Source: an optimization exercise on an open RTL-to-GDS flow (aim: small area). Production flows keep margins and buffers that such runs may drop. RTL that was checked went through simulation tests only; none was proved equivalent to the original. Not every run is shown, and edits may drop behaviour that the tests do not exercise. For run 2, only the layout was checked, not whether the RTL still works.

### Routed metal per tile, run 1

The die is cut into 33 by 33 equal tiles; dark blue is low, red is high, scaled to the fullest tile. Values are wire area over tile area, all layers added.
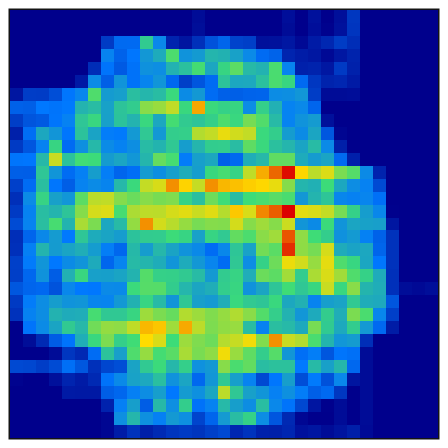
### Placed standard cells, run 1

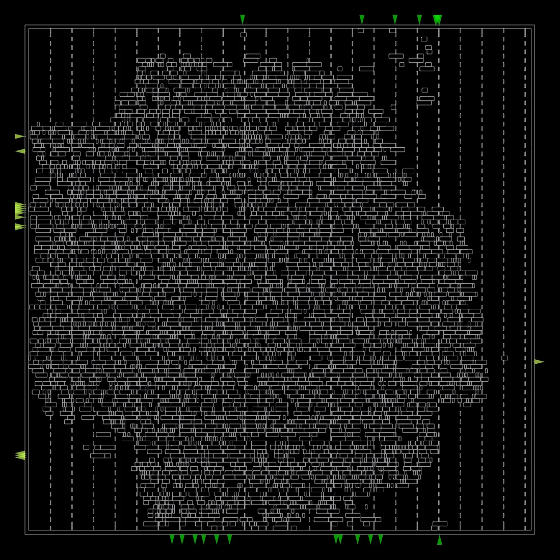
### Logic cells by family, run 1

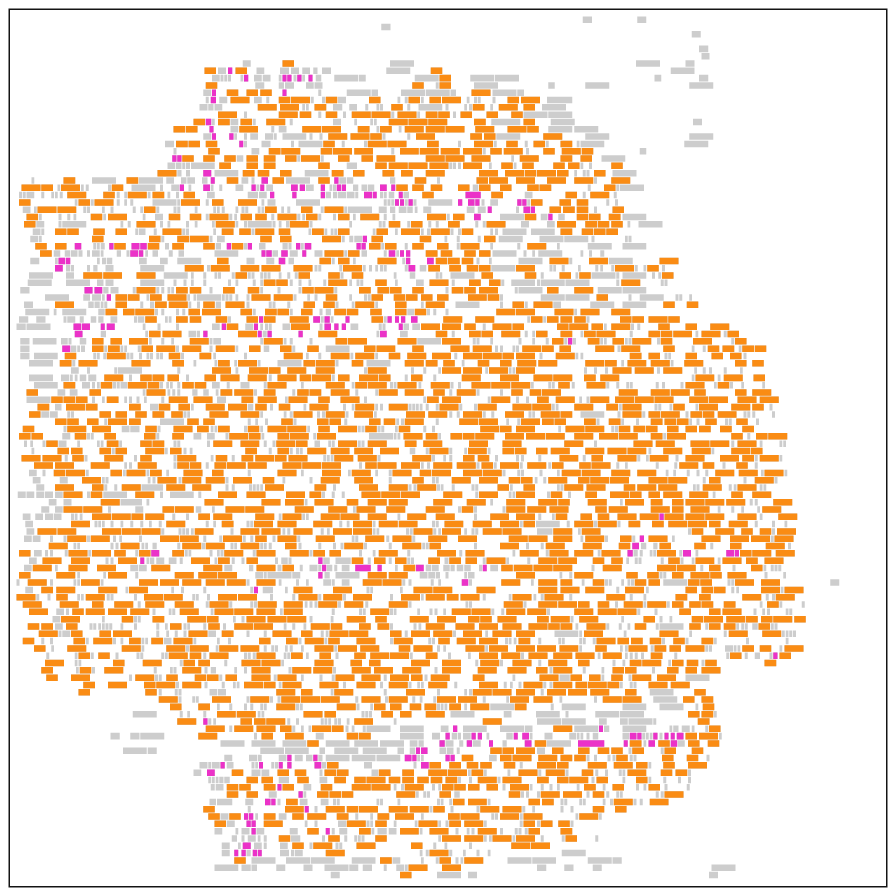
==> flow/design.v <==
module fir_filter(clk,reset,data_in,data_out);
input clk,reset;
input signed [15:0] data_in;  
output reg signed [15:0] data_out;  
parameter signed [15:0] b0=16'b1100101110011001;
parameter signed [15:0] b1=16'b1110101010001110;
parameter signed [15:0] b2=16'b0011001111011011;
parameter signed [15:0] b3=16'b0110100000001000;
parameter signed [15:0] b4=16'b0110100000001000;
parameter signed [15:0] b5=16'b0011001111011011;
parameter signed [15:0] b6=16'b1110101010001110;
parameter signed [15:0] b7=16'b1101110110111011;
wire signed [39:0]y;  
reg signed [15:0]x[0:7]; 
always @(posedge clk or posedge reset)
	if(reset)
		begin
		x[0] <=0;
		x[1] <=0;
		x[2] <=0;
		x[3] <=0;
		x[4] <=0;
		x[5] <=0;
		x[6] <=0;
		x[7] <=0;
		data_out<=0;
		end
	else
		begin
		x[0] <= data_in;
		x[1] <= x[0];
		x[2] <= x[1];
		x[3] <= x[2];
		x[4] <= x[3];
		x[5] <= x[4];
		x[6] <= x[5];
		x[7] <= x[6];
		data_out <= y[30:15];
		end
assign y=x[0] * b0 + x[1] * b1 + x[2] * b2 + x[3] * b3 + x[4] * b4 + x[5] * b5 + x[6] * b6 + x[7] * b7;
endmodule 
==> flow/run.sh <==
#!/bin/bash
# synth_recipe.tcl (not shown) runs the flow's synth.tcl, then flattens the netlist and writes it again
# the make line also repeats each setting of config.mk as NAME=value (left out here)
make -C /OpenROAD-flow-scripts/flow DESIGN_CONFIG=/design/flow/config.mk WORK_HOME=/design/flow/orfs CLKGATE_MAP_FILE= SYNTH_SCRIPT=/design/flow/synth_recipe.tcl finish
==> flow/config.mk <==
export PLATFORM = sky130hd
export DESIGN_NAME = fir_filter
export DESIGN_NICKNAME = fir_filter
export VERILOG_FILES = /design/flow/design.v
export SDC_FILE = /design/flow/constraint.sdc
export NUM_CORES = 4
export LEC_CHECK = 0
export CAP_MARGIN = 20
export CORE_MARGIN = 2
export CORE_UTILIZATION = 40
export SLEW_MARGIN = 20
==> flow/constraint.sdc <==
create_clock -name core_clock -period 13.0 [get_ports {clk}]
set_input_delay 2.6000 -clock core_clock [delete_from_list [all_inputs] [get_ports {clk}]]
set_output_delay 2.6000 -clock core_clock [all_outputs]
set_load 0.01 [all_outputs]
==> results.toml, run 1 <==
[die]
floorplan.die_area_um2 = 106000
initial_core_util = 0.402
num_rows = 118
design.portCount = 34
fp.dieW_um = 326
die_height_um = 326

[timing]
rsz_0062_raised_after_global_routing = "no"
sum_neg_setup_slack_ns = 0
final.hold.worst_slack_ns = 0.380
report.final.setup_viol = 0
pins_over_their_slew_limit = 0
period_needed_ns = 12.34
worst_slew_margin_rel = 0.372
max_clock_freq_ghz = 0.0811
finalCritPeriodShare = 0.949
hold_viol = 0
tightestPinTransition_ns = 0.918
timing.clock.skew_ns = 0.0206

[global_routing]
grtUsageMet2 = 0.352
grt_use_total = 0.214
overflow = 0
grt-busiest-layer = "met2"
grt_start_max_net_pins = 52
antenna_found_initial = 2
grt_util_met1 = 0.283
use_met3 = 0.0446
grt_first_pass_wirelength_mm = 166
grt_pass1_vias = 27200

[synthesis]
post_synth.cell_area_avg_um2 = 10.5
netlist_area_um2 = 41400
postSynthRegisterBits = 144
synth_most_common_cell = "inv_1"
netlist-cell-type-count = 58
synth_edf_count = 0
ys_top_cells_by_count = "inv_1, fa_1, ha_1, dfrtp_1, xnor2_1"
seq_area_frac_synth = 0.0869
ys.flop_type = "dfrtp_1"
netlist.area_leader.share = 0.434
cells_after_synthesis = 3950
async_flop_share = 1.00
synthDominantAreaCellType = "fa_1"
ys.warnings.count = 2
netlist_top_cells_area = "fa_1, ha_1, inv_1"

[route]
route.antenna.remaining_nets = 0
drt_pre_antenna_iters = 5
dr_total_vias = 25200
wl_per_cell_um = 19.8
drcViolationCount = 0
route.detailed.vias_per_inst = 4.65
initialDrtViolationCount = 1238
wirelength_mm = 107

[place]
gp_congestion = 0.956
port_buffers = 33
post-dp-hpwl_mm = 97.6

[job]
cap_violations = 0

[worst_setup_path]
critPathArrivalTime_ns = 12.74
critPathLaunchType = "flop"
setup.worst_path.end_class = "flop"
cp_data_required_time_ns = 13.41
critPathMaxStageDelay_ns = 0.59
crit_top_cell = "fa_1"
crit_type = "reg2reg"
crit_fanout = 7
cp_slowest_cell = "fa_1"

[layout]
flow.area_growth_from_synthesis_pct = 6.71
final_layout_size_suffix_gt1_frac = 0.0159
post-route-util = 0.429
finish.net_count = 5746

[clock_tree]
clockRootBuffer = "clkbuf_16"
cts.reportedPaths.clkPinSlew_ns = 0.09
clock_sinks = 144
clock_latency_ns = 0.53
cts_htree_levels = 4
clock_tree_from_tritoncts = "built"
clk_path_buf_depth = 2
cts_inserted_buffers = 17

[run_status]
outcome = "no timing/DRC/antenna violations"

[worst_hold_path]
hp-class = "reg2reg"
-- 'Routed metal per tile' (at the start) --
tiles over half the peak = 17%
nearly empty tiles = 25%
densest ninth of the die = centre
emptiest ninth of the die = upper right

-- 'Placed standard cells' (at the start) --
placeable core region: 103,000 µm²
fill count: 9,994
sequential share of cell area: 0.0815

-- 'Logic cells by family' (at the start) --
orange -> fa/ha/maj cells  # cells 1,715, where widely spread
magenta -> aoi and oai cells  # cells 179
most common cell after layout, fill and taps aside: inv_1
fraction of standard cell area in multi-input logic: 0.731
final cell count without fillers: 5,408

[run 1: state kept, by name, summed over array words and instances (netlist names)]
register,flops
data_out,16
x,128
[run 1: critical path, delay by kind of cell, from the launching register on]
kind                     cells  cell delay [ns]
adder cells (fa/ha/maj)     18             7.39
XOR/XNOR                     4             1.02
flip-flops                   1             0.49
AO/OA/AOI/OAI               10             2.51
AND/OR/NAND/NOR              4             0.61
buffers and inverters        4             0.20
[run 1: metal layers]
metal  part of all wire  up-vias
met5            0.00012        -
met4              0.035        2
met3              0.057      111
met2               0.48      505
met1               0.43    12800
li1                   -    11700
[run 1: layout by cell type, fill, tap and decap left out, types with 3 or more instances in the layout]
master           count
mux2i_1             12
and3_1               5
nor3_1              20
clkbuf_16           17
fa_1               899
o22ai_1              3
a211oi_1            10
nand2b_1            13
o2111ai_1            5
a31oi_1              6
or2_2                7
clkinv_4             3
o21bai_1             6
o21a_1               6
ha_1               816
o31ai_1              3
nand3b_1             3
a21oi_1             67
a21boi_1             8
o21ai_1             29
and2_1               4
buf_4               16
a2111oi_0            3
nor2b_1             18
a21o_1              23
or3_1                5
clkdlybuf4s50_1     33
inv_8                4
inv_1             1468
nor2_1              63
inv_6                4
xnor2_1            127
a211o_1              4
xor2_1              44
nand3_1             14
dfrtp_1            143
nand2_1             47
nand4_1              6
a221oi_1             3
o21ai_0             21
[run 1: cell type report]
class                      instances  area (µm²)
fill                            9994       59000
timing repair buffer              49         450
clock inverter                    15         170
sequential                       144        3600
antenna                            2        5.00
multi-input combinational       2332       32300
tap                             1380        1730
clock buffer                      17         425
inverter                        1469        5520
[run 1: stage by stage]
stage	setup WS, ns	instances	cell area, µm²
3_3_place_gp	0.637	5374	43600
3_5_place_dp	0.518	5374	43600
2_1_floorplan	1.21	3950	41400
5_1_grt	0.0459	5406	44200
6_report	0.662	5408	44200
4_1_cts	0.453	5406	44200
[run 1: repair_timing]
action / in CTS / in global routing
setup buffers: 0 / 0
gates resized for setup: 0 / 3
setup endpoints to repair: 0 / 1
hold buffers: 0 / 0
[run 1: worst paths after layout]
kind / from / endpoint / slack [ns] / depth (start not counted)
max in group asynchronous: reset / data_out[7] / 9.28 / 3
max reg2reg: x[1][4] / data_out[15] / 0.66 / 40
min reg2reg: x[6][15] / x[7][15] / 0.38 / 0
min: x[6][15] / x[7][15] / 0.38 / 0
max: x[1][4] / data_out[15] / 0.66 / 40
min in group asynchronous: reset / x[0][3] / 2.47 / 2
[run 1: kinds of logic after synthesis]
family	share of synthesized area
AO/OA/AOI/OAI	0.0339
AND/OR/NAND/NOR	0.0247
XOR/XNOR	0.0376
buffers and inverters	0.133
multiplexers	0.00290
flip-flops	0.0869
adder cells (fa/ha/maj)	0.681
==> run 2: a larger rewrite; changed files in full <==
==> flow/design.v <==
module fir_filter(clk,reset,data_in,data_out);
input clk,reset;
input signed [15:0] data_in;  
output reg signed [15:0] data_out;  
reg [15:0] x0, x1, x2, x3, x4, x5, x6, x7;
wire [15:0] y;
always @(posedge clk or posedge reset)
  if (reset) begin
    x0 <= 0; x1 <= 0; x2 <= 0; x3 <= 0;
    x4 <= 0; x5 <= 0; x6 <= 0; x7 <= 0;
    data_out <= 0;
  end else begin
    x0 <= data_in; x1 <= x0; x2 <= x1; x3 <= x2;
    x4 <= x3; x5 <= x4; x6 <= x5; x7 <= x6;
    data_out <= y;
  end
  wire n1 = x1[0] ^ x6[0];
  wire n2 = x1[0] & x6[0];
  wire n3, n4;
  fir_fa u_n3 (.a(x1[1]), .b(x6[1]), .c(n2), .s(n3), .co(n4));
  wire n5, n6;
  fir_fa u_n5 (.a(x1[2]), .b(x6[2]), .c(n4), .s(n5), .co(n6));
  wire n7, n8;
  fir_fa u_n7 (.a(x1[3]), .b(x6[3]), .c(n6), .s(n7), .co(n8));
  wire n9, n10;
  fir_fa u_n9 (.a(x1[4]), .b(x6[4]), .c(n8), .s(n9), .co(n10));
  wire n11, n12;
  fir_fa u_n11 (.a(x1[5]), .b(x6[5]), .c(n10), .s(n11), .co(n12));
  wire n13, n14;
  fir_fa u_n13 (.a(x1[6]), .b(x6[6]), .c(n12), .s(n13), .co(n14));
  wire n15, n16;
  fir_fa u_n15 (.a(x1[7]), .b(x6[7]), .c(n14), .s(n15), .co(n16));
  wire n17, n18;
  fir_fa u_n17 (.a(x1[8]), .b(x6[8]), .c(n16), .s(n17), .co(n18));
  wire n19, n20;
  fir_fa u_n19 (.a(x1[9]), .b(x6[9]), .c(n18), .s(n19), .co(n20));
  wire n21, n22;
  fir_fa u_n21 (.a(x1[10]), .b(x6[10]), .c(n20), .s(n21), .co(n22));
  wire n23, n24;
  fir_fa u_n23 (.a(x1[11]), .b(x6[11]), .c(n22), .s(n23), .co(n24));
  wire n25, n26;
  fir_fa u_n25 (.a(x1[12]), .b(x6[12]), .c(n24), .s(n25), .co(n26));
  wire n27, n28;
  fir_fa u_n27 (.a(x1[13]), .b(x6[13]), .c(n26), .s(n27), .co(n28));
  wire n29, n30;
  fir_fa u_n29 (.a(x1[14]), .b(x6[14]), .c(n28), .s(n29), .co(n30));
  wire n31, n32;
  fir_fa u_n31 (.a(x1[15]), .b(x6[15]), .c(~n30), .s(n31), .co(n32));
  wire n33 = x2[0] ^ x5[0];
  wire n34 = x2[0] & x5[0];
  wire n35, n36;
  fir_fa u_n35 (.a(x2[1]), .b(x5[1]), .c(n34), .s(n35), .co(n36));
  wire n37, n38;
  fir_fa u_n37 (.a(x2[2]), .b(x5[2]), .c(n36), .s(n37), .co(n38));
  wire n39, n40;
  fir_fa u_n39 (.a(x2[3]), .b(x5[3]), .c(n38), .s(n39), .co(n40));
  wire n41, n42;
  fir_fa u_n41 (.a(x2[4]), .b(x5[4]), .c(n40), .s(n41), .co(n42));
  wire n43, n44;
  fir_fa u_n43 (.a(x2[5]), .b(x5[5]), .c(n42), .s(n43), .co(n44));
  wire n45, n46;
  fir_fa u_n45 (.a(x2[6]), .b(x5[6]), .c(n44), .s(n45), .co(n46));
  wire n47, n48;
  fir_fa u_n47 (.a(x2[7]), .b(x5[7]), .c(n46), .s(n47), .co(n48));
  wire n49, n50;
  fir_fa u_n49 (.a(x2[8]), .b(x5[8]), .c(n48), .s(n49), .co(n50));
  wire n51, n52;
  fir_fa u_n51 (.a(x2[9]), .b(x5[9]), .c(n50), .s(n51), .co(n52));
  wire n53, n54;
  fir_fa u_n53 (.a(x2[10]), .b(x5[10]), .c(n52), .s(n53), .co(n54));
  wire n55, n56;
  fir_fa u_n55 (.a(x2[11]), .b(x5[11]), .c(n54), .s(n55), .co(n56));
  wire n57, n58;
  fir_fa u_n57 (.a(x2[12]), .b(x5[12]), .c(n56), .s(n57), .co(n58));
  wire n59, n60;
  fir_fa u_n59 (.a(x2[13]), .b(x5[13]), .c(n58), .s(n59), .co(n60));
  wire n61, n62;
  fir_fa u_n61 (.a(x2[14]), .b(x5[14]), .c(n60), .s(n61), .co(n62));
  wire n63, n64;
  fir_fa u_n63 (.a(x2[15]), .b(x5[15]), .c(~n62), .s(n63), .co(n64));
  wire n65 = x3[0] ^ x4[0];
  wire n66 = x3[0] & x4[0];
  wire n67, n68;
  fir_fa u_n67 (.a(x3[1]), .b(x4[1]), .c(n66), .s(n67), .co(n68));
  wire n69, n70;
  fir_fa u_n69 (.a(x3[2]), .b(x4[2]), .c(n68), .s(n69), .co(n70));
  wire n71, n72;
  fir_fa u_n71 (.a(x3[3]), .b(x4[3]), .c(n70), .s(n71), .co(n72));
  wire n73, n74;
  fir_fa u_n73 (.a(x3[4]), .b(x4[4]), .c(n72), .s(n73), .co(n74));
  wire n75, n76;
  fir_fa u_n75 (.a(x3[5]), .b(x4[5]), .c(n74), .s(n75), .co(n76));
  wire n77, n78;
  fir_fa u_n77 (.a(x3[6]), .b(x4[6]), .c(n76), .s(n77), .co(n78));
  wire n79, n80;
  fir_fa u_n79 (.a(x3[7]), .b(x4[7]), .c(n78), .s(n79), .co(n80));
  wire n81, n82;
  fir_fa u_n81 (.a(x3[8]), .b(x4[8]), .c(n80), .s(n81), .co(n82));
  wire n83, n84;
  fir_fa u_n83 (.a(x3[9]), .b(x4[9]), .c(n82), .s(n83), .co(n84));
  wire n85, n86;
  fir_fa u_n85 (.a(x3[10]), .b(x4[10]), .c(n84), .s(n85), .co(n86));
  wire n87, n88;
  fir_fa u_n87 (.a(x3[11]), .b(x4[11]), .c(n86), .s(n87), .co(n88));
  wire n89, n90;
  fir_fa u_n89 (.a(x3[12]), .b(x4[12]), .c(n88), .s(n89), .co(n90));
  wire n91, n92;
  fir_fa u_n91 (.a(x3[13]), .b(x4[13]), .c(n90), .s(n91), .co(n92));
  wire n93, n94;
  fir_fa u_n93 (.a(x3[14]), .b(x4[14]), .c(n92), .s(n93), .co(n94));
  wire n95, n96;
  fir_fa u_n95 (.a(x3[15]), .b(x4[15]), .c(~n94), .s(n95), .co(n96));
  wire n97 = n33 ^ ~x0[0];
  wire n98 = n33 & ~x0[0];
  wire n99, n100;
  fir_fa u_n99 (.a(n35), .b(~x0[1]), .c(n98), .s(n99), .co(n100));
  wire n101, n102;
  fir_fa u_n101 (.a(n37), .b(~x0[2]), .c(n100), .s(n101), .co(n102));
  wire n103, n104;
  fir_fa u_n103 (.a(n39), .b(~x0[3]), .c(n102), .s(n103), .co(n104));
  wire n105, n106;
  fir_fa u_n105 (.a(n41), .b(~x0[4]), .c(n104), .s(n105), .co(n106));
  wire n107, n108;
  fir_fa u_n107 (.a(n43), .b(~x0[5]), .c(n106), .s(n107), .co(n108));
  wire n109, n110;
  fir_fa u_n109 (.a(n45), .b(~x0[6]), .c(n108), .s(n109), .co(n110));
  wire n111, n112;
  fir_fa u_n111 (.a(n47), .b(~x0[7]), .c(n110), .s(n111), .co(n112));
  wire n113, n114;
  fir_fa u_n113 (.a(n49), .b(~x0[8]), .c(n112), .s(n113), .co(n114));
  wire n115, n116;
  fir_fa u_n115 (.a(n51), .b(~x0[9]), .c(n114), .s(n115), .co(n116));
  wire n117, n118;
  fir_fa u_n117 (.a(n53), .b(~x0[10]), .c(n116), .s(n117), .co(n118));
  wire n119, n120;
  fir_fa u_n119 (.a(n55), .b(~x0[11]), .c(n118), .s(n119), .co(n120));
  wire n121, n122;
  fir_fa u_n121 (.a(n57), .b(~x0[12]), .c(n120), .s(n121), .co(n122));
  wire n123, n124;
  fir_fa u_n123 (.a(n59), .b(~x0[13]), .c(n122), .s(n123), .co(n124));
  wire n125, n126;
  fir_fa u_n125 (.a(n61), .b(~x0[14]), .c(n124), .s(n125), .co(n126));
  wire n127, n128;
  fir_fa u_n127 (.a(~n63), .b(x0[15]), .c(n126), .s(n127), .co(n128));
  wire n129 = ~n64 ^ n128;
  wire n130 = ~n64 & n128;
  wire n131 = (1'b0 & x7[0]) | (1'b0 & n97) | (x7[0] & n97);
  wire n132 = 1'b0 ^ x7[1] ^ n1;
  wire n133 = (1'b0 & x7[1]) | (1'b0 & n1) | (x7[1] & n1);
  wire n134 = (n132 & n131) | (n132 & n99) | (n131 & n99);
  wire n135 = 1'b0 ^ x7[2] ^ x7[0];
  wire n136 = (1'b0 & x7[2]) | (1'b0 & x7[0]) | (x7[2] & x7[0]);
  wire n137, n138;
  fir_fa u_n137 (.a(n135), .b(n97), .c(n133), .s(n137), .co(n138));
  wire n139, n140;
  fir_fa u_n139 (.a(~x0[0]), .b(n3), .c(n137), .s(n139), .co(n140));
  wire n141 = (n134 & n101) | (n134 & n139) | (n101 & n139);
  wire n142, n143;
  fir_fa u_n142 (.a(~x0[1]), .b(x7[3]), .c(x7[1]), .s(n142), .co(n143));
  wire n144, n145;
  fir_fa u_n144 (.a(~n65), .b(n136), .c(n142), .s(n144), .co(n145));
  wire n146, n147;
  fir_fa u_n146 (.a(n144), .b(n138), .c(n5), .s(n146), .co(n147));
  wire n148, n149;
  fir_fa u_n148 (.a(n99), .b(n146), .c(n140), .s(n148), .co(n149));
  wire n150 = (n141 & n148) | (n141 & n103) | (n148 & n103);
  wire n151 = 1'b0 ^ x0[0] ^ x7[4];
  wire n152 = (1'b0 & x0[0]) | (1'b0 & x7[4]) | (x0[0] & x7[4]);
  wire n153, n154;
  fir_fa u_n153 (.a(x7[2]), .b(n143), .c(n151), .s(n153), .co(n154));
  wire n155, n156;
  fir_fa u_n155 (.a(x0[2]), .b(n1), .c(n67), .s(n155), .co(n156));
  wire n157, n158;
  fir_fa u_n157 (.a(n153), .b(n145), .c(~n155), .s(n157), .co(n158));
  wire n159, n160;
  fir_fa u_n159 (.a(n7), .b(n147), .c(n157), .s(n159), .co(n160));
  wire n161, n162;
  fir_fa u_n161 (.a(n101), .b(n149), .c(n159), .s(n161), .co(n162));
  wire n163 = (n150 & n105) | (n150 & n161) | (n105 & n161);
  wire n164, n165;
  fir_fa u_n164 (.a(x0[1]), .b(x7[5]), .c(x7[3]), .s(n164), .co(n165));
  wire n166, n167;
  fir_fa u_n166 (.a(n152), .b(n164), .c(n97), .s(n166), .co(n167));
  wire n168, n169;
  fir_fa u_n168 (.a(x0[3]), .b(n3), .c(n156), .s(n168), .co(n169));
  wire n170, n171;
  fir_fa u_n170 (.a(n154), .b(~n69), .c(n166), .s(n170), .co(n171));
  wire n172, n173;
  fir_fa u_n172 (.a(n158), .b(n170), .c(n9), .s(n172), .co(n173));
  wire n174, n175;
  fir_fa u_n174 (.a(n160), .b(n103), .c(n172), .s(n174), .co(n175));
  wire n176, n177;
  fir_fa u_n176 (.a(n162), .b(n174), .c(n163), .s(n176), .co(n177));
  wire n178 = (~n168 & n107) | (~n168 & n176) | (n107 & n176);
  wire n179 = 1'b0 ^ x0[2] ^ x7[6];
  wire n180 = (1'b0 & x0[2]) | (1'b0 & x7[6]) | (x0[2] & x7[6]);
  wire n181, n182;
  fir_fa u_n181 (.a(~x0[4]), .b(x7[4]), .c(x7[0]), .s(n181), .co(n182));
  wire n183, n184;
  fir_fa u_n183 (.a(n165), .b(n179), .c(n181), .s(n183), .co(n184));
  wire n185, n186;
  fir_fa u_n185 (.a(n167), .b(n183), .c(n99), .s(n185), .co(n186));
  wire n187, n188;
  fir_fa u_n187 (.a(n5), .b(n71), .c(n169), .s(n187), .co(n188));
  wire n189, n190;
  fir_fa u_n189 (.a(n171), .b(n185), .c(~n187), .s(n189), .co(n190));
  wire n191, n192;
  fir_fa u_n191 (.a(n11), .b(n173), .c(n189), .s(n191), .co(n192));
  wire n193, n194;
  fir_fa u_n193 (.a(n105), .b(n175), .c(n191), .s(n193), .co(n194));
  wire n195, n196;
  fir_fa u_n195 (.a(n177), .b(n193), .c(n109), .s(n195), .co(n196));
  wire n197 = ~(n178 | n195);
  wire n198 = 1'b0 ^ x0[3] ^ x0[0];
  wire n199 = (1'b0 & x0[3]) | (1'b0 & x0[0]) | (x0[3] & x0[0]);
  wire n200, n201;
  fir_fa u_n200 (.a(x7[7]), .b(x7[5]), .c(x7[1]), .s(n200), .co(n201));
  wire n202, n203;
  fir_fa u_n202 (.a(n180), .b(n198), .c(n182), .s(n202), .co(n203));
  wire n204, n205;
  fir_fa u_n204 (.a(x0[5]), .b(n1), .c(~n200), .s(n204), .co(n205));
  wire n206, n207;
  fir_fa u_n206 (.a(n184), .b(n202), .c(~n204), .s(n206), .co(n207));
  wire n208, n209;
  fir_fa u_n208 (.a(n206), .b(n186), .c(n101), .s(n208), .co(n209));
  wire n210, n211;
  fir_fa u_n210 (.a(n7), .b(n73), .c(n188), .s(n210), .co(n211));
  wire n212, n213;
  fir_fa u_n212 (.a(n208), .b(~n210), .c(n190), .s(n212), .co(n213));
  wire n214, n215;
  fir_fa u_n214 (.a(n13), .b(n192), .c(n212), .s(n214), .co(n215));
  wire n216, n217;
  fir_fa u_n216 (.a(n107), .b(n194), .c(n214), .s(n216), .co(n217));
  wire n218, n219;
  fir_fa u_n218 (.a(n196), .b(n216), .c(n111), .s(n218), .co(n219));
  wire n220 = n197 & ~n218;
  wire n221, n222;
  fir_fa u_n221 (.a(x0[4]), .b(x0[1]), .c(x7[8]), .s(n221), .co(n222));
  wire n223, n224;
  fir_fa u_n223 (.a(~x0[6]), .b(x7[6]), .c(x7[2]), .s(n223), .co(n224));
  wire n225, n226;
  fir_fa u_n225 (.a(n199), .b(n201), .c(n221), .s(n225), .co(n226));
  wire n227, n228;
  fir_fa u_n227 (.a(n223), .b(n203), .c(n225), .s(n227), .co(n228));
  wire n229, n230;
  fir_fa u_n229 (.a(n3), .b(n205), .c(~n227), .s(n229), .co(n230));
  wire n231, n232;
  fir_fa u_n231 (.a(n207), .b(n209), .c(n103), .s(n231), .co(n232));
  wire n233, n234;
  fir_fa u_n233 (.a(n9), .b(n229), .c(n75), .s(n233), .co(n234));
  wire n235, n236;
  fir_fa u_n235 (.a(n211), .b(~n231), .c(n233), .s(n235), .co(n236));
  wire n237, n238;
  fir_fa u_n237 (.a(n213), .b(n15), .c(n215), .s(n237), .co(n238));
  wire n239, n240;
  fir_fa u_n239 (.a(n109), .b(n217), .c(n237), .s(n239), .co(n240));
  wire n241, n242;
  fir_fa u_n241 (.a(n239), .b(n219), .c(n113), .s(n241), .co(n242));
  wire n243 = (n235 & n220) | (n235 & ~n241) | (n220 & ~n241);
  wire n244 = 1'b0 ^ x0[5] ^ x0[2];
  wire n245 = (1'b0 & x0[5]) | (1'b0 & x0[2]) | (x0[5] & x0[2]);
  wire n246, n247;
  fir_fa u_n246 (.a(x7[9]), .b(x7[7]), .c(x7[3]), .s(n246), .co(n247));
  wire n248, n249;
  fir_fa u_n248 (.a(x7[0]), .b(n222), .c(n244), .s(n248), .co(n249));
  wire n250, n251;
  fir_fa u_n250 (.a(x0[7]), .b(n1), .c(~n224), .s(n250), .co(n251));
  wire n252, n253;
  fir_fa u_n252 (.a(n246), .b(n226), .c(n248), .s(n252), .co(n253));
  wire n254, n255;
  fir_fa u_n254 (.a(n250), .b(n5), .c(~n228), .s(n254), .co(n255));
  wire n256, n257;
  fir_fa u_n256 (.a(~n252), .b(n230), .c(n254), .s(n256), .co(n257));
  wire n258, n259;
  fir_fa u_n258 (.a(n11), .b(n256), .c(n234), .s(n258), .co(n259));
  wire n260, n261;
  fir_fa u_n260 (.a(n232), .b(~n77), .c(n105), .s(n260), .co(n261));
  wire n262, n263;
  fir_fa u_n262 (.a(n258), .b(n236), .c(~n260), .s(n262), .co(n263));
  wire n264, n265;
  fir_fa u_n264 (.a(n17), .b(n238), .c(n111), .s(n264), .co(n265));
  wire n266, n267;
  fir_fa u_n266 (.a(~n262), .b(n240), .c(n264), .s(n266), .co(n267));
  wire n268, n269;
  fir_fa u_n268 (.a(n242), .b(n115), .c(n266), .s(n268), .co(n269));
  wire n270 = n243 & ~n268;
  wire n271 = 1'b0 ^ x0[6] ^ x0[3];
  wire n272 = (1'b0 & x0[6]) | (1'b0 & x0[3]) | (x0[6] & x0[3]);
  wire n273, n274;
  fir_fa u_n273 (.a(x7[10]), .b(x7[8]), .c(x7[4]), .s(n273), .co(n274));
  wire n275, n276;
  fir_fa u_n275 (.a(x7[1]), .b(n245), .c(n247), .s(n275), .co(n276));
  wire n277, n278;
  fir_fa u_n277 (.a(x0[8]), .b(n97), .c(n3), .s(n277), .co(n278));
  wire n279, n280;
  fir_fa u_n279 (.a(n271), .b(n273), .c(n249), .s(n279), .co(n280));
  wire n281, n282;
  fir_fa u_n281 (.a(n275), .b(n253), .c(n279), .s(n281), .co(n282));
  wire n283, n284;
  fir_fa u_n283 (.a(n251), .b(n277), .c(n7), .s(n283), .co(n284));
  wire n285, n286;
  fir_fa u_n285 (.a(~n281), .b(n255), .c(n283), .s(n285), .co(n286));
  wire n287, n288;
  fir_fa u_n287 (.a(n257), .b(n285), .c(n13), .s(n287), .co(n288));
  wire n289, n290;
  fir_fa u_n289 (.a(n79), .b(n259), .c(n287), .s(n289), .co(n290));
  wire n291, n292;
  fir_fa u_n291 (.a(n107), .b(n261), .c(n19), .s(n291), .co(n292));
  wire n293, n294;
  fir_fa u_n293 (.a(n291), .b(n265), .c(n113), .s(n293), .co(n294));
  wire n295, n296;
  fir_fa u_n295 (.a(n263), .b(n289), .c(~n267), .s(n295), .co(n296));
  wire n297, n298;
  fir_fa u_n297 (.a(n293), .b(n117), .c(n269), .s(n297), .co(n298));
  wire n299 = (n295 & n270) | (n295 & ~n297) | (n270 & ~n297);
  wire n300, n301;
  fir_fa u_n300 (.a(x0[7]), .b(x0[4]), .c(x7[11]), .s(n300), .co(n301));
  wire n302, n303;
  fir_fa u_n302 (.a(x7[9]), .b(x7[5]), .c(x7[2]), .s(n302), .co(n303));
  wire n304, n305;
  fir_fa u_n304 (.a(x0[9]), .b(n65), .c(n1), .s(n304), .co(n305));
  wire n306, n307;
  fir_fa u_n306 (.a(n272), .b(n274), .c(n300), .s(n306), .co(n307));
  wire n308, n309;
  fir_fa u_n308 (.a(n302), .b(n276), .c(n306), .s(n308), .co(n309));
  wire n310, n311;
  fir_fa u_n310 (.a(n304), .b(n5), .c(n278), .s(n310), .co(n311));
  wire n312, n313;
  fir_fa u_n312 (.a(n280), .b(n308), .c(n282), .s(n312), .co(n313));
  wire n314, n315;
  fir_fa u_n314 (.a(n99), .b(n310), .c(n9), .s(n314), .co(n315));
  wire n316, n317;
  fir_fa u_n316 (.a(n284), .b(n314), .c(n286), .s(n316), .co(n317));
  wire n318, n319;
  fir_fa u_n318 (.a(n316), .b(n15), .c(n288), .s(n318), .co(n319));
  wire n320, n321;
  fir_fa u_n320 (.a(n81), .b(n290), .c(n318), .s(n320), .co(n321));
  wire n322, n323;
  fir_fa u_n322 (.a(n312), .b(n109), .c(n21), .s(n322), .co(n323));
  wire n324, n325;
  fir_fa u_n324 (.a(n292), .b(n322), .c(n294), .s(n324), .co(n325));
  wire n326, n327;
  fir_fa u_n326 (.a(~n320), .b(n115), .c(n324), .s(n326), .co(n327));
  wire n328, n329;
  fir_fa u_n328 (.a(n119), .b(n298), .c(n326), .s(n328), .co(n329));
  wire n330 = (n296 & n299) | (n296 & ~n328) | (n299 & ~n328);
  wire n331, n332;
  fir_fa u_n331 (.a(x0[8]), .b(x0[5]), .c(x7[12]), .s(n331), .co(n332));
  wire n333, n334;
  fir_fa u_n333 (.a(x7[10]), .b(x7[6]), .c(x7[3]), .s(n333), .co(n334));
  wire n335, n336;
  fir_fa u_n335 (.a(n301), .b(n303), .c(n331), .s(n335), .co(n336));
  wire n337, n338;
  fir_fa u_n337 (.a(x0[10]), .b(n67), .c(n305), .s(n337), .co(n338));
  wire n339, n340;
  fir_fa u_n339 (.a(n333), .b(n97), .c(n307), .s(n339), .co(n340));
  wire n341, n342;
  fir_fa u_n341 (.a(n335), .b(n309), .c(n339), .s(n341), .co(n342));
  wire n343, n344;
  fir_fa u_n343 (.a(n3), .b(n337), .c(n7), .s(n343), .co(n344));
  wire n345, n346;
  fir_fa u_n345 (.a(n311), .b(n101), .c(n343), .s(n345), .co(n346));
  wire n347, n348;
  fir_fa u_n347 (.a(n11), .b(n315), .c(n345), .s(n347), .co(n348));
  wire n349, n350;
  fir_fa u_n349 (.a(n341), .b(n313), .c(~n317), .s(n349), .co(n350));
  wire n351, n352;
  fir_fa u_n351 (.a(n347), .b(n17), .c(n319), .s(n351), .co(n352));
  wire n353, n354;
  fir_fa u_n353 (.a(n83), .b(n321), .c(n351), .s(n353), .co(n354));
  wire n355, n356;
  fir_fa u_n355 (.a(n349), .b(n111), .c(n23), .s(n355), .co(n356));
  wire n357, n358;
  fir_fa u_n357 (.a(n323), .b(n355), .c(n325), .s(n357), .co(n358));
  wire n359, n360;
  fir_fa u_n359 (.a(n117), .b(n357), .c(n327), .s(n359), .co(n360));
  wire n361, n362;
  fir_fa u_n361 (.a(n121), .b(n329), .c(n359), .s(n361), .co(n362));
  wire n363 = (n353 & ~n361) | (n353 & n330) | (~n361 & n330);
  wire n364 = 1'b0 ^ x0[9] ^ x0[6];
  wire n365 = (1'b0 & x0[9]) | (1'b0 & x0[6]) | (x0[9] & x0[6]);
  wire n366, n367;
  fir_fa u_n366 (.a(x7[13]), .b(x7[11]), .c(x7[7]), .s(n366), .co(n367));
  wire n368, n369;
  fir_fa u_n368 (.a(x7[4]), .b(x7[0]), .c(n65), .s(n368), .co(n369));
  wire n370, n371;
  fir_fa u_n370 (.a(n1), .b(n332), .c(n334), .s(n370), .co(n371));
  wire n372, n373;
  fir_fa u_n372 (.a(n364), .b(n366), .c(n368), .s(n372), .co(n373));
  wire n374, n375;
  fir_fa u_n374 (.a(x0[11]), .b(n69), .c(n338), .s(n374), .co(n375));
  wire n376, n377;
  fir_fa u_n376 (.a(n336), .b(n370), .c(n372), .s(n376), .co(n377));
  wire n378, n379;
  fir_fa u_n378 (.a(~n5), .b(n340), .c(n99), .s(n378), .co(n379));
  wire n380, n381;
  fir_fa u_n380 (.a(n376), .b(n342), .c(n378), .s(n380), .co(n381));
  wire n382, n383;
  fir_fa u_n382 (.a(n374), .b(n9), .c(n344), .s(n382), .co(n383));
  wire n384, n385;
  fir_fa u_n384 (.a(n103), .b(n346), .c(n382), .s(n384), .co(n385));
  wire n386, n387;
  fir_fa u_n386 (.a(n13), .b(n348), .c(n384), .s(n386), .co(n387));
  wire n388, n389;
  fir_fa u_n388 (.a(n380), .b(n350), .c(~n386), .s(n388), .co(n389));
  wire n390, n391;
  fir_fa u_n390 (.a(n19), .b(n352), .c(n85), .s(n390), .co(n391));
  wire n392, n393;
  fir_fa u_n392 (.a(n388), .b(~n354), .c(n113), .s(n392), .co(n393));
  wire n394, n395;
  fir_fa u_n394 (.a(n392), .b(n25), .c(n356), .s(n394), .co(n395));
  wire n396, n397;
  fir_fa u_n396 (.a(n394), .b(n358), .c(n119), .s(n396), .co(n397));
  wire n398, n399;
  fir_fa u_n398 (.a(~n390), .b(n360), .c(n396), .s(n398), .co(n399));
  wire n400, n401;
  fir_fa u_n400 (.a(n362), .b(n123), .c(n398), .s(n400), .co(n401));
  wire n402 = n363 & ~n400;
  wire n403, n404;
  fir_fa u_n403 (.a(x0[10]), .b(x0[7]), .c(x7[14]), .s(n403), .co(n404));
  wire n405, n406;
  fir_fa u_n405 (.a(x7[12]), .b(x7[8]), .c(x7[5]), .s(n405), .co(n406));
  wire n407, n408;
  fir_fa u_n407 (.a(x7[1]), .b(n365), .c(n367), .s(n407), .co(n408));
  wire n409, n410;
  fir_fa u_n409 (.a(n403), .b(n405), .c(n369), .s(n409), .co(n410));
  wire n411, n412;
  fir_fa u_n411 (.a(n67), .b(n3), .c(n371), .s(n411), .co(n412));
  wire n413, n414;
  fir_fa u_n413 (.a(n407), .b(n373), .c(n409), .s(n413), .co(n414));
  wire n415, n416;
  fir_fa u_n415 (.a(x0[12]), .b(n97), .c(n71), .s(n415), .co(n416));
  wire n417, n418;
  fir_fa u_n417 (.a(n411), .b(n377), .c(n413), .s(n417), .co(n418));
  wire n419, n420;
  fir_fa u_n419 (.a(n375), .b(n7), .c(n415), .s(n419), .co(n420));
  wire n421, n422;
  fir_fa u_n421 (.a(n101), .b(n379), .c(n417), .s(n421), .co(n422));
  wire n423, n424;
  fir_fa u_n423 (.a(n11), .b(n383), .c(n419), .s(n423), .co(n424));
  wire n425, n426;
  fir_fa u_n425 (.a(n105), .b(n385), .c(n423), .s(n425), .co(n426));
  wire n427, n428;
  fir_fa u_n427 (.a(n381), .b(n421), .c(~n15), .s(n427), .co(n428));
  wire n429, n430;
  fir_fa u_n429 (.a(n387), .b(n425), .c(~n427), .s(n429), .co(n430));
  wire n431, n432;
  fir_fa u_n431 (.a(~n389), .b(n429), .c(n21), .s(n431), .co(n432));
  wire n433, n434;
  fir_fa u_n433 (.a(n87), .b(n391), .c(n431), .s(n433), .co(n434));
  wire n435, n436;
  fir_fa u_n435 (.a(n115), .b(n393), .c(n27), .s(n435), .co(n436));
  wire n437, n438;
  fir_fa u_n437 (.a(n395), .b(n435), .c(n397), .s(n437), .co(n438));
  wire n439, n440;
  fir_fa u_n439 (.a(n121), .b(n437), .c(n399), .s(n439), .co(n440));
  wire n441, n442;
  fir_fa u_n441 (.a(n125), .b(n401), .c(n439), .s(n441), .co(n442));
  wire n443 = (n433 & n402) | (n433 & ~n441) | (n402 & ~n441);
  wire n444 = 1'b0 ^ x0[11] ^ x0[8];
  wire n445 = (1'b0 & x0[11]) | (1'b0 & x0[8]) | (x0[11] & x0[8]);
  wire n446, n447;
  fir_fa u_n446 (.a(x7[13]), .b(x7[9]), .c(x7[6]), .s(n446), .co(n447));
  wire n448, n449;
  fir_fa u_n448 (.a(x0[13]), .b(x7[15]), .c(n65), .s(n448), .co(n449));
  wire n450, n451;
  fir_fa u_n450 (.a(x7[2]), .b(n404), .c(n406), .s(n450), .co(n451));
  wire n452, n453;
  fir_fa u_n452 (.a(n444), .b(n446), .c(n408), .s(n452), .co(n453));
  wire n454, n455;
  fir_fa u_n454 (.a(n450), .b(n410), .c(n69), .s(n454), .co(n455));
  wire n456, n457;
  fir_fa u_n456 (.a(n5), .b(n412), .c(n452), .s(n456), .co(n457));
  wire n458, n459;
  fir_fa u_n458 (.a(n414), .b(n454), .c(n456), .s(n458), .co(n459));
  wire n460, n461;
  fir_fa u_n460 (.a(n448), .b(n99), .c(n73), .s(n460), .co(n461));
  wire n462, n463;
  fir_fa u_n462 (.a(n418), .b(n103), .c(n458), .s(n462), .co(n463));
  wire n464, n465;
  fir_fa u_n464 (.a(n416), .b(n9), .c(n420), .s(n464), .co(n465));
  wire n466, n467;
  fir_fa u_n466 (.a(n460), .b(n13), .c(n424), .s(n466), .co(n467));
  wire n468, n469;
  fir_fa u_n468 (.a(n422), .b(n462), .c(~n464), .s(n468), .co(n469));
  wire n470, n471;
  fir_fa u_n470 (.a(n107), .b(n426), .c(n466), .s(n470), .co(n471));
  wire n472, n473;
  fir_fa u_n472 (.a(n468), .b(~n17), .c(n428), .s(n472), .co(n473));
  wire n474, n475;
  fir_fa u_n474 (.a(n470), .b(n430), .c(~n472), .s(n474), .co(n475));
  wire n476, n477;
  fir_fa u_n476 (.a(n23), .b(n474), .c(n432), .s(n476), .co(n477));
  wire n478, n479;
  fir_fa u_n478 (.a(n89), .b(n434), .c(n476), .s(n478), .co(n479));
  wire n480, n481;
  fir_fa u_n480 (.a(n117), .b(n29), .c(n436), .s(n480), .co(n481));
  wire n482, n483;
  fir_fa u_n482 (.a(n480), .b(n438), .c(n123), .s(n482), .co(n483));
  wire n484, n485;
  fir_fa u_n484 (.a(~n478), .b(n440), .c(n482), .s(n484), .co(n485));
  wire n486, n487;
  fir_fa u_n486 (.a(n127), .b(n442), .c(n484), .s(n486), .co(n487));
  wire n488 = 1'b0 ^ x0[12] ^ x0[9];
  wire n489 = (1'b0 & x0[12]) | (1'b0 & x0[9]) | (x0[12] & x0[9]);
  wire n490, n491;
  fir_fa u_n490 (.a(x7[14]), .b(x7[10]), .c(x7[7]), .s(n490), .co(n491));
  wire n492, n493;
  fir_fa u_n492 (.a(x7[3]), .b(n445), .c(n447), .s(n492), .co(n493));
  wire n494, n495;
  fir_fa u_n494 (.a(x0[14]), .b(n449), .c(n67), .s(n494), .co(n495));
  wire n496, n497;
  fir_fa u_n496 (.a(n488), .b(n490), .c(n451), .s(n496), .co(n497));
  wire n498, n499;
  fir_fa u_n498 (.a(n492), .b(n453), .c(n496), .s(n498), .co(n499));
  wire n500, n501;
  fir_fa u_n500 (.a(n71), .b(n455), .c(n7), .s(n500), .co(n501));
  wire n502, n503;
  fir_fa u_n502 (.a(n457), .b(n498), .c(n500), .s(n502), .co(n503));
  wire n504, n505;
  fir_fa u_n504 (.a(n494), .b(n101), .c(n75), .s(n504), .co(n505));
  wire n506, n507;
  fir_fa u_n506 (.a(~n459), .b(n461), .c(n11), .s(n506), .co(n507));
  wire n508, n509;
  fir_fa u_n508 (.a(n502), .b(n105), .c(n463), .s(n508), .co(n509));
  wire n510, n511;
  fir_fa u_n510 (.a(n504), .b(n465), .c(n506), .s(n510), .co(n511));
  wire n512, n513;
  fir_fa u_n512 (.a(n15), .b(n467), .c(n510), .s(n512), .co(n513));
  wire n514, n515;
  fir_fa u_n514 (.a(n508), .b(n469), .c(~n109), .s(n514), .co(n515));
  wire n516, n517;
  fir_fa u_n516 (.a(n471), .b(n19), .c(n512), .s(n516), .co(n517));
  wire n518, n519;
  fir_fa u_n518 (.a(n473), .b(n514), .c(~n516), .s(n518), .co(n519));
  wire n520, n521;
  fir_fa u_n520 (.a(n475), .b(n25), .c(n477), .s(n520), .co(n521));
  wire n522, n523;
  fir_fa u_n522 (.a(n91), .b(n479), .c(n520), .s(n522), .co(n523));
  wire n524, n525;
  fir_fa u_n524 (.a(n518), .b(n119), .c(n481), .s(n524), .co(n525));
  wire n526, n527;
  fir_fa u_n526 (.a(n522), .b(n31), .c(~n524), .s(n526), .co(n527));
  wire n528, n529;
  fir_fa u_n528 (.a(n483), .b(n125), .c(~n526), .s(n528), .co(n529));
  wire n530, n531;
  fir_fa u_n530 (.a(n485), .b(n129), .c(n528), .s(n530), .co(n531));
  wire n532, n533;
  fir_fa u_n532 (.a(x0[15]), .b(x0[13]), .c(x0[10]), .s(n532), .co(n533));
  wire n534, n535;
  fir_fa u_n534 (.a(x7[11]), .b(x7[8]), .c(x7[4]), .s(n534), .co(n535));
  wire n536, n537;
  fir_fa u_n536 (.a(n489), .b(n491), .c(n532), .s(n536), .co(n537));
  wire n538, n539;
  fir_fa u_n538 (.a(n534), .b(n493), .c(n536), .s(n538), .co(n539));
  wire n540, n541;
  fir_fa u_n540 (.a(x7[15]), .b(n495), .c(n69), .s(n540), .co(n541));
  wire n542, n543;
  fir_fa u_n542 (.a(n497), .b(n538), .c(n499), .s(n542), .co(n543));
  wire n544, n545;
  fir_fa u_n544 (.a(n73), .b(n9), .c(n501), .s(n544), .co(n545));
  wire n546, n547;
  fir_fa u_n546 (.a(n542), .b(n503), .c(n544), .s(n546), .co(n547));
  wire n548, n549;
  fir_fa u_n548 (.a(n540), .b(n103), .c(n505), .s(n548), .co(n549));
  wire n550, n551;
  fir_fa u_n550 (.a(n77), .b(n13), .c(n507), .s(n550), .co(n551));
  wire n552, n553;
  fir_fa u_n552 (.a(n546), .b(n509), .c(n107), .s(n552), .co(n553));
  wire n554, n555;
  fir_fa u_n554 (.a(n548), .b(n511), .c(n550), .s(n554), .co(n555));
  wire n556, n557;
  fir_fa u_n556 (.a(n17), .b(n513), .c(n554), .s(n556), .co(n557));
  wire n558, n559;
  fir_fa u_n558 (.a(n111), .b(n21), .c(n517), .s(n558), .co(n559));
  wire n560, n561;
  fir_fa u_n560 (.a(n552), .b(n515), .c(~n556), .s(n560), .co(n561));
  wire n562, n563;
  fir_fa u_n562 (.a(~n558), .b(n519), .c(n560), .s(n562), .co(n563));
  wire n564, n565;
  fir_fa u_n564 (.a(n27), .b(n521), .c(n93), .s(n564), .co(n565));
  wire n566, n567;
  fir_fa u_n566 (.a(n523), .b(n32), .c(n564), .s(n566), .co(n567));
  wire n568, n569;
  fir_fa u_n568 (.a(n562), .b(n121), .c(n525), .s(n568), .co(n569));
  wire n570, n571;
  fir_fa u_n570 (.a(n566), .b(~n568), .c(n527), .s(n570), .co(n571));
  wire n572, n573;
  fir_fa u_n572 (.a(n127), .b(n130), .c(n529), .s(n572), .co(n573));
  wire n574, n575;
  fir_fa u_n574 (.a(~n570), .b(n572), .c(n531), .s(n574), .co(n575));
  wire n576 = 1'b0 ^ x0[14] ^ x0[11];
  wire n577 = (1'b0 & x0[14]) | (1'b0 & x0[11]) | (x0[14] & x0[11]);
  wire n578, n579;
  fir_fa u_n578 (.a(x7[12]), .b(x7[9]), .c(x7[5]), .s(n578), .co(n579));
  wire n580, n581;
  fir_fa u_n580 (.a(n533), .b(n535), .c(n576), .s(n580), .co(n581));
  wire n582, n583;
  fir_fa u_n582 (.a(n578), .b(n537), .c(n580), .s(n582), .co(n583));
  wire n584, n585;
  fir_fa u_n584 (.a(n539), .b(n582), .c(~n71), .s(n584), .co(n585));
  wire n586, n587;
  fir_fa u_n586 (.a(n584), .b(n543), .c(n75), .s(n586), .co(n587));
  wire n588, n589;
  fir_fa u_n588 (.a(~n541), .b(n11), .c(n545), .s(n588), .co(n589));
  wire n590, n591;
  fir_fa u_n590 (.a(n586), .b(n547), .c(n588), .s(n590), .co(n591));
  wire n592, n593;
  fir_fa u_n592 (.a(n105), .b(n79), .c(n549), .s(n592), .co(n593));
  wire n594, n595;
  fir_fa u_n594 (.a(n15), .b(n551), .c(n592), .s(n594), .co(n595));
  wire n596, n597;
  fir_fa u_n596 (.a(n590), .b(n553), .c(n109), .s(n596), .co(n597));
  wire n598, n599;
  fir_fa u_n598 (.a(n555), .b(n19), .c(n594), .s(n598), .co(n599));
  wire n600, n601;
  fir_fa u_n600 (.a(n557), .b(n113), .c(n598), .s(n600), .co(n601));
  wire n602, n603;
  fir_fa u_n602 (.a(~n596), .b(n23), .c(n559), .s(n602), .co(n603));
  wire n604, n605;
  fir_fa u_n604 (.a(~n561), .b(n600), .c(n602), .s(n604), .co(n605));
  wire n606, n607;
  fir_fa u_n606 (.a(~n563), .b(n604), .c(n29), .s(n606), .co(n607));
  wire n608, n609;
  fir_fa u_n608 (.a(n565), .b(n606), .c(n567), .s(n608), .co(n609));
  wire n610, n611;
  fir_fa u_n610 (.a(n95), .b(n123), .c(n569), .s(n610), .co(n611));
  wire n612, n613;
  fir_fa u_n612 (.a(n608), .b(~n610), .c(n571), .s(n612), .co(n613));
  wire n614, n615;
  fir_fa u_n614 (.a(n129), .b(n573), .c(~n612), .s(n614), .co(n615));
  wire n616 = 1'b0 ^ x0[12] ^ x7[13];
  wire n617 = (1'b0 & x0[12]) | (1'b0 & x7[13]) | (x0[12] & x7[13]);
  wire n618, n619;
  fir_fa u_n618 (.a(~x0[15]), .b(x7[10]), .c(x7[6]), .s(n618), .co(n619));
  wire n620, n621;
  fir_fa u_n620 (.a(n577), .b(n579), .c(n616), .s(n620), .co(n621));
  wire n622, n623;
  fir_fa u_n622 (.a(n618), .b(n581), .c(n620), .s(n622), .co(n623));
  wire n624, n625;
  fir_fa u_n624 (.a(n583), .b(n622), .c(n585), .s(n624), .co(n625));
  wire n626, n627;
  fir_fa u_n626 (.a(n624), .b(n587), .c(n77), .s(n626), .co(n627));
  wire n628, n629;
  fir_fa u_n628 (.a(~n73), .b(n13), .c(n589), .s(n628), .co(n629));
  wire n630, n631;
  fir_fa u_n630 (.a(n626), .b(n591), .c(n628), .s(n630), .co(n631));
  wire n632, n633;
  fir_fa u_n632 (.a(n107), .b(n593), .c(n81), .s(n632), .co(n633));
  wire n634, n635;
  fir_fa u_n634 (.a(n17), .b(n595), .c(n632), .s(n634), .co(n635));
  wire n636, n637;
  fir_fa u_n636 (.a(n630), .b(n597), .c(n111), .s(n636), .co(n637));
  wire n638, n639;
  fir_fa u_n638 (.a(n21), .b(n599), .c(n634), .s(n638), .co(n639));
  wire n640, n641;
  fir_fa u_n640 (.a(n601), .b(n638), .c(n115), .s(n640), .co(n641));
  wire n642, n643;
  fir_fa u_n642 (.a(~n636), .b(n25), .c(n603), .s(n642), .co(n643));
  wire n644, n645;
  fir_fa u_n644 (.a(n640), .b(n605), .c(n642), .s(n644), .co(n645));
  wire n646, n647;
  fir_fa u_n646 (.a(n96), .b(~n644), .c(n31), .s(n646), .co(n647));
  wire n648, n649;
  fir_fa u_n648 (.a(n607), .b(~n646), .c(n609), .s(n648), .co(n649));
  wire n650, n651;
  fir_fa u_n650 (.a(n125), .b(n611), .c(n130), .s(n650), .co(n651));
  wire n652, n653;
  fir_fa u_n652 (.a(n648), .b(n613), .c(~n650), .s(n652), .co(n653));
  wire n654 = 1'b0 ^ x0[13] ^ x7[14];
  wire n655 = (1'b0 & x0[13]) | (1'b0 & x7[14]) | (x0[13] & x7[14]);
  wire n656, n657;
  fir_fa u_n656 (.a(x7[11]), .b(x7[7]), .c(n617), .s(n656), .co(n657));
  wire n658, n659;
  fir_fa u_n658 (.a(n619), .b(n654), .c(n621), .s(n658), .co(n659));
  wire n660, n661;
  fir_fa u_n660 (.a(n656), .b(n623), .c(n658), .s(n660), .co(n661));
  wire n662, n663;
  fir_fa u_n662 (.a(n660), .b(~n75), .c(n625), .s(n662), .co(n663));
  wire n664, n665;
  fir_fa u_n664 (.a(n662), .b(n79), .c(n627), .s(n664), .co(n665));
  wire n666, n667;
  fir_fa u_n666 (.a(n15), .b(n629), .c(n664), .s(n666), .co(n667));
  wire n668, n669;
  fir_fa u_n668 (.a(n109), .b(n83), .c(n633), .s(n668), .co(n669));
  wire n670, n671;
  fir_fa u_n670 (.a(n19), .b(n635), .c(n668), .s(n670), .co(n671));
  wire n672, n673;
  fir_fa u_n672 (.a(n631), .b(n666), .c(n637), .s(n672), .co(n673));
  wire n674, n675;
  fir_fa u_n674 (.a(n23), .b(n639), .c(n670), .s(n674), .co(n675));
  wire n676, n677;
  fir_fa u_n676 (.a(n674), .b(n641), .c(n117), .s(n676), .co(n677));
  wire n678, n679;
  fir_fa u_n678 (.a(n113), .b(n672), .c(~n27), .s(n678), .co(n679));
  wire n680, n681;
  fir_fa u_n680 (.a(n643), .b(n676), .c(n645), .s(n680), .co(n681));
  wire n682, n683;
  fir_fa u_n682 (.a(n678), .b(n32), .c(n647), .s(n682), .co(n683));
  wire n684, n685;
  fir_fa u_n684 (.a(n680), .b(~n682), .c(n649), .s(n684), .co(n685));
  wire n686, n687;
  fir_fa u_n686 (.a(n127), .b(~n684), .c(n651), .s(n686), .co(n687));
  wire n688, n689;
  fir_fa u_n688 (.a(x0[14]), .b(x7[12]), .c(x7[8]), .s(n688), .co(n689));
  wire n690, n691;
  fir_fa u_n690 (.a(n655), .b(n688), .c(n657), .s(n690), .co(n691));
  wire n692, n693;
  fir_fa u_n692 (.a(~x7[15]), .b(n690), .c(n659), .s(n692), .co(n693));
  wire n694, n695;
  fir_fa u_n694 (.a(n661), .b(n692), .c(n663), .s(n694), .co(n695));
  wire n696, n697;
  fir_fa u_n696 (.a(n694), .b(n81), .c(n665), .s(n696), .co(n697));
  wire n698, n699;
  fir_fa u_n698 (.a(n17), .b(n667), .c(n696), .s(n698), .co(n699));
  wire n700, n701;
  fir_fa u_n700 (.a(n77), .b(n111), .c(n85), .s(n700), .co(n701));
  wire n702, n703;
  fir_fa u_n702 (.a(n669), .b(n21), .c(n671), .s(n702), .co(n703));
  wire n704, n705;
  fir_fa u_n704 (.a(n698), .b(n673), .c(n115), .s(n704), .co(n705));
  wire n706, n707;
  fir_fa u_n706 (.a(n700), .b(n25), .c(n675), .s(n706), .co(n707));
  wire n708, n709;
  fir_fa u_n708 (.a(n702), .b(n706), .c(n677), .s(n708), .co(n709));
  wire n710, n711;
  fir_fa u_n710 (.a(~n704), .b(n119), .c(n29), .s(n710), .co(n711));
  wire n712, n713;
  fir_fa u_n712 (.a(n708), .b(n710), .c(n681), .s(n712), .co(n713));
  wire n714, n715;
  fir_fa u_n714 (.a(n679), .b(~n712), .c(n683), .s(n714), .co(n715));
  wire n716, n717;
  fir_fa u_n716 (.a(n714), .b(n129), .c(~n685), .s(n716), .co(n717));
  wire n718, n719;
  fir_fa u_n718 (.a(~x0[15]), .b(x7[13]), .c(x7[9]), .s(n718), .co(n719));
  wire n720, n721;
  fir_fa u_n720 (.a(n689), .b(n718), .c(n691), .s(n720), .co(n721));
  wire n722, n723;
  fir_fa u_n722 (.a(n720), .b(n693), .c(n695), .s(n722), .co(n723));
  wire n724, n725;
  fir_fa u_n724 (.a(n722), .b(n83), .c(n697), .s(n724), .co(n725));
  wire n726, n727;
  fir_fa u_n726 (.a(n19), .b(n699), .c(n724), .s(n726), .co(n727));
  wire n728, n729;
  fir_fa u_n728 (.a(n79), .b(n113), .c(n87), .s(n728), .co(n729));
  wire n730, n731;
  fir_fa u_n730 (.a(n701), .b(n23), .c(n703), .s(n730), .co(n731));
  wire n732, n733;
  fir_fa u_n732 (.a(n726), .b(n705), .c(n117), .s(n732), .co(n733));
  wire n734, n735;
  fir_fa u_n734 (.a(n728), .b(n27), .c(n707), .s(n734), .co(n735));
  wire n736, n737;
  fir_fa u_n736 (.a(n730), .b(n734), .c(n709), .s(n736), .co(n737));
  wire n738, n739;
  fir_fa u_n738 (.a(n732), .b(~n121), .c(n31), .s(n738), .co(n739));
  wire n740, n741;
  fir_fa u_n740 (.a(n711), .b(n736), .c(n713), .s(n740), .co(n741));
  wire n742, n743;
  fir_fa u_n742 (.a(n738), .b(n715), .c(n130), .s(n742), .co(n743));
  wire n744, n745;
  fir_fa u_n744 (.a(~n740), .b(n742), .c(n717), .s(n744), .co(n745));
  wire n746 = 1'b0 ^ x7[14] ^ x7[10];
  wire n747 = (1'b0 & x7[14]) | (1'b0 & x7[10]) | (x7[14] & x7[10]);
  wire n748, n749;
  fir_fa u_n748 (.a(n719), .b(n746), .c(n721), .s(n748), .co(n749));
  wire n750, n751;
  fir_fa u_n750 (.a(n748), .b(~n81), .c(n723), .s(n750), .co(n751));
  wire n752, n753;
  fir_fa u_n752 (.a(n750), .b(n85), .c(n725), .s(n752), .co(n753));
  wire n754, n755;
  fir_fa u_n754 (.a(n21), .b(n727), .c(n752), .s(n754), .co(n755));
  wire n756, n757;
  fir_fa u_n756 (.a(n115), .b(n89), .c(n729), .s(n756), .co(n757));
  wire n758, n759;
  fir_fa u_n758 (.a(n25), .b(n731), .c(n756), .s(n758), .co(n759));
  wire n760, n761;
  fir_fa u_n760 (.a(n754), .b(n733), .c(n119), .s(n760), .co(n761));
  wire n762, n763;
  fir_fa u_n762 (.a(n29), .b(n735), .c(n758), .s(n762), .co(n763));
  wire n764, n765;
  fir_fa u_n764 (.a(n762), .b(n737), .c(n123), .s(n764), .co(n765));
  wire n766, n767;
  fir_fa u_n766 (.a(n32), .b(n760), .c(n739), .s(n766), .co(n767));
  wire n768, n769;
  fir_fa u_n768 (.a(n764), .b(n741), .c(~n766), .s(n768), .co(n769));
  wire n770, n771;
  fir_fa u_n770 (.a(~n768), .b(n743), .c(n745), .s(n770), .co(n771));
  wire n772 = 1'b1 ^ x7[15] ^ ~x7[11];
  wire n773 = (1'b1 & x7[15]) | (1'b1 & ~x7[11]) | (x7[15] & ~x7[11]);
  wire n774, n775;
  fir_fa u_n774 (.a(n747), .b(~n772), .c(n749), .s(n774), .co(n775));
  wire n776, n777;
  fir_fa u_n776 (.a(n774), .b(~n83), .c(n751), .s(n776), .co(n777));
  wire n778, n779;
  fir_fa u_n778 (.a(n776), .b(n87), .c(n753), .s(n778), .co(n779));
  wire n780, n781;
  fir_fa u_n780 (.a(n23), .b(n755), .c(n778), .s(n780), .co(n781));
  wire n782, n783;
  fir_fa u_n782 (.a(n91), .b(n757), .c(n117), .s(n782), .co(n783));
  wire n784, n785;
  fir_fa u_n784 (.a(n27), .b(n759), .c(n782), .s(n784), .co(n785));
  wire n786, n787;
  fir_fa u_n786 (.a(n780), .b(n761), .c(n121), .s(n786), .co(n787));
  wire n788, n789;
  fir_fa u_n788 (.a(~n31), .b(n763), .c(n784), .s(n788), .co(n789));
  wire n790, n791;
  fir_fa u_n790 (.a(n788), .b(n765), .c(n125), .s(n790), .co(n791));
  wire n792, n793;
  fir_fa u_n792 (.a(n786), .b(n767), .c(~n790), .s(n792), .co(n793));
  wire n794, n795;
  fir_fa u_n794 (.a(~n769), .b(n792), .c(n771), .s(n794), .co(n795));
  wire n796, n797;
  fir_fa u_n796 (.a(x7[12]), .b(~n773), .c(n775), .s(n796), .co(n797));
  wire n798, n799;
  fir_fa u_n798 (.a(n796), .b(~n85), .c(n777), .s(n798), .co(n799));
  wire n800, n801;
  fir_fa u_n800 (.a(n89), .b(n779), .c(n798), .s(n800), .co(n801));
  wire n802, n803;
  fir_fa u_n802 (.a(n25), .b(n781), .c(n800), .s(n802), .co(n803));
  wire n804, n805;
  fir_fa u_n804 (.a(n93), .b(n783), .c(n119), .s(n804), .co(n805));
  wire n806, n807;
  fir_fa u_n806 (.a(n29), .b(n785), .c(n804), .s(n806), .co(n807));
  wire n808, n809;
  fir_fa u_n808 (.a(n802), .b(n32), .c(n787), .s(n808), .co(n809));
  wire n810, n811;
  fir_fa u_n810 (.a(~n123), .b(n789), .c(n806), .s(n810), .co(n811));
  wire n812, n813;
  fir_fa u_n812 (.a(n810), .b(n791), .c(n127), .s(n812), .co(n813));
  wire n814, n815;
  fir_fa u_n814 (.a(n808), .b(~n812), .c(n793), .s(n814), .co(n815));
  wire n816 = 1'b0 ^ x7[13] ^ n797;
  wire n817 = (1'b0 & x7[13]) | (1'b0 & n797) | (x7[13] & n797);
  wire n818, n819;
  fir_fa u_n818 (.a(n816), .b(~n87), .c(n799), .s(n818), .co(n819));
  wire n820, n821;
  fir_fa u_n820 (.a(n91), .b(n801), .c(n818), .s(n820), .co(n821));
  wire n822, n823;
  fir_fa u_n822 (.a(n27), .b(n803), .c(n820), .s(n822), .co(n823));
  wire n824, n825;
  fir_fa u_n824 (.a(n95), .b(n31), .c(n822), .s(n824), .co(n825));
  wire n826, n827;
  fir_fa u_n826 (.a(n805), .b(n121), .c(n807), .s(n826), .co(n827));
  wire n828, n829;
  fir_fa u_n828 (.a(n824), .b(n809), .c(n125), .s(n828), .co(n829));
  wire n830, n831;
  fir_fa u_n830 (.a(n826), .b(n811), .c(n129), .s(n830), .co(n831));
  wire n832, n833;
  fir_fa u_n832 (.a(~n828), .b(n813), .c(n830), .s(n832), .co(n833));
  wire n834 = 1'b0 ^ x7[14] ^ n817;
  wire n835 = (1'b0 & x7[14]) | (1'b0 & n817) | (x7[14] & n817);
  wire n836, n837;
  fir_fa u_n836 (.a(n834), .b(~n89), .c(n819), .s(n836), .co(n837));
  wire n838, n839;
  fir_fa u_n838 (.a(n93), .b(n821), .c(n29), .s(n838), .co(n839));
  wire n840, n841;
  fir_fa u_n840 (.a(n836), .b(n96), .c(n32), .s(n840), .co(n841));
  wire n842, n843;
  fir_fa u_n842 (.a(n823), .b(n838), .c(n840), .s(n842), .co(n843));
  wire n844, n845;
  fir_fa u_n844 (.a(n123), .b(~n825), .c(n827), .s(n844), .co(n845));
  wire n846, n847;
  fir_fa u_n846 (.a(n842), .b(n829), .c(n127), .s(n846), .co(n847));
  wire n848, n849;
  fir_fa u_n848 (.a(n844), .b(n130), .c(n831), .s(n848), .co(n849));
  wire n850, n851;
  fir_fa u_n850 (.a(~n846), .b(n848), .c(n833), .s(n850), .co(n851));
  wire n852, n853;
  fir_fa u_n852 (.a(x7[15]), .b(~n835), .c(n91), .s(n852), .co(n853));
  wire n854, n855;
  fir_fa u_n854 (.a(n852), .b(n95), .c(n31), .s(n854), .co(n855));
  wire n856, n857;
  fir_fa u_n856 (.a(n837), .b(n839), .c(n841), .s(n856), .co(n857));
  wire n858, n859;
  fir_fa u_n858 (.a(~n854), .b(n843), .c(n856), .s(n858), .co(n859));
  wire n860, n861;
  fir_fa u_n860 (.a(n125), .b(n845), .c(~n858), .s(n860), .co(n861));
  wire n862, n863;
  fir_fa u_n862 (.a(n129), .b(n847), .c(~n860), .s(n862), .co(n863));
  wire n864, n865;
  fir_fa u_n864 (.a(n849), .b(~n862), .c(n851), .s(n864), .co(n865));
  wire n866, n867;
  fir_fa u_n866 (.a(n93), .b(n853), .c(n96), .s(n866), .co(n867));
  wire n868, n869;
  fir_fa u_n868 (.a(n32), .b(n866), .c(n855), .s(n868), .co(n869));
  wire n870, n871;
  fir_fa u_n870 (.a(n857), .b(n859), .c(n130), .s(n870), .co(n871));
  wire n872, n873;
  fir_fa u_n872 (.a(n868), .b(n127), .c(n861), .s(n872), .co(n873));
  wire n874, n875;
  fir_fa u_n874 (.a(n870), .b(~n872), .c(n863), .s(n874), .co(n875));
  wire n876 = ~n95 ^ n867 ^ n869;
  wire n877 = n876 ^ n129 ^ ~n871;
  wire n878 = n873 ^ n877 ^ ~n875;
  wire n879 = n443 ^ ~n486;
  wire n880 = n443 & ~n486;
  wire n881, n882;
  fir_fa u_n881 (.a(n487), .b(n530), .c(~n880), .s(n881), .co(n882));
  wire n883 = n574 ^ n882;
  wire n884 = ~(n574 | n882);
  wire n885, n886;
  fir_fa u_n885 (.a(n575), .b(n614), .c(~n884), .s(n885), .co(n886));
  wire n887, n888;
  fir_fa u_n887 (.a(n615), .b(~n652), .c(n886), .s(n887), .co(n888));
  wire n889, n890;
  fir_fa u_n889 (.a(~n653), .b(n686), .c(n888), .s(n889), .co(n890));
  wire n891, n892;
  fir_fa u_n891 (.a(n687), .b(n716), .c(n890), .s(n891), .co(n892));
  wire n893 = n744 ^ n892;
  wire n894 = ~(n744 | n892);
  wire n895 = n795 ^ n814;
  wire n896 = ~(n795 | n814);
  wire n897, n898;
  fir_fa u_n897 (.a(~n815), .b(n832), .c(n896), .s(n897), .co(n898));
  wire n899 = n850 ^ n898;
  wire n900 = n850 & n898;
  wire n901 = n864 ^ n900;
  wire n902 = n864 & n900;
  wire n903, n904;
  fir_fa u_n903 (.a(n865), .b(~n874), .c(n902), .s(n903), .co(n904));
  wire n905 = n878 ^ n904;
  wire n906 = n794 ^ n770;
  wire n907 = ~(n794 | n770);
  wire n908, n909;
  fir_fa u_n908 (.a(n795), .b(n814), .c(~n907), .s(n908), .co(n909));
  wire n910, n911;
  fir_fa u_n910 (.a(n815), .b(~n832), .c(n909), .s(n910), .co(n911));
  wire n912 = n850 ^ ~n911;
  wire n913 = n850 & ~n911;
  wire n914 = n864 ^ n913;
  wire n915 = n864 & n913;
  wire n916, n917;
  fir_fa u_n916 (.a(n865), .b(~n874), .c(n915), .s(n916), .co(n917));
  wire n918 = n878 ^ n917;
  wire n919 = n894 ? n770 : ~n770;
  wire n920 = n894 ? n906 : ~n794;
  wire n921 = n894 ? ~n908 : n895;
  wire n922 = n894 ? ~n910 : n897;
  wire n923 = n894 ? n912 : n899;
  wire n924 = n894 ? n914 : n901;
  wire n925 = n894 ? n916 : n903;
  wire n926 = n894 ? n918 : n905;
  assign y = {n926, n925, n924, n923, n922, n921, n920, n919, n893, ~n891, ~n889, ~n887, ~n885, n883, ~n881, n879};
endmodule
module fir_fa(a, b, c, s, co);
input a, b, c;
output s, co;
assign s = a ^ b ^ c;
assign co = (a & b) | (a & c) | (b & c);
endmodule
==> flow/config.mk <==
export PLATFORM = sky130hd
export DESIGN_NAME = fir_filter
export DESIGN_NICKNAME = fir_filter
export VERILOG_FILES = /design/flow/design.v
export SDC_FILE = /design/flow/constraint.sdc
export NUM_CORES = 4
export LEC_CHECK = 0
export CAP_MARGIN = 20
export CORE_MARGIN = 2
export CORE_UTILIZATION = 60
export CTS_BUF_LIST = sky130_fd_sc_hd__clkbuf_8
export SLEW_MARGIN = 20
export SYNTH_HIERARCHICAL = 1
==> results.toml, run 2 <==
[run_status]
outcome = "no timing/DRC/antenna violations"

[worst_setup_path]
critPathMaxStageDelay_ns = 0.66
cp_data_required_time_ns = 13.39
worst-r2r-cell-count = 35
crit_top_cell = "fa_1"
critPathLaunchType = "flop"
critPathArrivalTime_ns = 12.51
crit_start = "x1[0]"
r2r-start = "x1[0]"
crit_fanout = 8
cp_slowest_cell = "fa_1"
timing.rr.end = "data_out[15]"

[synthesis]
netlist_area_um2 = 13100
synth_most_common_cell = "fa_1"
netlist_top_cells_area = "fa_1, dfrtp_1, inv_1"
netlist.area_leader.share = 0.638
postSynthRegisterBits = 144
ys_top_cells_by_count = "fa_1, dfrtp_1, inv_1, ha_1, xnor2_1"
ys.warnings.count = 7
seq_area_frac_synth = 0.275
post_synth.cell_area_avg_um2 = 17.2
cells_after_synthesis = 762

[clock_tree]
cts_repair_resize_count = 0
clk_path_buf_depth = 2
clock_tree_from_tritoncts = "built"
cts_inserted_buffers = 17
cts_hold_buf = 0
clock_sinks = 144
cts.reportedPaths.clkPinSlew_ns = 0.11
postCtsSetupRepairBufs = 0

[worst_hold_path]
min_to = "x4[0]"
hold_path.startpoint = "x3[0]"
hp-class = "reg2reg"
timing.hold.worst_path_depth = 0

[place]
gp_congestion = 0.906
post-dp-hpwl_mm = 22.8

[layout]
area_of_the_multi_input_gates_um2 = 9010
final_layout_size_suffix_gt1_frac = 0.0552
insertedDiodeCount = 0
layout_common_cells = "fa_1, dfrtp_1, inv_1"
finish.net_count = 1284
regArea_um2 = 3600
fillers = 1532

[global_routing]
grt_pass1_vias = 7661
grt_first_pass_wirelength_mm = 42.1
overflow = 0
antenna_found_initial = 0

[timing]
timing.clock.skew_ns = 0.0168
worst_slew_margin_rel = 0.545
max_clock_freq_ghz = 0.0825
final.hold.worst_slack_ns = 0.376
sum_neg_setup_slack_ns = 0
tightestPinTransition_ns = 0.681
period_needed_ns = 12.13
pins_over_their_slew_limit = 0
report.final.setup_viol = 0

[route]
drcViolationCount = 0
route.antenna.remaining_nets = 0
initialDrtViolationCount = 240
drt_pre_antenna_iters = 4

[die]
die_height_um = 152
num_rows = 54

[job]
cap_violations = 0
-- run 2: cell count changes after synthesis, moves of 20 or more --
cell / delta
inv_1: -1335
ha_1: -789
fa_1: -481
xnor2_1: -118
a21oi_1: -67
nor2_1: -60
nand2_1: -45
xor2_1: -43
o21ai_1: -29
a21o_1: -22
nor3_1: -20
o21ai_0: -20
-- run 2: cells by family after synthesis --
kind of cell	synth area share
AO/OA/AOI/OAI	0.00496
XOR/XNOR	0.00668
adder cells (fa/ha/maj)	0.668
buffers and inverters	0.0386
flip-flops	0.275
multiplexers	0.00401
AND/OR/NAND/NOR	0.00334
-- run 2: worst max-delay path: cells and delay by family, from the launching register on --
kind,cells,cell delay (ns)
DFF,1,0.40
muxes,1,0.29
xor gates and xnor gates,2,0.29
buffers and inverters,5,0.27
adders and majority gates,27,10.80
-- run 2: modules after synthesis (local to each module, per instance) --
module      flops+latches  cells  area (µm²)  copies in the design
fir_fa                  0      1        20.0                   418
fir_filter            144    344        4750                     1
-- run 2: final cells by class --
type                       instances  share of cell area
clock buffer                      17              0.0164
timing repair buffer              41              0.0287
inverter                         134              0.0355
clock inverter                    15              0.0132
multi-input combinational        483               0.630
tap                              280              0.0245
sequential                       144               0.252
-- run 2: per-layer routing --
layer	routed length (µm)	vias up	share of wire	global-route usage
li1	-	2349	-	-
met1	10800	3530	0.42	0.378
met2	13000	120	0.51	0.396
met3	1240	29	0.049	0.0442
met4	468	0	0.018	0.0676
met5	0	-	0	0
-- run 2: per-stage QoR --
stage | std cells | utilization | setup WS, ns | instance area [µm²]
after floorplan | 762 | - | 1.34 | 13100
after global placement | 1081 | 0.641 | 0.951 | 13900
after detailed placement | 1081 | 0.641 | 0.803 | 13900
after CTS | 1113 | 0.660 | 0.761 | 14300
after global routing | 1114 | 0.662 | 0.293 | 14300
final | 1114 | 0.662 | 0.874 | 14300
-- run 2: worst max-delay path by stage --
stage                         to  slack, ns  cells past startpoint
floorplan           data_out[15]       1.34                     36
global placement    data_out[15]       0.95                     35
detailed placement  data_out[15]       0.80                     35
CTS                 data_out[15]       0.76                     35
global route        data_out[15]       0.29                     35
finish              data_out[15]       0.87                     35
### Placement density heat map, run 2

The die is cut into 15 by 15 equal tiles; dark blue is low, red is high, 0 to 100% covered.
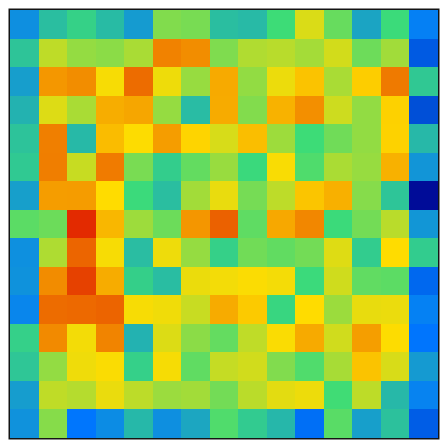
tiles over 75% full = 22%
mean over tiles = 61%
fullest tile = 95%
effective utilization at floorplan: 0.607
placeable core region: 21,600 µm²
utilization of the core after routing: 0.662

### Metal layers overlaid, run 2

Two of the layers only.
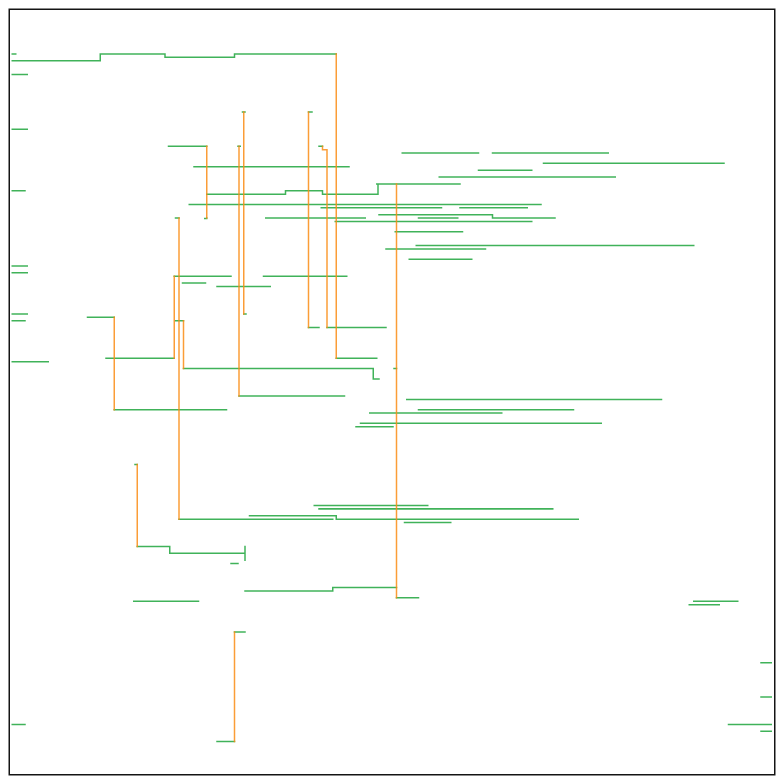
orange -> M4  # wire length 469 µm
green -> M3  # wire length 1,240 µm
total routed wirelength: 25.5 mm
routed vias: 6,028
overall fraction of global-route tracks in use: 0.251
routed wire length per instance: 22.9 µm

### Logic cells by family, run 2

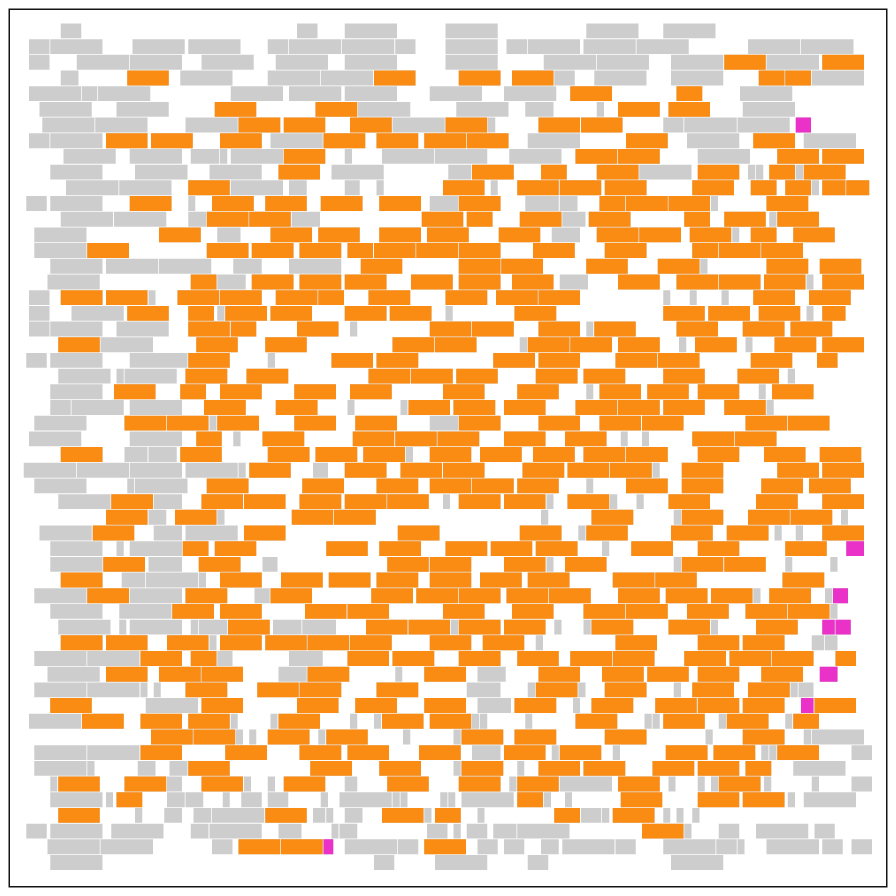
orange -> fa/ha/maj cells  # cells 450, where widely spread
magenta -> aoi and oai cells  # cells 8
most common cell after layout, fill and taps aside: fa_1
final cell count without fillers: 1,114
fraction of standard cell area in multi-input logic: 0.630

## Run 3: large edit since run 2, in outline
flow/design.v: 950 -> 1027 lines; modules unchanged: 1
  fir_filter: edited, 944 -> 1021 lines
### Logic cells by family, run 3

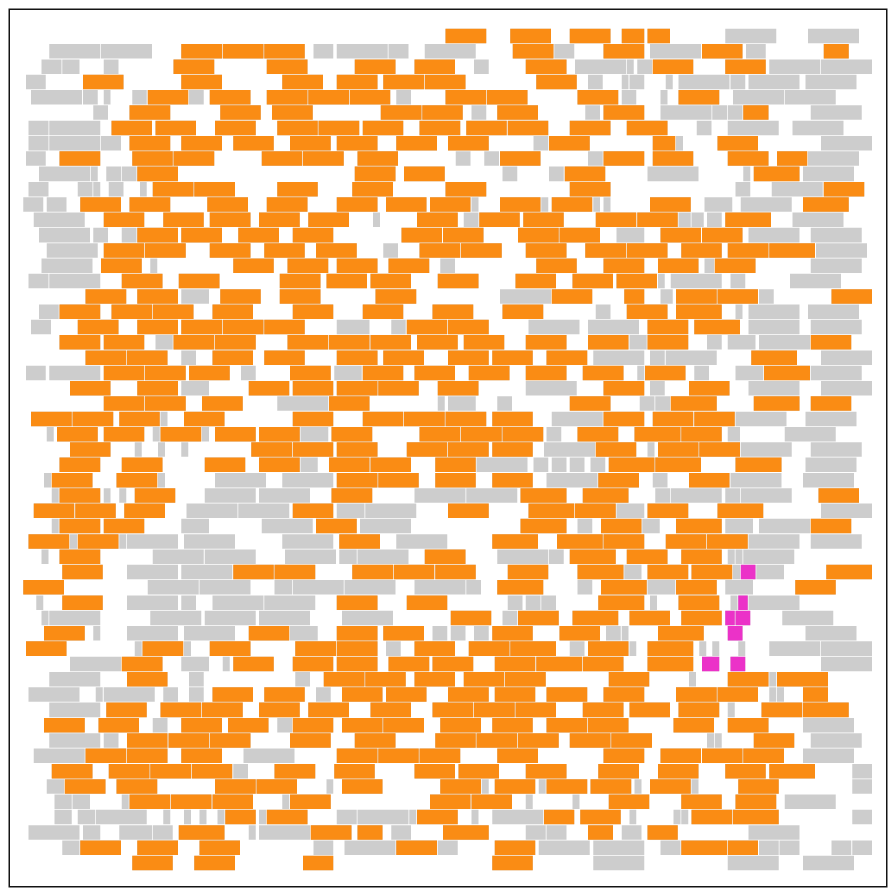
magenta -> aoi and oai cells  # cells 7
orange -> fa/ha/maj cells  # cells 496, where widely spread

### Routed metal per tile, run 3

The die is cut into 31 by 31 equal tiles; dark blue is low, red is high, scaled to the fullest tile. Values are wire area over tile area, all layers added.
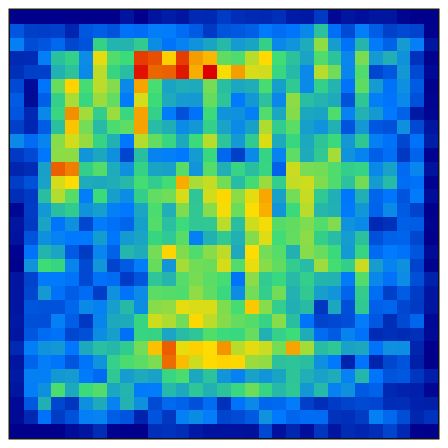
densest ninth of the die = centre
emptiest ninth of the die = lower right
nearly empty tiles = 4.2%
mean over tiles = 0.22
tiles over half the peak = 23%

==> results.toml, run 3 <==
[run_status]
outcome = "no timing/DRC/antenna violations"

[worst_hold_path]
hp-class = "reg2reg"

[clock_tree]
cts_inserted_buffers = 17
cts_hold_buf = 0
cts.reportedPaths.clkPinSlew_ns = 0.10
clock_latency_ns = 0.47
clock_sinks = 144
cts_htree_levels = 4

[synthesis]
cells_after_synthesis = 723
ys.warnings.count = 7
ys.flop_type = "dfrtp_1"
seq_area_frac_synth = 0.261
ys_top_cells_by_count = "fa_1, dfrtp_1, inv_1, ha_1, xnor2_1"
post_synth.cell_area_avg_um2 = 19.1
netlist_top_cells_area = "fa_1, dfrtp_1, inv_1"
synth_edf_count = 0
postSynthRegisterBits = 144

[place]
post-dp-hpwl_mm = 29.6

[die]
initial_core_util = 0.611
num_rows = 55
floorplan.core_area_um2 = 22600

[layout]
flow.area_growth_from_synthesis_pct = 13.2
insertedDiodeCount = 0
layout_common_cells = "fa_1, dfrtp_1, buf_4"
fillers = 1525
final_design_area_no_fill_um2 = 15600

[route]
route.antenna.remaining_nets = 0
initialDrtViolationCount = 418

[global_routing]
grt_first_pass_wirelength_mm = 51.7
antenna_found_initial = 0
grt_start_max_net_pins = 74

[worst_setup_path]
cp_slowest_cell = "fa_1"
critPathBufInv = 1
cp_data_required_time_ns = 13.40
critPathArrivalTime_ns = 13.14
setup.worst_path.end_class = "flop"
crit_type = "reg2reg"

[timing]
pins_over_their_slew_limit = 0
final_worst_path_setup_slack_ns = 0.257
hold_viol = 0
tightestPinTransition_ns = 0.933
report.final.setup_viol = 0
max_clock_freq_ghz = 0.0785
worst_slew_margin_rel = 0.378
timing.clock.skew_ns = 0.0235
finalCritPeriodShare = 0.980
### Metal layers overlaid, run 3

Two of the layers only.
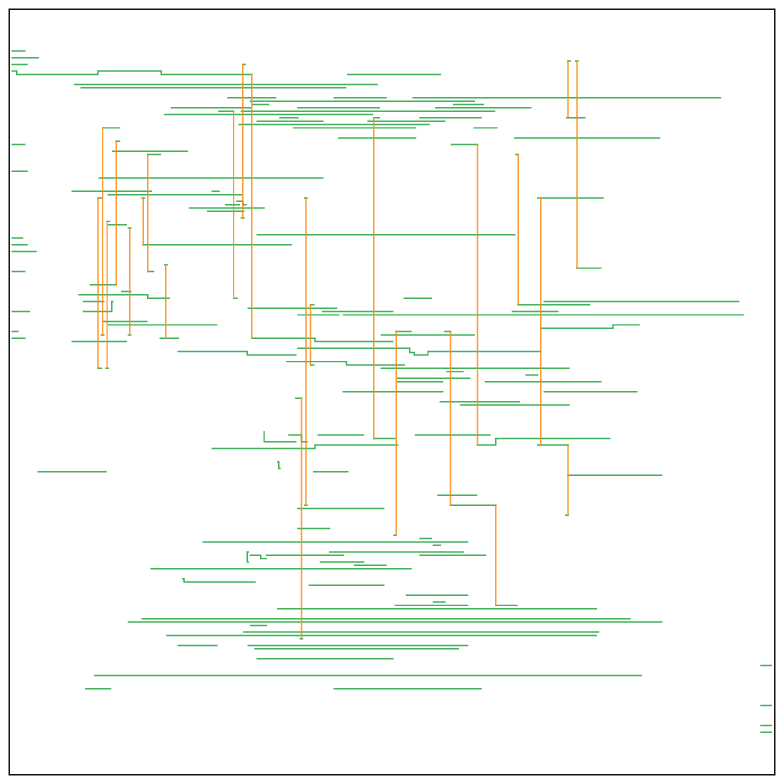
orange -> M4  # wire length 826 µm
green -> M3  # wire length 2,710 µm
overall fraction of global-route tracks in use: 0.314
routed vias: 6,617
total routed wirelength: 33.2 mm

==> run 3: logic make-up after synthesis <==
family / count (synthesis) / share of synthesized area
simple gates: 9 / 0.00318
buf+inv: 57 / 0.0155
other cells: 2 / 0.000545
xor+xnor: 8 / 0.00508
flops: 144 / 0.261
fa+ha+maj: 496 / 0.711
compound gates: 7 / 0.00327
==> run 3: final timing paths <==
check                      startpoint  slack (ns)  depth (start not counted)      endpoint
min                             x1[0]        0.38                          0         x2[0]
min reg2reg                     x1[0]        0.38                          0         x2[0]
max in group asynchronous       reset        9.04                          3         x1[9]
max reg2reg                     x2[0]        0.26                         39  data_out[15]
max                             x2[0]        0.26                         39  data_out[15]
min in group asynchronous       reset        2.58                          2         x0[8]
==> run 3: modules after synthesis, one instance, submodules excluded <==
module	cell area [µm²]	copies in the design	cells	flops+latches
fir_fa	20.0	480	1	0
fir_filter	4180	1	243	144
==> run 3: timing repair <==
item | CTS | global route
resized for setup | 27 | 6
endpoints found under the hold margin | 0 | 0
setup endpoints to repair | 1 | 1
pin swaps | 17 | 10
==> run 3: per-layer routing <==
layer | up-vias | global-route usage | share of wire
li1 | 2435 | - | -
met1 | 3850 | 0.459 | 0.41
met2 | 281 | 0.476 | 0.48
met3 | 51 | 0.0997 | 0.081
met4 | 0 | 0.0808 | 0.025
met5 | - | 0 | 0
==> run 3: worst reg2reg max path: cells and delay by family, from the launching register on <==
kind                     cells  cell delay [ns]
flip-flops                   1             0.40
adder cells (fa/ha/maj)     34            11.65
XOR/XNOR                     4             0.61
buffers and inverters        1             0.05
==> run 3: cell type report <==
type                       count  area, µm²  area share
tap                          285        357      0.0228
inverter                      57        219      0.0140
clock inverter                14        113     0.00721
timing repair buffer         109        901      0.0577
sequential                   144       3600       0.231
clock buffer                  18        248      0.0159
multi-input combinational    538      10200       0.651
==> run 3: per-stage QoR <==
stage / utilization / hold slack (ns) / std cells
global placement: 0.671 / 0.366 / 1133
floorplan: - / 0.357 / 739
detailed placement: 0.671 / 0.372 / 1133
finish: 0.692 / 0.378 / 1165
CTS: 0.690 / 0.385 / 1165
global route: 0.692 / 0.402 / 1165
==> inputs of run 4 (changes only) <==
--- a/flow/config.mk
+++ b/flow/config.mk
@@ -7,7 +7,6 @@
 export LEC_CHECK = 0
 export CAP_MARGIN = 20
 export CORE_MARGIN = 2
-export CORE_UTILIZATION = 60
-export CTS_BUF_LIST = sky130_fd_sc_hd__clkbuf_8
+export CORE_UTILIZATION = 40
 export SLEW_MARGIN = 20
 export SYNTH_HIERARCHICAL = 1
==> results.toml, run 4 <==
[worst_setup_path]
dominant_delay_contributor_by_cell_family_on_the_critical_path = "adder cells"
critPathArrivalTime_ns = 13.22
timing.rr.end = "data_out[15]"
r2r-start = "x2[0]"
critPathLaunchType = "flop"
cp_slowest_cell = "fa_2"
setup.worst_path.end_class = "flop"
crit_fanout = 2
worst-r2r-cell-count = 43
critPathBufInv = 2

[synthesis]
netlist.area_leader.share = 0.697
post_synth.cell_area_avg_um2 = 19.1
postSynthRegisterBits = 144
seq_area_frac_synth = 0.261
netlist_top_cells_area = "fa_1, dfrtp_1, inv_1"
synth_most_common_cell = "fa_1"
cells_after_synthesis = 723
netlist-cell-type-count = 17
async_flop_share = 1.00

[clock_tree]
clock_sinks = 144
clk_path_buf_depth = 2
postCtsSetupRepairBufs = 0
cts_hold_buf = 0
clockRootBuffer = "clkbuf_16"
clock_tree_from_tritoncts = "built"
clock_latency_ns = 0.45

[worst_hold_path]
hp-class = "reg2reg"
hold_path.startpoint = "x5[0]"
timing.hold.worst_path_depth = 0
min_to = "x6[0]"

[timing]
tightestPinTransition_ns = 0.966
hold_viol = 0
worst_slew_margin_rel = 0.356
period_needed_ns = 12.86
finalCritPeriodShare = 0.989

[layout]
final_common_cell = "fa_1"
area_of_the_multi_input_gates_um2 = 10100
insertedDiodeCount = 0
flow.area_growth_from_synthesis_pct = 16.6
final_layout_size_suffix_gt1_frac = 0.180
regArea_um2 = 3600
finish.net_count = 1382
finalNonFillerCells = 1332

[die]
design.portCount = 34
floorplan.die_area_um2 = 36000

[place]
gp_congestion = 0.911
port_buffers = 33
post-dp-hpwl_mm = 29.6

[route]
wirelength_mm = 33.8
wl_per_cell_um = 25.4
drt_pre_antenna_iters = 4
drcViolationCount = 0
initialDrtViolationCount = 381

[job]
cap_violations = 0

[global_routing]
grt_start_max_net_pins = 74
antenna_found_initial = 0

[run_status]
outcome = "no timing/DRC/antenna violations"
run 4: repair_timing:
action | CTS | global route
pin swaps | 15 | 3
endpoints found under the setup margin | 1 | 1
cloned | 0 | 0
gates resized for setup | 24 | 3
run 4: per-stage QoR:
stage | hold WS, ns | utilization | setup slack, ns | TNS (ns)
after floorplan | 0.357 | - | 0.0148 | 0
after global placement | 0.363 | 0.457 | -0.283 | -0.283
after detailed placement | 0.372 | 0.457 | -0.393 | -0.393
after CTS | 0.386 | 0.476 | 0.0351 | 0
after global routing | 0.401 | 0.477 | -0.290 | -0.290
final | 0.385 | 0.477 | 0.139 | 0
run 4: layout make-up:
class                           count  area share
Clock inverter                     12     0.00981
Inverter                           57      0.0136
Sequential cell                   144       0.224
Multi-Input combinational cell    538       0.632
Clock buffer                       19      0.0276
Tap cell                          448      0.0349
Timing Repair Buffer              114      0.0584
run 4: Yosys stat by module, one instance, submodules excluded:
module	copies in the design	cells	flops+latches
fir_filter	1	243	144
fir_fa	480	1	0
run 4: layer usage:
| metal | track usage | part of all wire | vias to the layer above |
|---|---|---|---|
| li1 | - | - | 2448 |
| met1 | 0.299 | 0.42 | 3786 |
| met2 | 0.339 | 0.50 | 180 |
| met3 | 0.0546 | 0.063 | 26 |
| met4 | 0.0471 | 0.013 | 0 |
| met5 | 0 | 0 | - |
run 4: worst reg2reg max path, delay by kind of cell (launching register included):
family	cells	cell delay (ns)
and+or+nand+nor	1	0.06
buffers and inverters	2	0.09
AOI/OAI and AO/OA	2	0.20
DFF	1	0.38
adders and majority gates	34	11.42
xor gates and xnor gates	4	0.61
run 4: worst max-delay path by stage:
stage | from | end | slack [ns] | depth (start not counted)
6_report | x2[0] | data_out[15] | 0.14 | 43
5_1_grt | x2[0] | data_out[15] | -0.29 | 43
4_1_cts | x2[0] | data_out[15] | 0.04 | 43
3_5_place_dp | x1[0] | data_out[15] | -0.39 | 43
3_3_place_gp | x1[0] | data_out[15] | -0.28 | 43
2_1_floorplan | x1[0] | data_out[15] | 0.01 | 43
run 4: cell families (layout without fill, tap and decap cells):
kind of cell / count (synthesis) / count (layout) / share of synthesized area
fa+ha+maj: 496 / 496 / 0.711
flops: 144 / 144 / 0.261
buf+inv: 57 / 202 / 0.0155
simple gates: 9 / 9 / 0.00318
xor+xnor: 8 / 8 / 0.00508
compound gates: 7 / 7 / 0.00327
other cells: 2 / 18 / 0.000545
### Placed standard cells, run 4

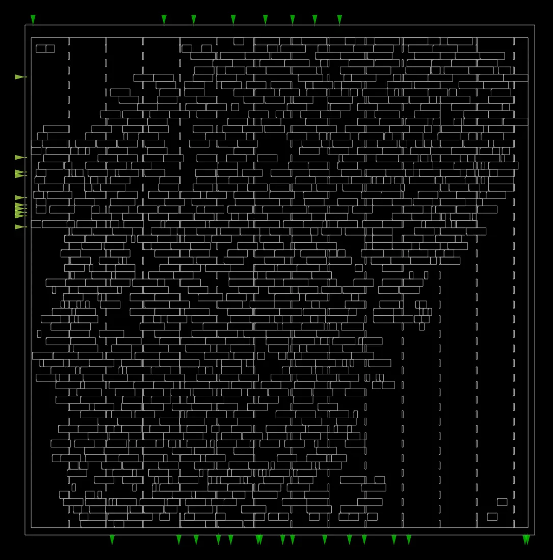
fill count: 2,886
count of flip-flops and latches: 144
placeable core region: 33,700 µm²
total number of placement rows: 67
utilization of the core after routing: 0.477

### Routed metal per tile, run 4

The die is cut into 38 by 38 equal tiles; dark blue is low, red is high, scaled to the fullest tile. Values are wire area over tile area, all layers added.
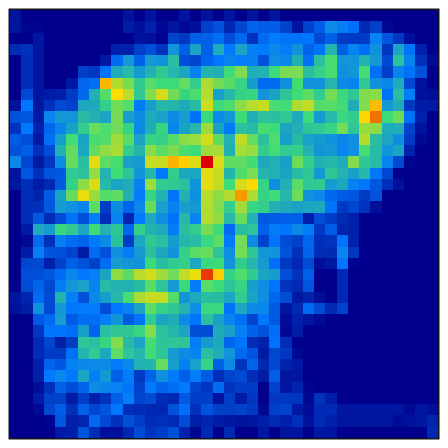
fullest tile = 0.63
mean over tiles = 0.15
emptiest ninth of the die = lower right
nearly empty tiles = 23%

### Placement density heat map, run 4

The die is cut into 19 by 19 equal tiles; dark blue is low, red is high, 0 to 100% covered.
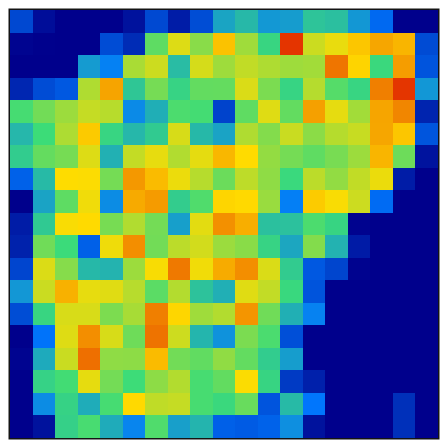
fullest tile = 94%
densest ninth of the die = centre
emptiest ninth of the die = lower right
mean over tiles = 43%

--- run 5: outline of the changes from run 4 ---
flow/design.v: 1027 -> 947 lines; modules unchanged: 1
  fir_filter: edited, 1021 -> 941 lines
==> flow/flow/run.sh (new file) <==
#!/bin/bash
set -euo pipefail
export CTS_ARGS="-sink_clustering_enable -repair_clock_nets -buf_list sky130_fd_sc_hd__clkbuf_8 -dont_use_dummy_load"
bash standard.sh > standard_flow.log 2>&1
==> flow/standard.sh (new file) <==
#!/bin/bash
# synth_recipe.tcl (not shown) runs the flow's synth.tcl, then flattens the netlist and writes it again
# the make line also repeats each setting of config.mk as NAME=value (left out here)
make -C /OpenROAD-flow-scripts/flow DESIGN_CONFIG=/design/flow/config.mk WORK_HOME=/design/flow/orfs CLKGATE_MAP_FILE= SYNTH_SCRIPT=/design/flow/synth_recipe.tcl "${@:-finish}"
--- a/flow/config.mk
+++ b/flow/config.mk
@@ -8,5 +8,6 @@
 export CAP_MARGIN = 20
 export CORE_MARGIN = 2
-export CORE_UTILIZATION = 40
+export CORE_UTILIZATION = 60
+export CTS_BUF_LIST = sky130_fd_sc_hd__clkbuf_8
 export SLEW_MARGIN = 20
 export SYNTH_HIERARCHICAL = 1
removed: flow/run.sh
==> results.toml, run 5 <==
[run_status]
outcome = "no timing/DRC/antenna violations"

[synthesis]
netlist-cell-type-count = 21
seq_area_frac_synth = 0.279
ys.warnings.count = 7
synthesized_area_fraction_occupied_by_adder_cells = 0.678
synth_compound_area_frac = 0.00348
cells_after_synthesis = 719
yosys-mux-area-fraction = 0.00319
post_synth_and_or_nand_nor_area_fraction = 0.00329
postSynthRegisterBits = 144
synth_xor_area_frac = 0.00677
ys.flop_type = "dfrtp_1"
synth_most_common_cell = "fa_1"
async_flop_share = 1.00
netlist_area_um2 = 12900
netlist_top_cells_area = "fa_1, dfrtp_1, inv_1"
ys_top_cells_by_count = "fa_1, dfrtp_1, inv_1, ha_1, xnor2_1"
post_synth.cell_area_avg_um2 = 18.0
netlist.area_leader.share = 0.647

[layout]
final_layout_size_suffix_gt1_frac = 0.0570
final_common_cell = "fa_1"
finish.net_count = 1254
finalNonFillerCells = 1065
insertedDiodeCount = 0
layout_common_cells = "fa_1, dfrtp_1, inv_1"
final_design_area_no_fill_um2 = 14000

[worst_setup_path]
critPathArrivalTime_ns = 12.70
r2r-start = "x6[0]"
cp_slowest_cell = "fa_1"
critPathBufInv = 3
crit_type = "reg2reg"
crit_fanout = 7
crit_top_cell = "fa_1"
worst-r2r-cell-count = 34
timing.rr.end = "data_out[15]"
dominant_delay_contributor_by_cell_family_on_the_critical_path = "adder cells"
cp_data_required_time_ns = 13.35
critPathLaunchType = "flop"

[place]
port_buffers = 33
place_inst = 1048
place_ws_ns = 0.584
postPlaceCellArea_um2 = 13800
post-dp-hpwl_mm = 24.8
gp_congestion = 0.959

[worst_hold_path]
min_to = "x4[0]"
hp-class = "reg2reg"
hold_path.startpoint = "x3[0]"

[clock_tree]
cts_htree_levels = 4
clockRootBuffer = "clkbuf_8"
clock_latency_ns = 0.45
cts.reportedPaths.clkPinSlew_ns = 0.08
postCtsSetupRepairBufs = 0
cts_inserted_buffers = 17
cts_hold_buf = 0
cts_repair_resize_count = 0
clock_tree_from_tritoncts = "built"
clk_path_buf_depth = 2

[global_routing]
antenna_found_initial = 0
grt_start_max_net_pins = 80
grt_use_total = 0.282
overflow = 0
grt_first_pass_wirelength_mm = 43.8

[die]
die_height_um = 151
floorplan.die_area_um2 = 22800
fp.dieW_um = 151
num_rows = 53
design.portCount = 34

[job]
cap_violations = 0

[timing]
sum_neg_setup_slack_ns = 0
tightestPinTransition_ns = 0.972
rsz_0062_raised_after_global_routing = "no"
report.final.setup_viol = 0
worst_slew_margin_rel = 0.352
final_worst_path_setup_slack_ns = 0.649
timing.clock.skew_ns = 0.0383
pins_over_their_slew_limit = 0
final.hold.worst_slack_ns = 0.385
max_clock_freq_ghz = 0.0810
hold_viol = 0

[route]
initialDrtViolationCount = 360
drt_pre_antenna_iters = 4
wirelength_mm = 27.7
route.antenna.remaining_nets = 0
drcViolationCount = 0
wl_per_cell_um = 26.0
dr_total_vias = 5910
==> run 5: modules after synthesis, one instance, submodules excluded <==
module / area [µm²] / copies in the design / cells inside / flip-flops and latches
fir_fa: 20.0 / 418 / 1 / 0
fir_filter: 4570 / 1 / 301 / 144
==> run 5: per-layer routing <==
layer,up-vias,global-route usage,part of all wire
met4,0,0.0514,0.0099
li1,2263,-,-
met3,17,0.0720,0.075
met5,-,0,0
met2,179,0.409,0.47
met1,3451,0.454,0.45
==> run 5: cell families (layout without fill, tap and decap cells) <==
kind of cell,after synthesis,in the layout
compound gates,7,7
buf+inv,93,164
xor+xnor,10,10
fa+ha+maj,451,451
mux,4,4
simple gates,10,10
flops,144,144
==> run 5: layout make-up <==
class / count / area, µm² / share of cell area
multi-input cells: 482 / 8980 / 0.641
well taps: 275 / 344 / 0.0246
inverters: 92 / 350 / 0.0250
repair buffers: 55 / 495 / 0.0354
flip-flops and latches: 144 / 3600 / 0.257
clock buffers: 17 / 234 / 0.0167
==> run 5: worst max path at each step <==
stage	from	to	slack (ns)	cells past startpoint
5_1_grt	x6[0]	data_out[13]	0.24	34
6_report	x6[0]	data_out[15]	0.65	34
3_3_place_gp	x2[0]	data_out[15]	0.84	35
4_1_cts	x6[0]	data_out[15]	0.56	34
2_1_floorplan	x1[0]	data_out[15]	1.04	35
3_5_place_dp	x1[0]	data_out[15]	0.58	34
### Placed standard cells, run 5

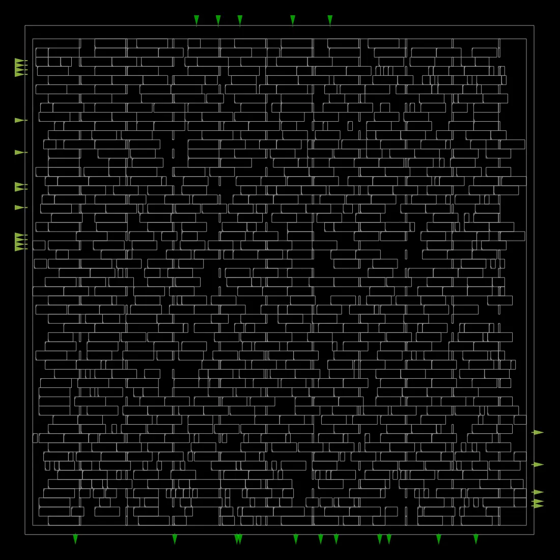
fill count: 1,465
placeable core region: 21,100 µm²
utilization of the core after routing: 0.664
total number of tap cells: 275

### Metal layers overlaid, run 5

Two of the layers only.
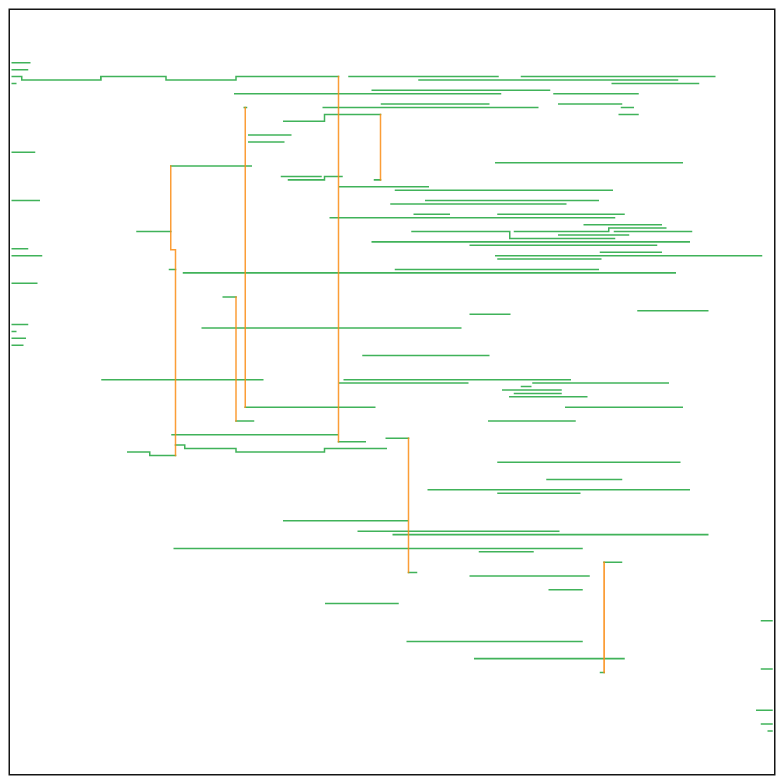
green -> M3  # wire length 2,090 µm
orange -> M4  # wire length 275 µm

### Placement density heat map, run 5

The die is cut into 15 by 15 equal tiles; dark blue is low, red is high, 0 to 100% covered.
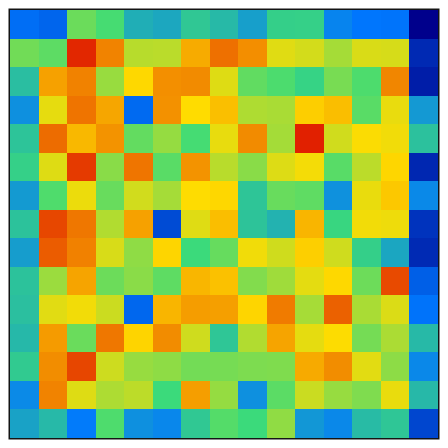
mean over tiles = 60%
nearly empty tiles = 0.40%
tiles over 75% full = 27%
fullest tile = 96%
effective utilization at floorplan: 0.614

==> inputs of run 6 (changes only) <==
--- a/flow/config.mk
+++ b/flow/config.mk
@@ -8,6 +8,6 @@
 export CAP_MARGIN = 20
 export CORE_MARGIN = 2
 export CORE_UTILIZATION = 60
-export CTS_BUF_LIST = sky130_fd_sc_hd__clkbuf_8
+export GPL_TIMING_DRIVEN = 0
 export SLEW_MARGIN = 20
 export SYNTH_HIERARCHICAL = 1
### Placement density heat map, run 6

The die is cut into 15 by 15 equal tiles; dark blue is low, red is high, 0 to 100% covered.
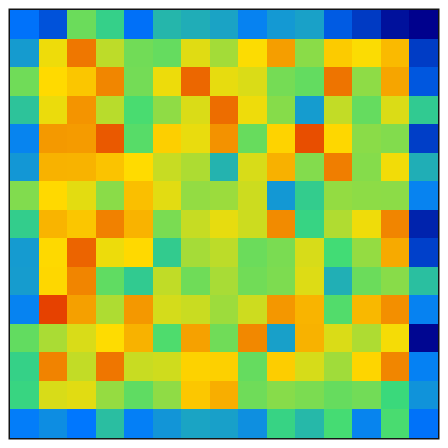
mean over tiles = 60%
fullest tile = 93%
nearly empty tiles = 0.90%
tiles over 75% full = 27%
utilization of the core after routing: 0.659

### Metal layers overlaid, run 6

Two of the layers only.
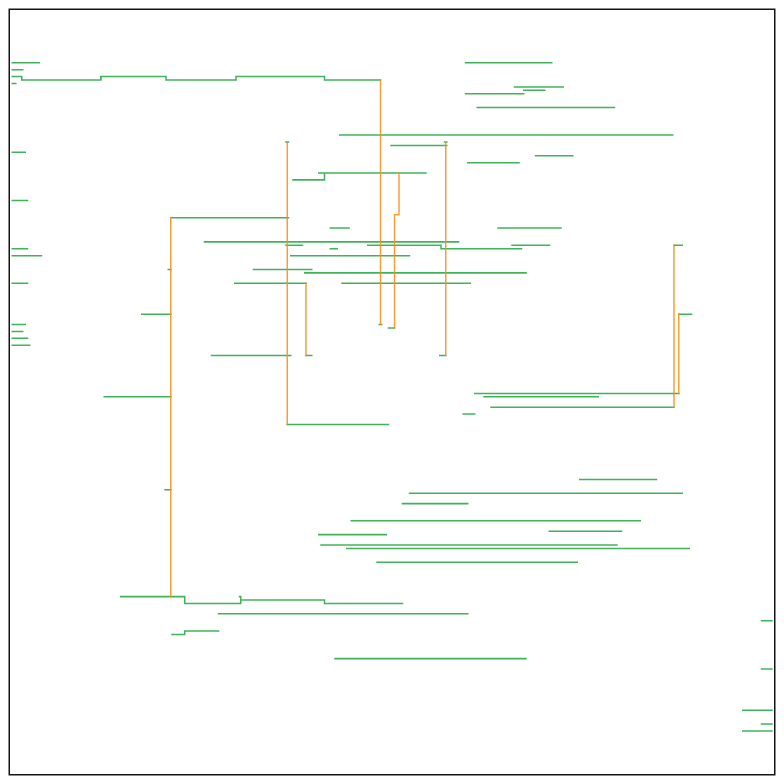
green -> M3  # wire length 1,230 µm
orange -> M4  # wire length 314 µm

==> results.toml, run 6 <==
[global_routing]
grt_use_total = 0.256
grt_start_max_net_pins = 111
grt_first_pass_wirelength_mm = 40.2
grt_pass1_vias = 7214
antenna_found_initial = 0
overflow = 0

[die]
floorplan.core_area_um2 = 21100
die_height_um = 151
fp.dieW_um = 151
floorplan.die_area_um2 = 22800
design.portCount = 34
initial_core_util = 0.614

[job]
cap_violations = 0

[layout]
regArea_um2 = 3600
finish.net_count = 1233
flow.area_growth_from_synthesis_pct = 7.36
finalNonFillerCells = 1044
layout_common_cells = "fa_1, dfrtp_1, inv_1"
final_design_area_no_fill_um2 = 13900
insertedDiodeCount = 0
area_of_the_multi_input_gates_um2 = 9000
final_layout_size_suffix_gt1_frac = 0.0377
final_common_cell = "fa_1"

[timing]
period_needed_ns = 12.32
pins_over_their_slew_limit = 0
report.final.setup_viol = 0
final.hold.worst_slack_ns = 0.387
hold_viol = 0
sum_neg_setup_slack_ns = 0
rsz_0062_raised_after_global_routing = "no"
finalCritPeriodShare = 0.948
tightestPinTransition_ns = 0.738
timing.clock.skew_ns = 0.0386
max_clock_freq_ghz = 0.0812
final_worst_path_setup_slack_ns = 0.679

[synthesis]
ys.flop_type = "dfrtp_1"
ys.warnings.count = 7
synth_most_common_cell = "fa_1"
post_synth.cell_area_avg_um2 = 18.0
netlist_top_cells_area = "fa_1, dfrtp_1, inv_1"
async_flop_share = 1.00
seq_area_frac_synth = 0.279
synthDominantAreaCellType = "fa_1"
postSynthRegisterBits = 144
netlist.area_leader.share = 0.647
netlist_area_um2 = 12900
cells_after_synthesis = 719
netlist-cell-type-count = 21
ys_top_cells_by_count = "fa_1, dfrtp_1, inv_1, ha_1, xnor2_1"

[worst_setup_path]
critPathLaunchType = "flop"
crit_top_cell = "fa_1"
dominant_delay_contributor_by_cell_family_on_the_critical_path = "adder cells"
cp_slowest_cell = "fa_1"
crit_fanout = 7
crit_type = "reg2reg"
cp_data_required_time_ns = 13.34
critPathArrivalTime_ns = 12.66
critPathBufInv = 3

[route]
initialDrtViolationCount = 273
route.antenna.remaining_nets = 0
drt_pre_antenna_iters = 4
route.detailed.vias_per_inst = 5.53
dr_total_vias = 5776
wl_per_cell_um = 23.8

[place]
place_inst = 1028
postPlaceCellArea_um2 = 13600
gp_congestion = 0.890
port_buffers = 33

[clock_tree]
cts_inserted_buffers = 17
clock_tree_from_tritoncts = "built"
cts.reportedPaths.clkPinSlew_ns = 0.08
clk_path_buf_depth = 2
clock_latency_ns = 0.46
clockRootBuffer = "clkbuf_8"

[run_status]
outcome = "no timing/DRC/antenna violations"
### Placed standard cells, run 6

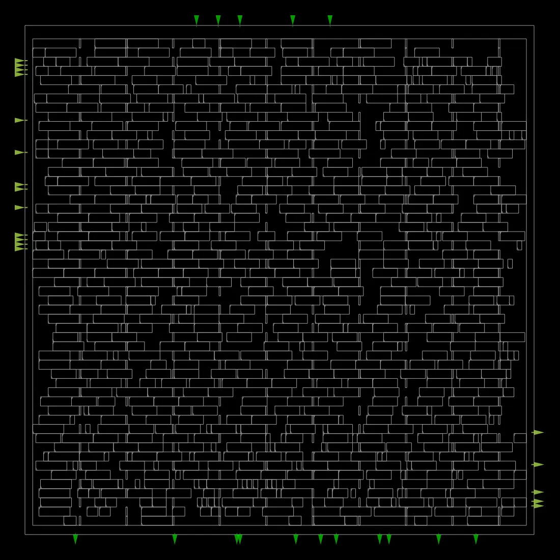
sequential share of cell area: 0.259
fill count: 1,476
total number of placement rows: 53

-- run 6: cell counts after synthesis --
Identical to the previous run, type by type.
-- run 6: worst paths after layout --
path / startpoint / end / slack (ns) / cells after the start
worst max-delay path: x2[0] / data_out[15] / 0.68 / 34
worst min register to register: x1[0] / x2[0] / 0.39 / 0
min in group asynchronous: reset / x3[4] / 2.49 / 2
worst min-delay path: x1[0] / x2[0] / 0.39 / 0
max in group asynchronous: reset / data_out[13] / 9.67 / 3
worst max register to register: x2[0] / data_out[15] / 0.68 / 34
-- run 6: area by class of cell --
class	count	area share
multi-input cells	482	0.648
flip-flops and latches	144	0.259
repair buffers	34	0.0258
inverters	92	0.0254
well taps	275	0.0248
clock buffers	17	0.0168
-- run 6: what timing repair did --
action | CTS | global route
gates resized for setup | 0 | 5
buffers inserted | 0 | 0
endpoints found under the hold margin | 0 | 0
hold buffers | 0 | 0
setup endpoints to repair | 0 | 4
-- run 6: cells by family (layout without fill, tap and decap cells) --
| family | Yosys count | after routing | synth area share |
|---|---|---|---|
| xor+xnor | 10 | 10 | 0.00677 |
| mux | 4 | 4 | 0.00319 |
| compound gates | 7 | 7 | 0.00348 |
| buf+inv | 93 | 143 | 0.0270 |
| fa+ha+maj | 451 | 451 | 0.678 |
| simple gates | 10 | 10 | 0.00329 |
| flops | 144 | 144 | 0.279 |
-- run 6: worst register-to-register path: cells and delay by family (launching register included) --
kind       cells  cell delay [ns]
flops          1             0.40
xor+xnor       2             0.31
buf+inv        3             0.15
mux            1             0.26
fa+ha+maj     28            11.12
-- run 6: routing by layer --
layer	vias up	GRT usage	wire, µm
li1	2232	-	-
met3	20	0.0473	1230
met4	0	0.0505	314
met1	3408	0.394	10800
met5	-	0	0
met2	116	0.402	12500
-- run 6: Yosys stat by module (local to each module, per instance) --
module,cells,flip-flops and latches,times used
fir_filter,301,144,1
fir_fa,1,0,418
==> inputs of run 7 (changes only) <==
==> flow/run.sh (new file) <==
#!/bin/bash
# synth_recipe.tcl (not shown) runs the flow's synth.tcl, then flattens the netlist and writes it again
# the make line also repeats each setting of config.mk as NAME=value (left out here)
make -C /OpenROAD-flow-scripts/flow DESIGN_CONFIG=/design/flow/config.mk WORK_HOME=/design/flow/orfs CLKGATE_MAP_FILE= SYNTH_SCRIPT=/design/flow/synth_recipe.tcl finish
--- a/flow/config.mk
+++ b/flow/config.mk
@@ -8,6 +8,8 @@
 export CAP_MARGIN = 20
 export CORE_MARGIN = 2
 export CORE_UTILIZATION = 60
-export GPL_TIMING_DRIVEN = 0
+export CTS_BUF_LIST = sky130_fd_sc_hd__clkbuf_16
+export CTS_CLUSTER_DIAMETER = 150
+export CTS_CLUSTER_SIZE = 40
 export SLEW_MARGIN = 20
 export SYNTH_HIERARCHICAL = 1
removed: flow/flow/run.sh
removed: flow/standard.sh
### Placed standard cells, run 7

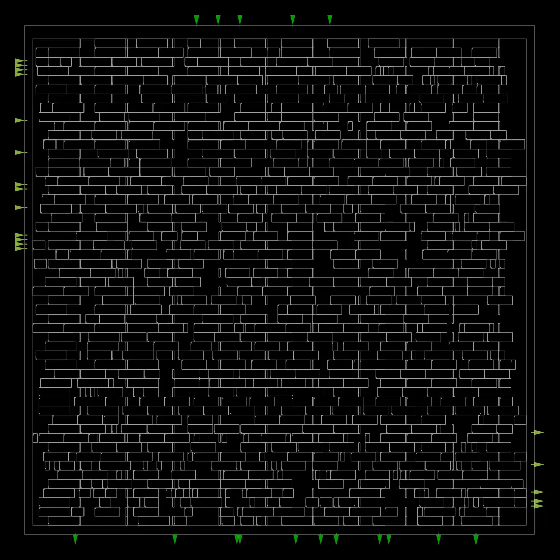
sequential share of cell area: 0.250
fill count: 1,415

### Routed metal per tile, run 7

The die is cut into 30 by 30 equal tiles; dark blue is low, red is high, scaled to the fullest tile. Values are wire area over tile area, all layers added.
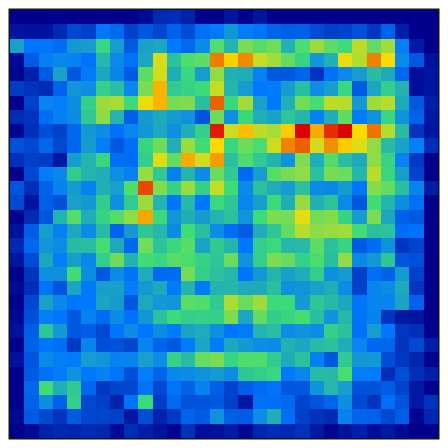
mean over tiles = 0.20
tiles over half the peak = 16%
nearly empty tiles = 6.8%
fullest tile = 0.62

### Metal layers overlaid, run 7

Two of the layers only.
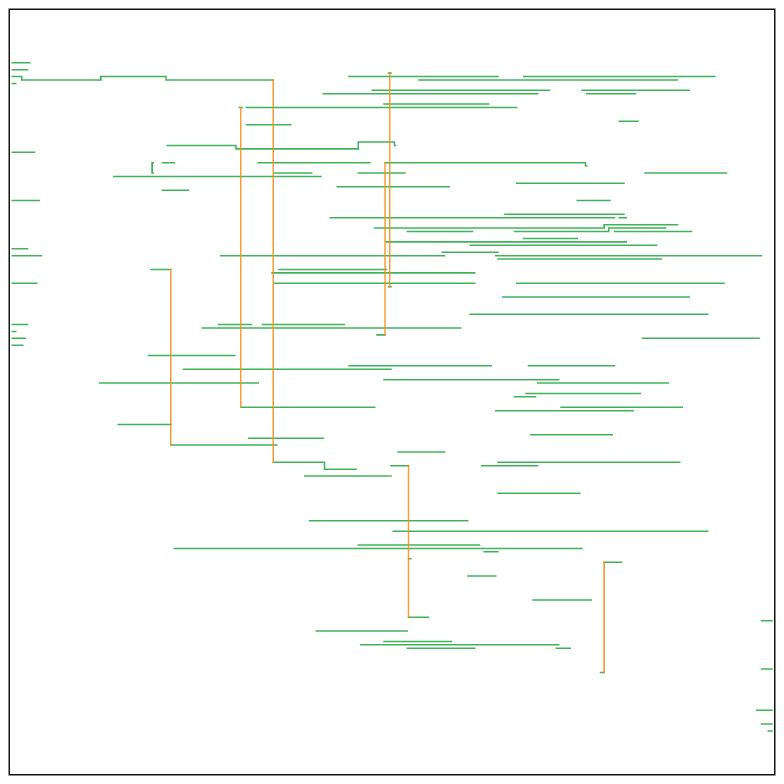
green -> M3  # wire length 2,200 µm
orange -> M4  # wire length 297 µm

==> results.toml, run 7 <==
[route]
wirelength_mm = 28.0
initialDrtViolationCount = 381
wl_per_cell_um = 26.0
route.detailed.vias_per_inst = 5.59
dr_total_vias = 6041

[timing]
tightestPinTransition_ns = 0.962
finalCritPeriodShare = 0.952
period_needed_ns = 12.38
timing.clock.skew_ns = 0.0152
pins_over_their_slew_limit = 0
hold_viol = 0
max_clock_freq_ghz = 0.0808
worst_slew_margin_rel = 0.359
sum_neg_setup_slack_ns = 0

[synthesis]
ys.warnings.count = 7
netlist_top_cells_area = "fa_1, dfrtp_1, inv_1"
seq_area_frac_synth = 0.279
cells_after_synthesis = 719
async_flop_share = 1.00
post_synth.cell_area_avg_um2 = 18.0
netlist-cell-type-count = 21
ys_top_cells_by_count = "fa_1, dfrtp_1, inv_1, ha_1, xnor2_1"
synth_edf_count = 0

[layout]
final_layout_size_suffix_gt1_frac = 0.0745
insertedDiodeCount = 0
final_common_cell = "fa_1"
flow.area_growth_from_synthesis_pct = 11.2
final_design_area_no_fill_um2 = 14400
layout_common_cells = "fa_1, dfrtp_1, inv_1"

[global_routing]
grt_start_max_net_pins = 80
overflow = 0
antenna_found_initial = 0

[worst_setup_path]
crit_fanout = 7
worst-r2r-cell-count = 34
timing.rr.end = "data_out[15]"
crit_type = "reg2reg"
worst-r2r-setup-slack_ns = 0.62
cp_data_required_time_ns = 13.35
r2r-start = "x6[0]"
setup.worst_path.end_class = "flop"
dominant_delay_contributor_by_cell_family_on_the_critical_path = "adder cells"
cp_slowest_cell = "fa_1"
crit_top_cell = "fa_1"
critPathArrivalTime_ns = 12.72

[clock_tree]
clockRootBuffer = "clkbuf_16"
cts_repair_resize_count = 0
postCtsSetupRepairBufs = 0
clk_path_buf_depth = 2
clock_latency_ns = 0.43
cts_htree_levels = 4
cts.reportedPaths.clkPinSlew_ns = 0.07
clock_tree_from_tritoncts = "built"
cts_hold_buf = 0
cts_inserted_buffers = 17
clock_sinks = 144

[die]
die_height_um = 151
num_rows = 53
floorplan.die_area_um2 = 22800
fp.dieW_um = 151
design.portCount = 34

[worst_hold_path]
hp-class = "reg2reg"
timing.hold.worst_path_depth = 0
hold_path.startpoint = "x3[0]"
min_to = "x4[0]"

[run_status]
outcome = "no timing/DRC/antenna violations"

[place]
gp_congestion = 0.959
postPlaceCellArea_um2 = 13800
port_buffers = 33

[job]
cap_violations = 0
==> run 7: cell counts after synthesis <==
Identical to the previous run, type by type.
==> run 7: layout make-up <==
type / instances / share of cell area
Clock buffer: 17 / 0.0296
Multi-Input combinational cell: 482 / 0.624
Inverter: 92 / 0.0243
Tap cell: 275 / 0.0239
Sequential cell: 144 / 0.250
Timing Repair Buffer: 55 / 0.0344
Clock inverter: 15 / 0.0131
==> run 7: per-module statistics from Yosys, one instance, submodules excluded <==
module | copies in the design | flops+latches | cell area, µm²
fir_filter | 1 | 144 | 4570
fir_fa | 418 | 0 | 20.0
==> run 7: cells by family (layout without fill, tap and decap cells) <==
kind of cell / count (synthesis) / after routing / synth area share
adder cells (fa/ha/maj): 451 / 451 / 0.678
buffers and inverters: 93 / 179 / 0.0270
flip-flops: 144 / 144 / 0.279
multiplexers: 4 / 4 / 0.00319
XOR/XNOR: 10 / 10 / 0.00677
AND/OR/NAND/NOR: 10 / 10 / 0.00329
AO/OA/AOI/OAI: 7 / 7 / 0.00348
==> run 7: worst max-delay path by stage <==
stage / start / end / depth (start not counted)
final: x6[0] / data_out[15] / 34
after global routing: x6[0] / data_out[13] / 34
after CTS: x1[0] / data_out[15] / 34
after detailed placement: x1[0] / data_out[15] / 34
after global placement: x2[0] / data_out[15] / 35
after floorplan: x1[0] / data_out[15] / 35
==> run 7: stage by stage <==
step,util,std cells,setup WS [ns],hold slack (ns)
after CTS,0.683,1080,0.527,0.384
final,0.683,1080,0.625,0.388
after global routing,0.683,1080,0.243,0.411
after global placement,0.653,1048,0.837,0.363
after floorplan,-,719,1.04,0.357
after detailed placement,0.653,1048,0.584,0.371
==> run 7: routing by layer <==
layer | GRT usage | vias up | part of all wire
met2 | 0.413 | 205 | 0.47
met3 | 0.0747 | 16 | 0.079
met4 | 0.0533 | 0 | 0.011
li1 | - | 2288 | -
met5 | 0 | - | 0
met1 | 0.452 | 3532 | 0.44
==> run 7: worst register-to-register path: cells and delay by family, from the launching register on <==
kind	cells	cell delay (ns)
flops	1	0.41
xor+xnor	2	0.29
fa+ha+maj	28	11.16
mux	1	0.27
buf+inv	3	0.18

==> screenshots <==
Logic cells by family.
shot_01.png
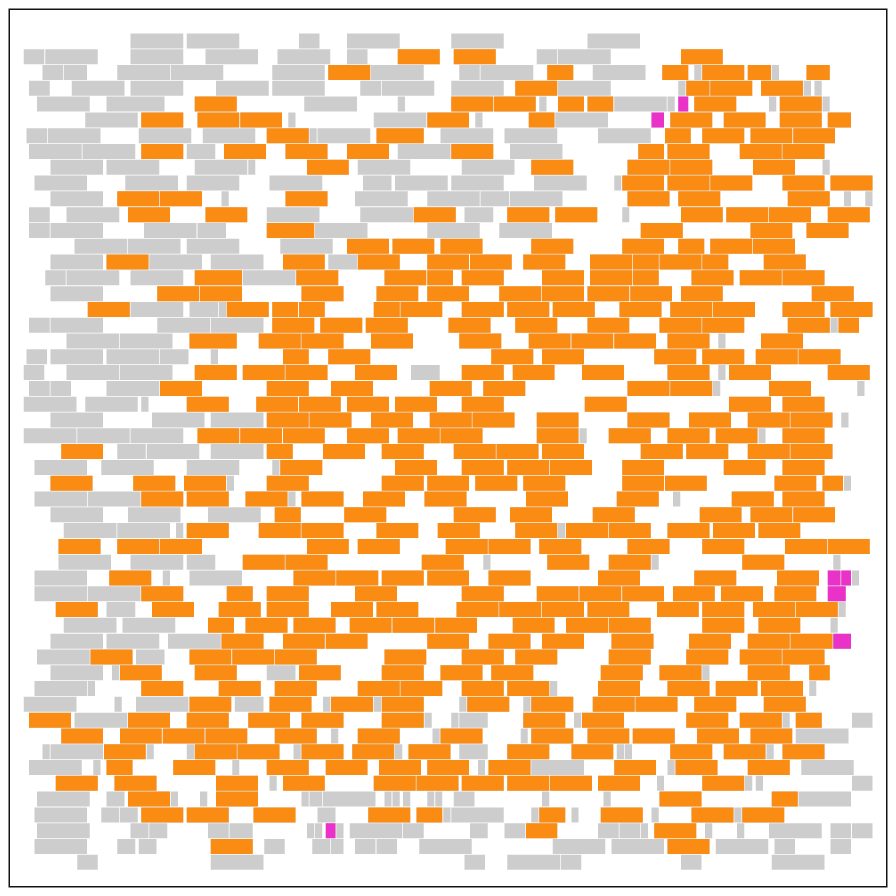
shot_02.png
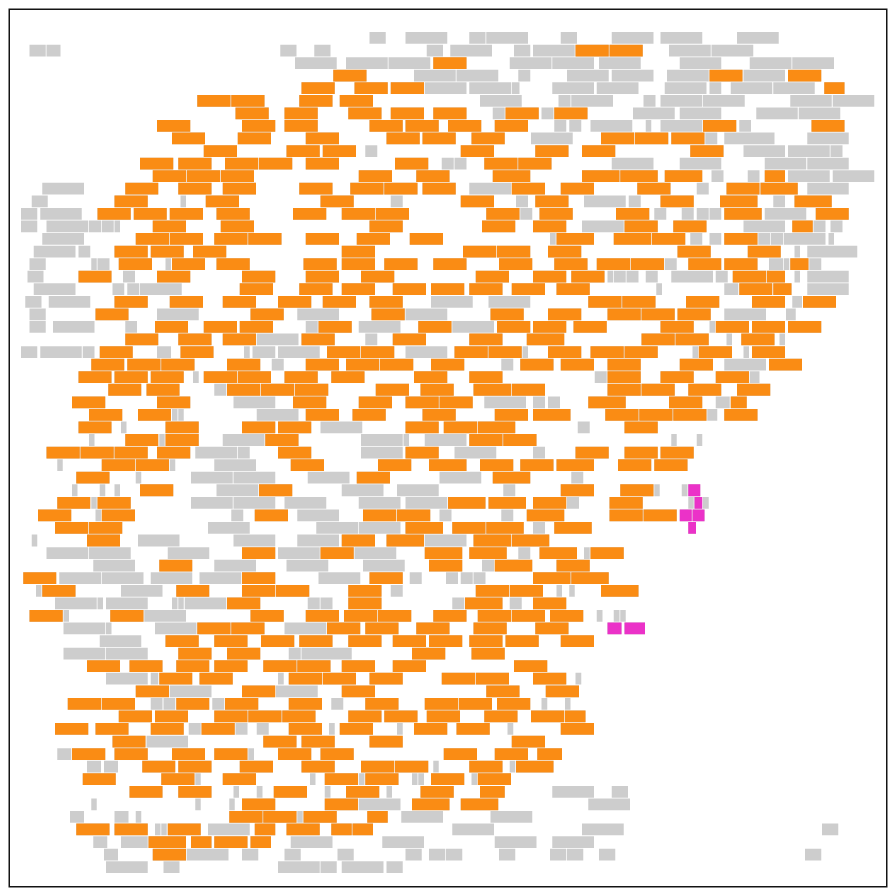
Run 4 is shot_02.png.
Run 6 is shot_01.png.
The one with the most cells is shot_02.png.

Key to shot_01.png:
orange -> fa/ha/maj cells  # cells 451, where widely spread
magenta -> aoi and oai cells  # cells 7

[static timing again, ports no longer ideal]
In the flow no input, the clock included, has a driving cell. The finished layouts below were timed again as built, in two steps.
Step 1 (the two cells are an assumption about what drives the block):
set clk [get_ports {clk}]
set_driving_cell -lib_cell sky130_fd_sc_hd__clkbuf_16 $clk
set_driving_cell -lib_cell sky130_fd_sc_hd__buf_2 [delete_from_list [all_inputs] $clk]
Step 2, shift: input delay + t, output delay - t, t = (earliest + latest rising clock arrival at the registers) / 2. This alone moves slack from input paths to output paths.
Three values: no drivers, after step 1, after step 2; two values: the first two.
run	t (ns)	setup WS [ns]	worst setup path at the end	clock arrival spread, ns	worst register clock-pin slew, ns
run 1	0.577	0.662 / 0.662 / 0.662	register to register	0.023 / 0.023	0.09 / 0.09
run 2	0.503	0.874 / 0.874 / 0.874	register to register	0.020 / 0.020	0.11 / 0.11
run 3	0.498	0.257 / 0.257 / 0.257	register to register	0.024 / 0.024	0.10 / 0.10
run 4	0.490	0.139 / 0.139 / 0.139	register to register	0.016 / 0.015	0.07 / 0.07
run 5	0.478	0.649 / 0.649 / 0.649	register to register	0.039 / 0.039	0.10 / 0.10
run 6	0.477	0.679 / 0.679 / 0.679	register to register	0.038 / 0.038	0.10 / 0.10
run 7	0.470	0.625 / 0.625 / 0.625	register to register	0.015 / 0.015	0.08 / 0.08
After both steps setup and hold are still met in every run listed.
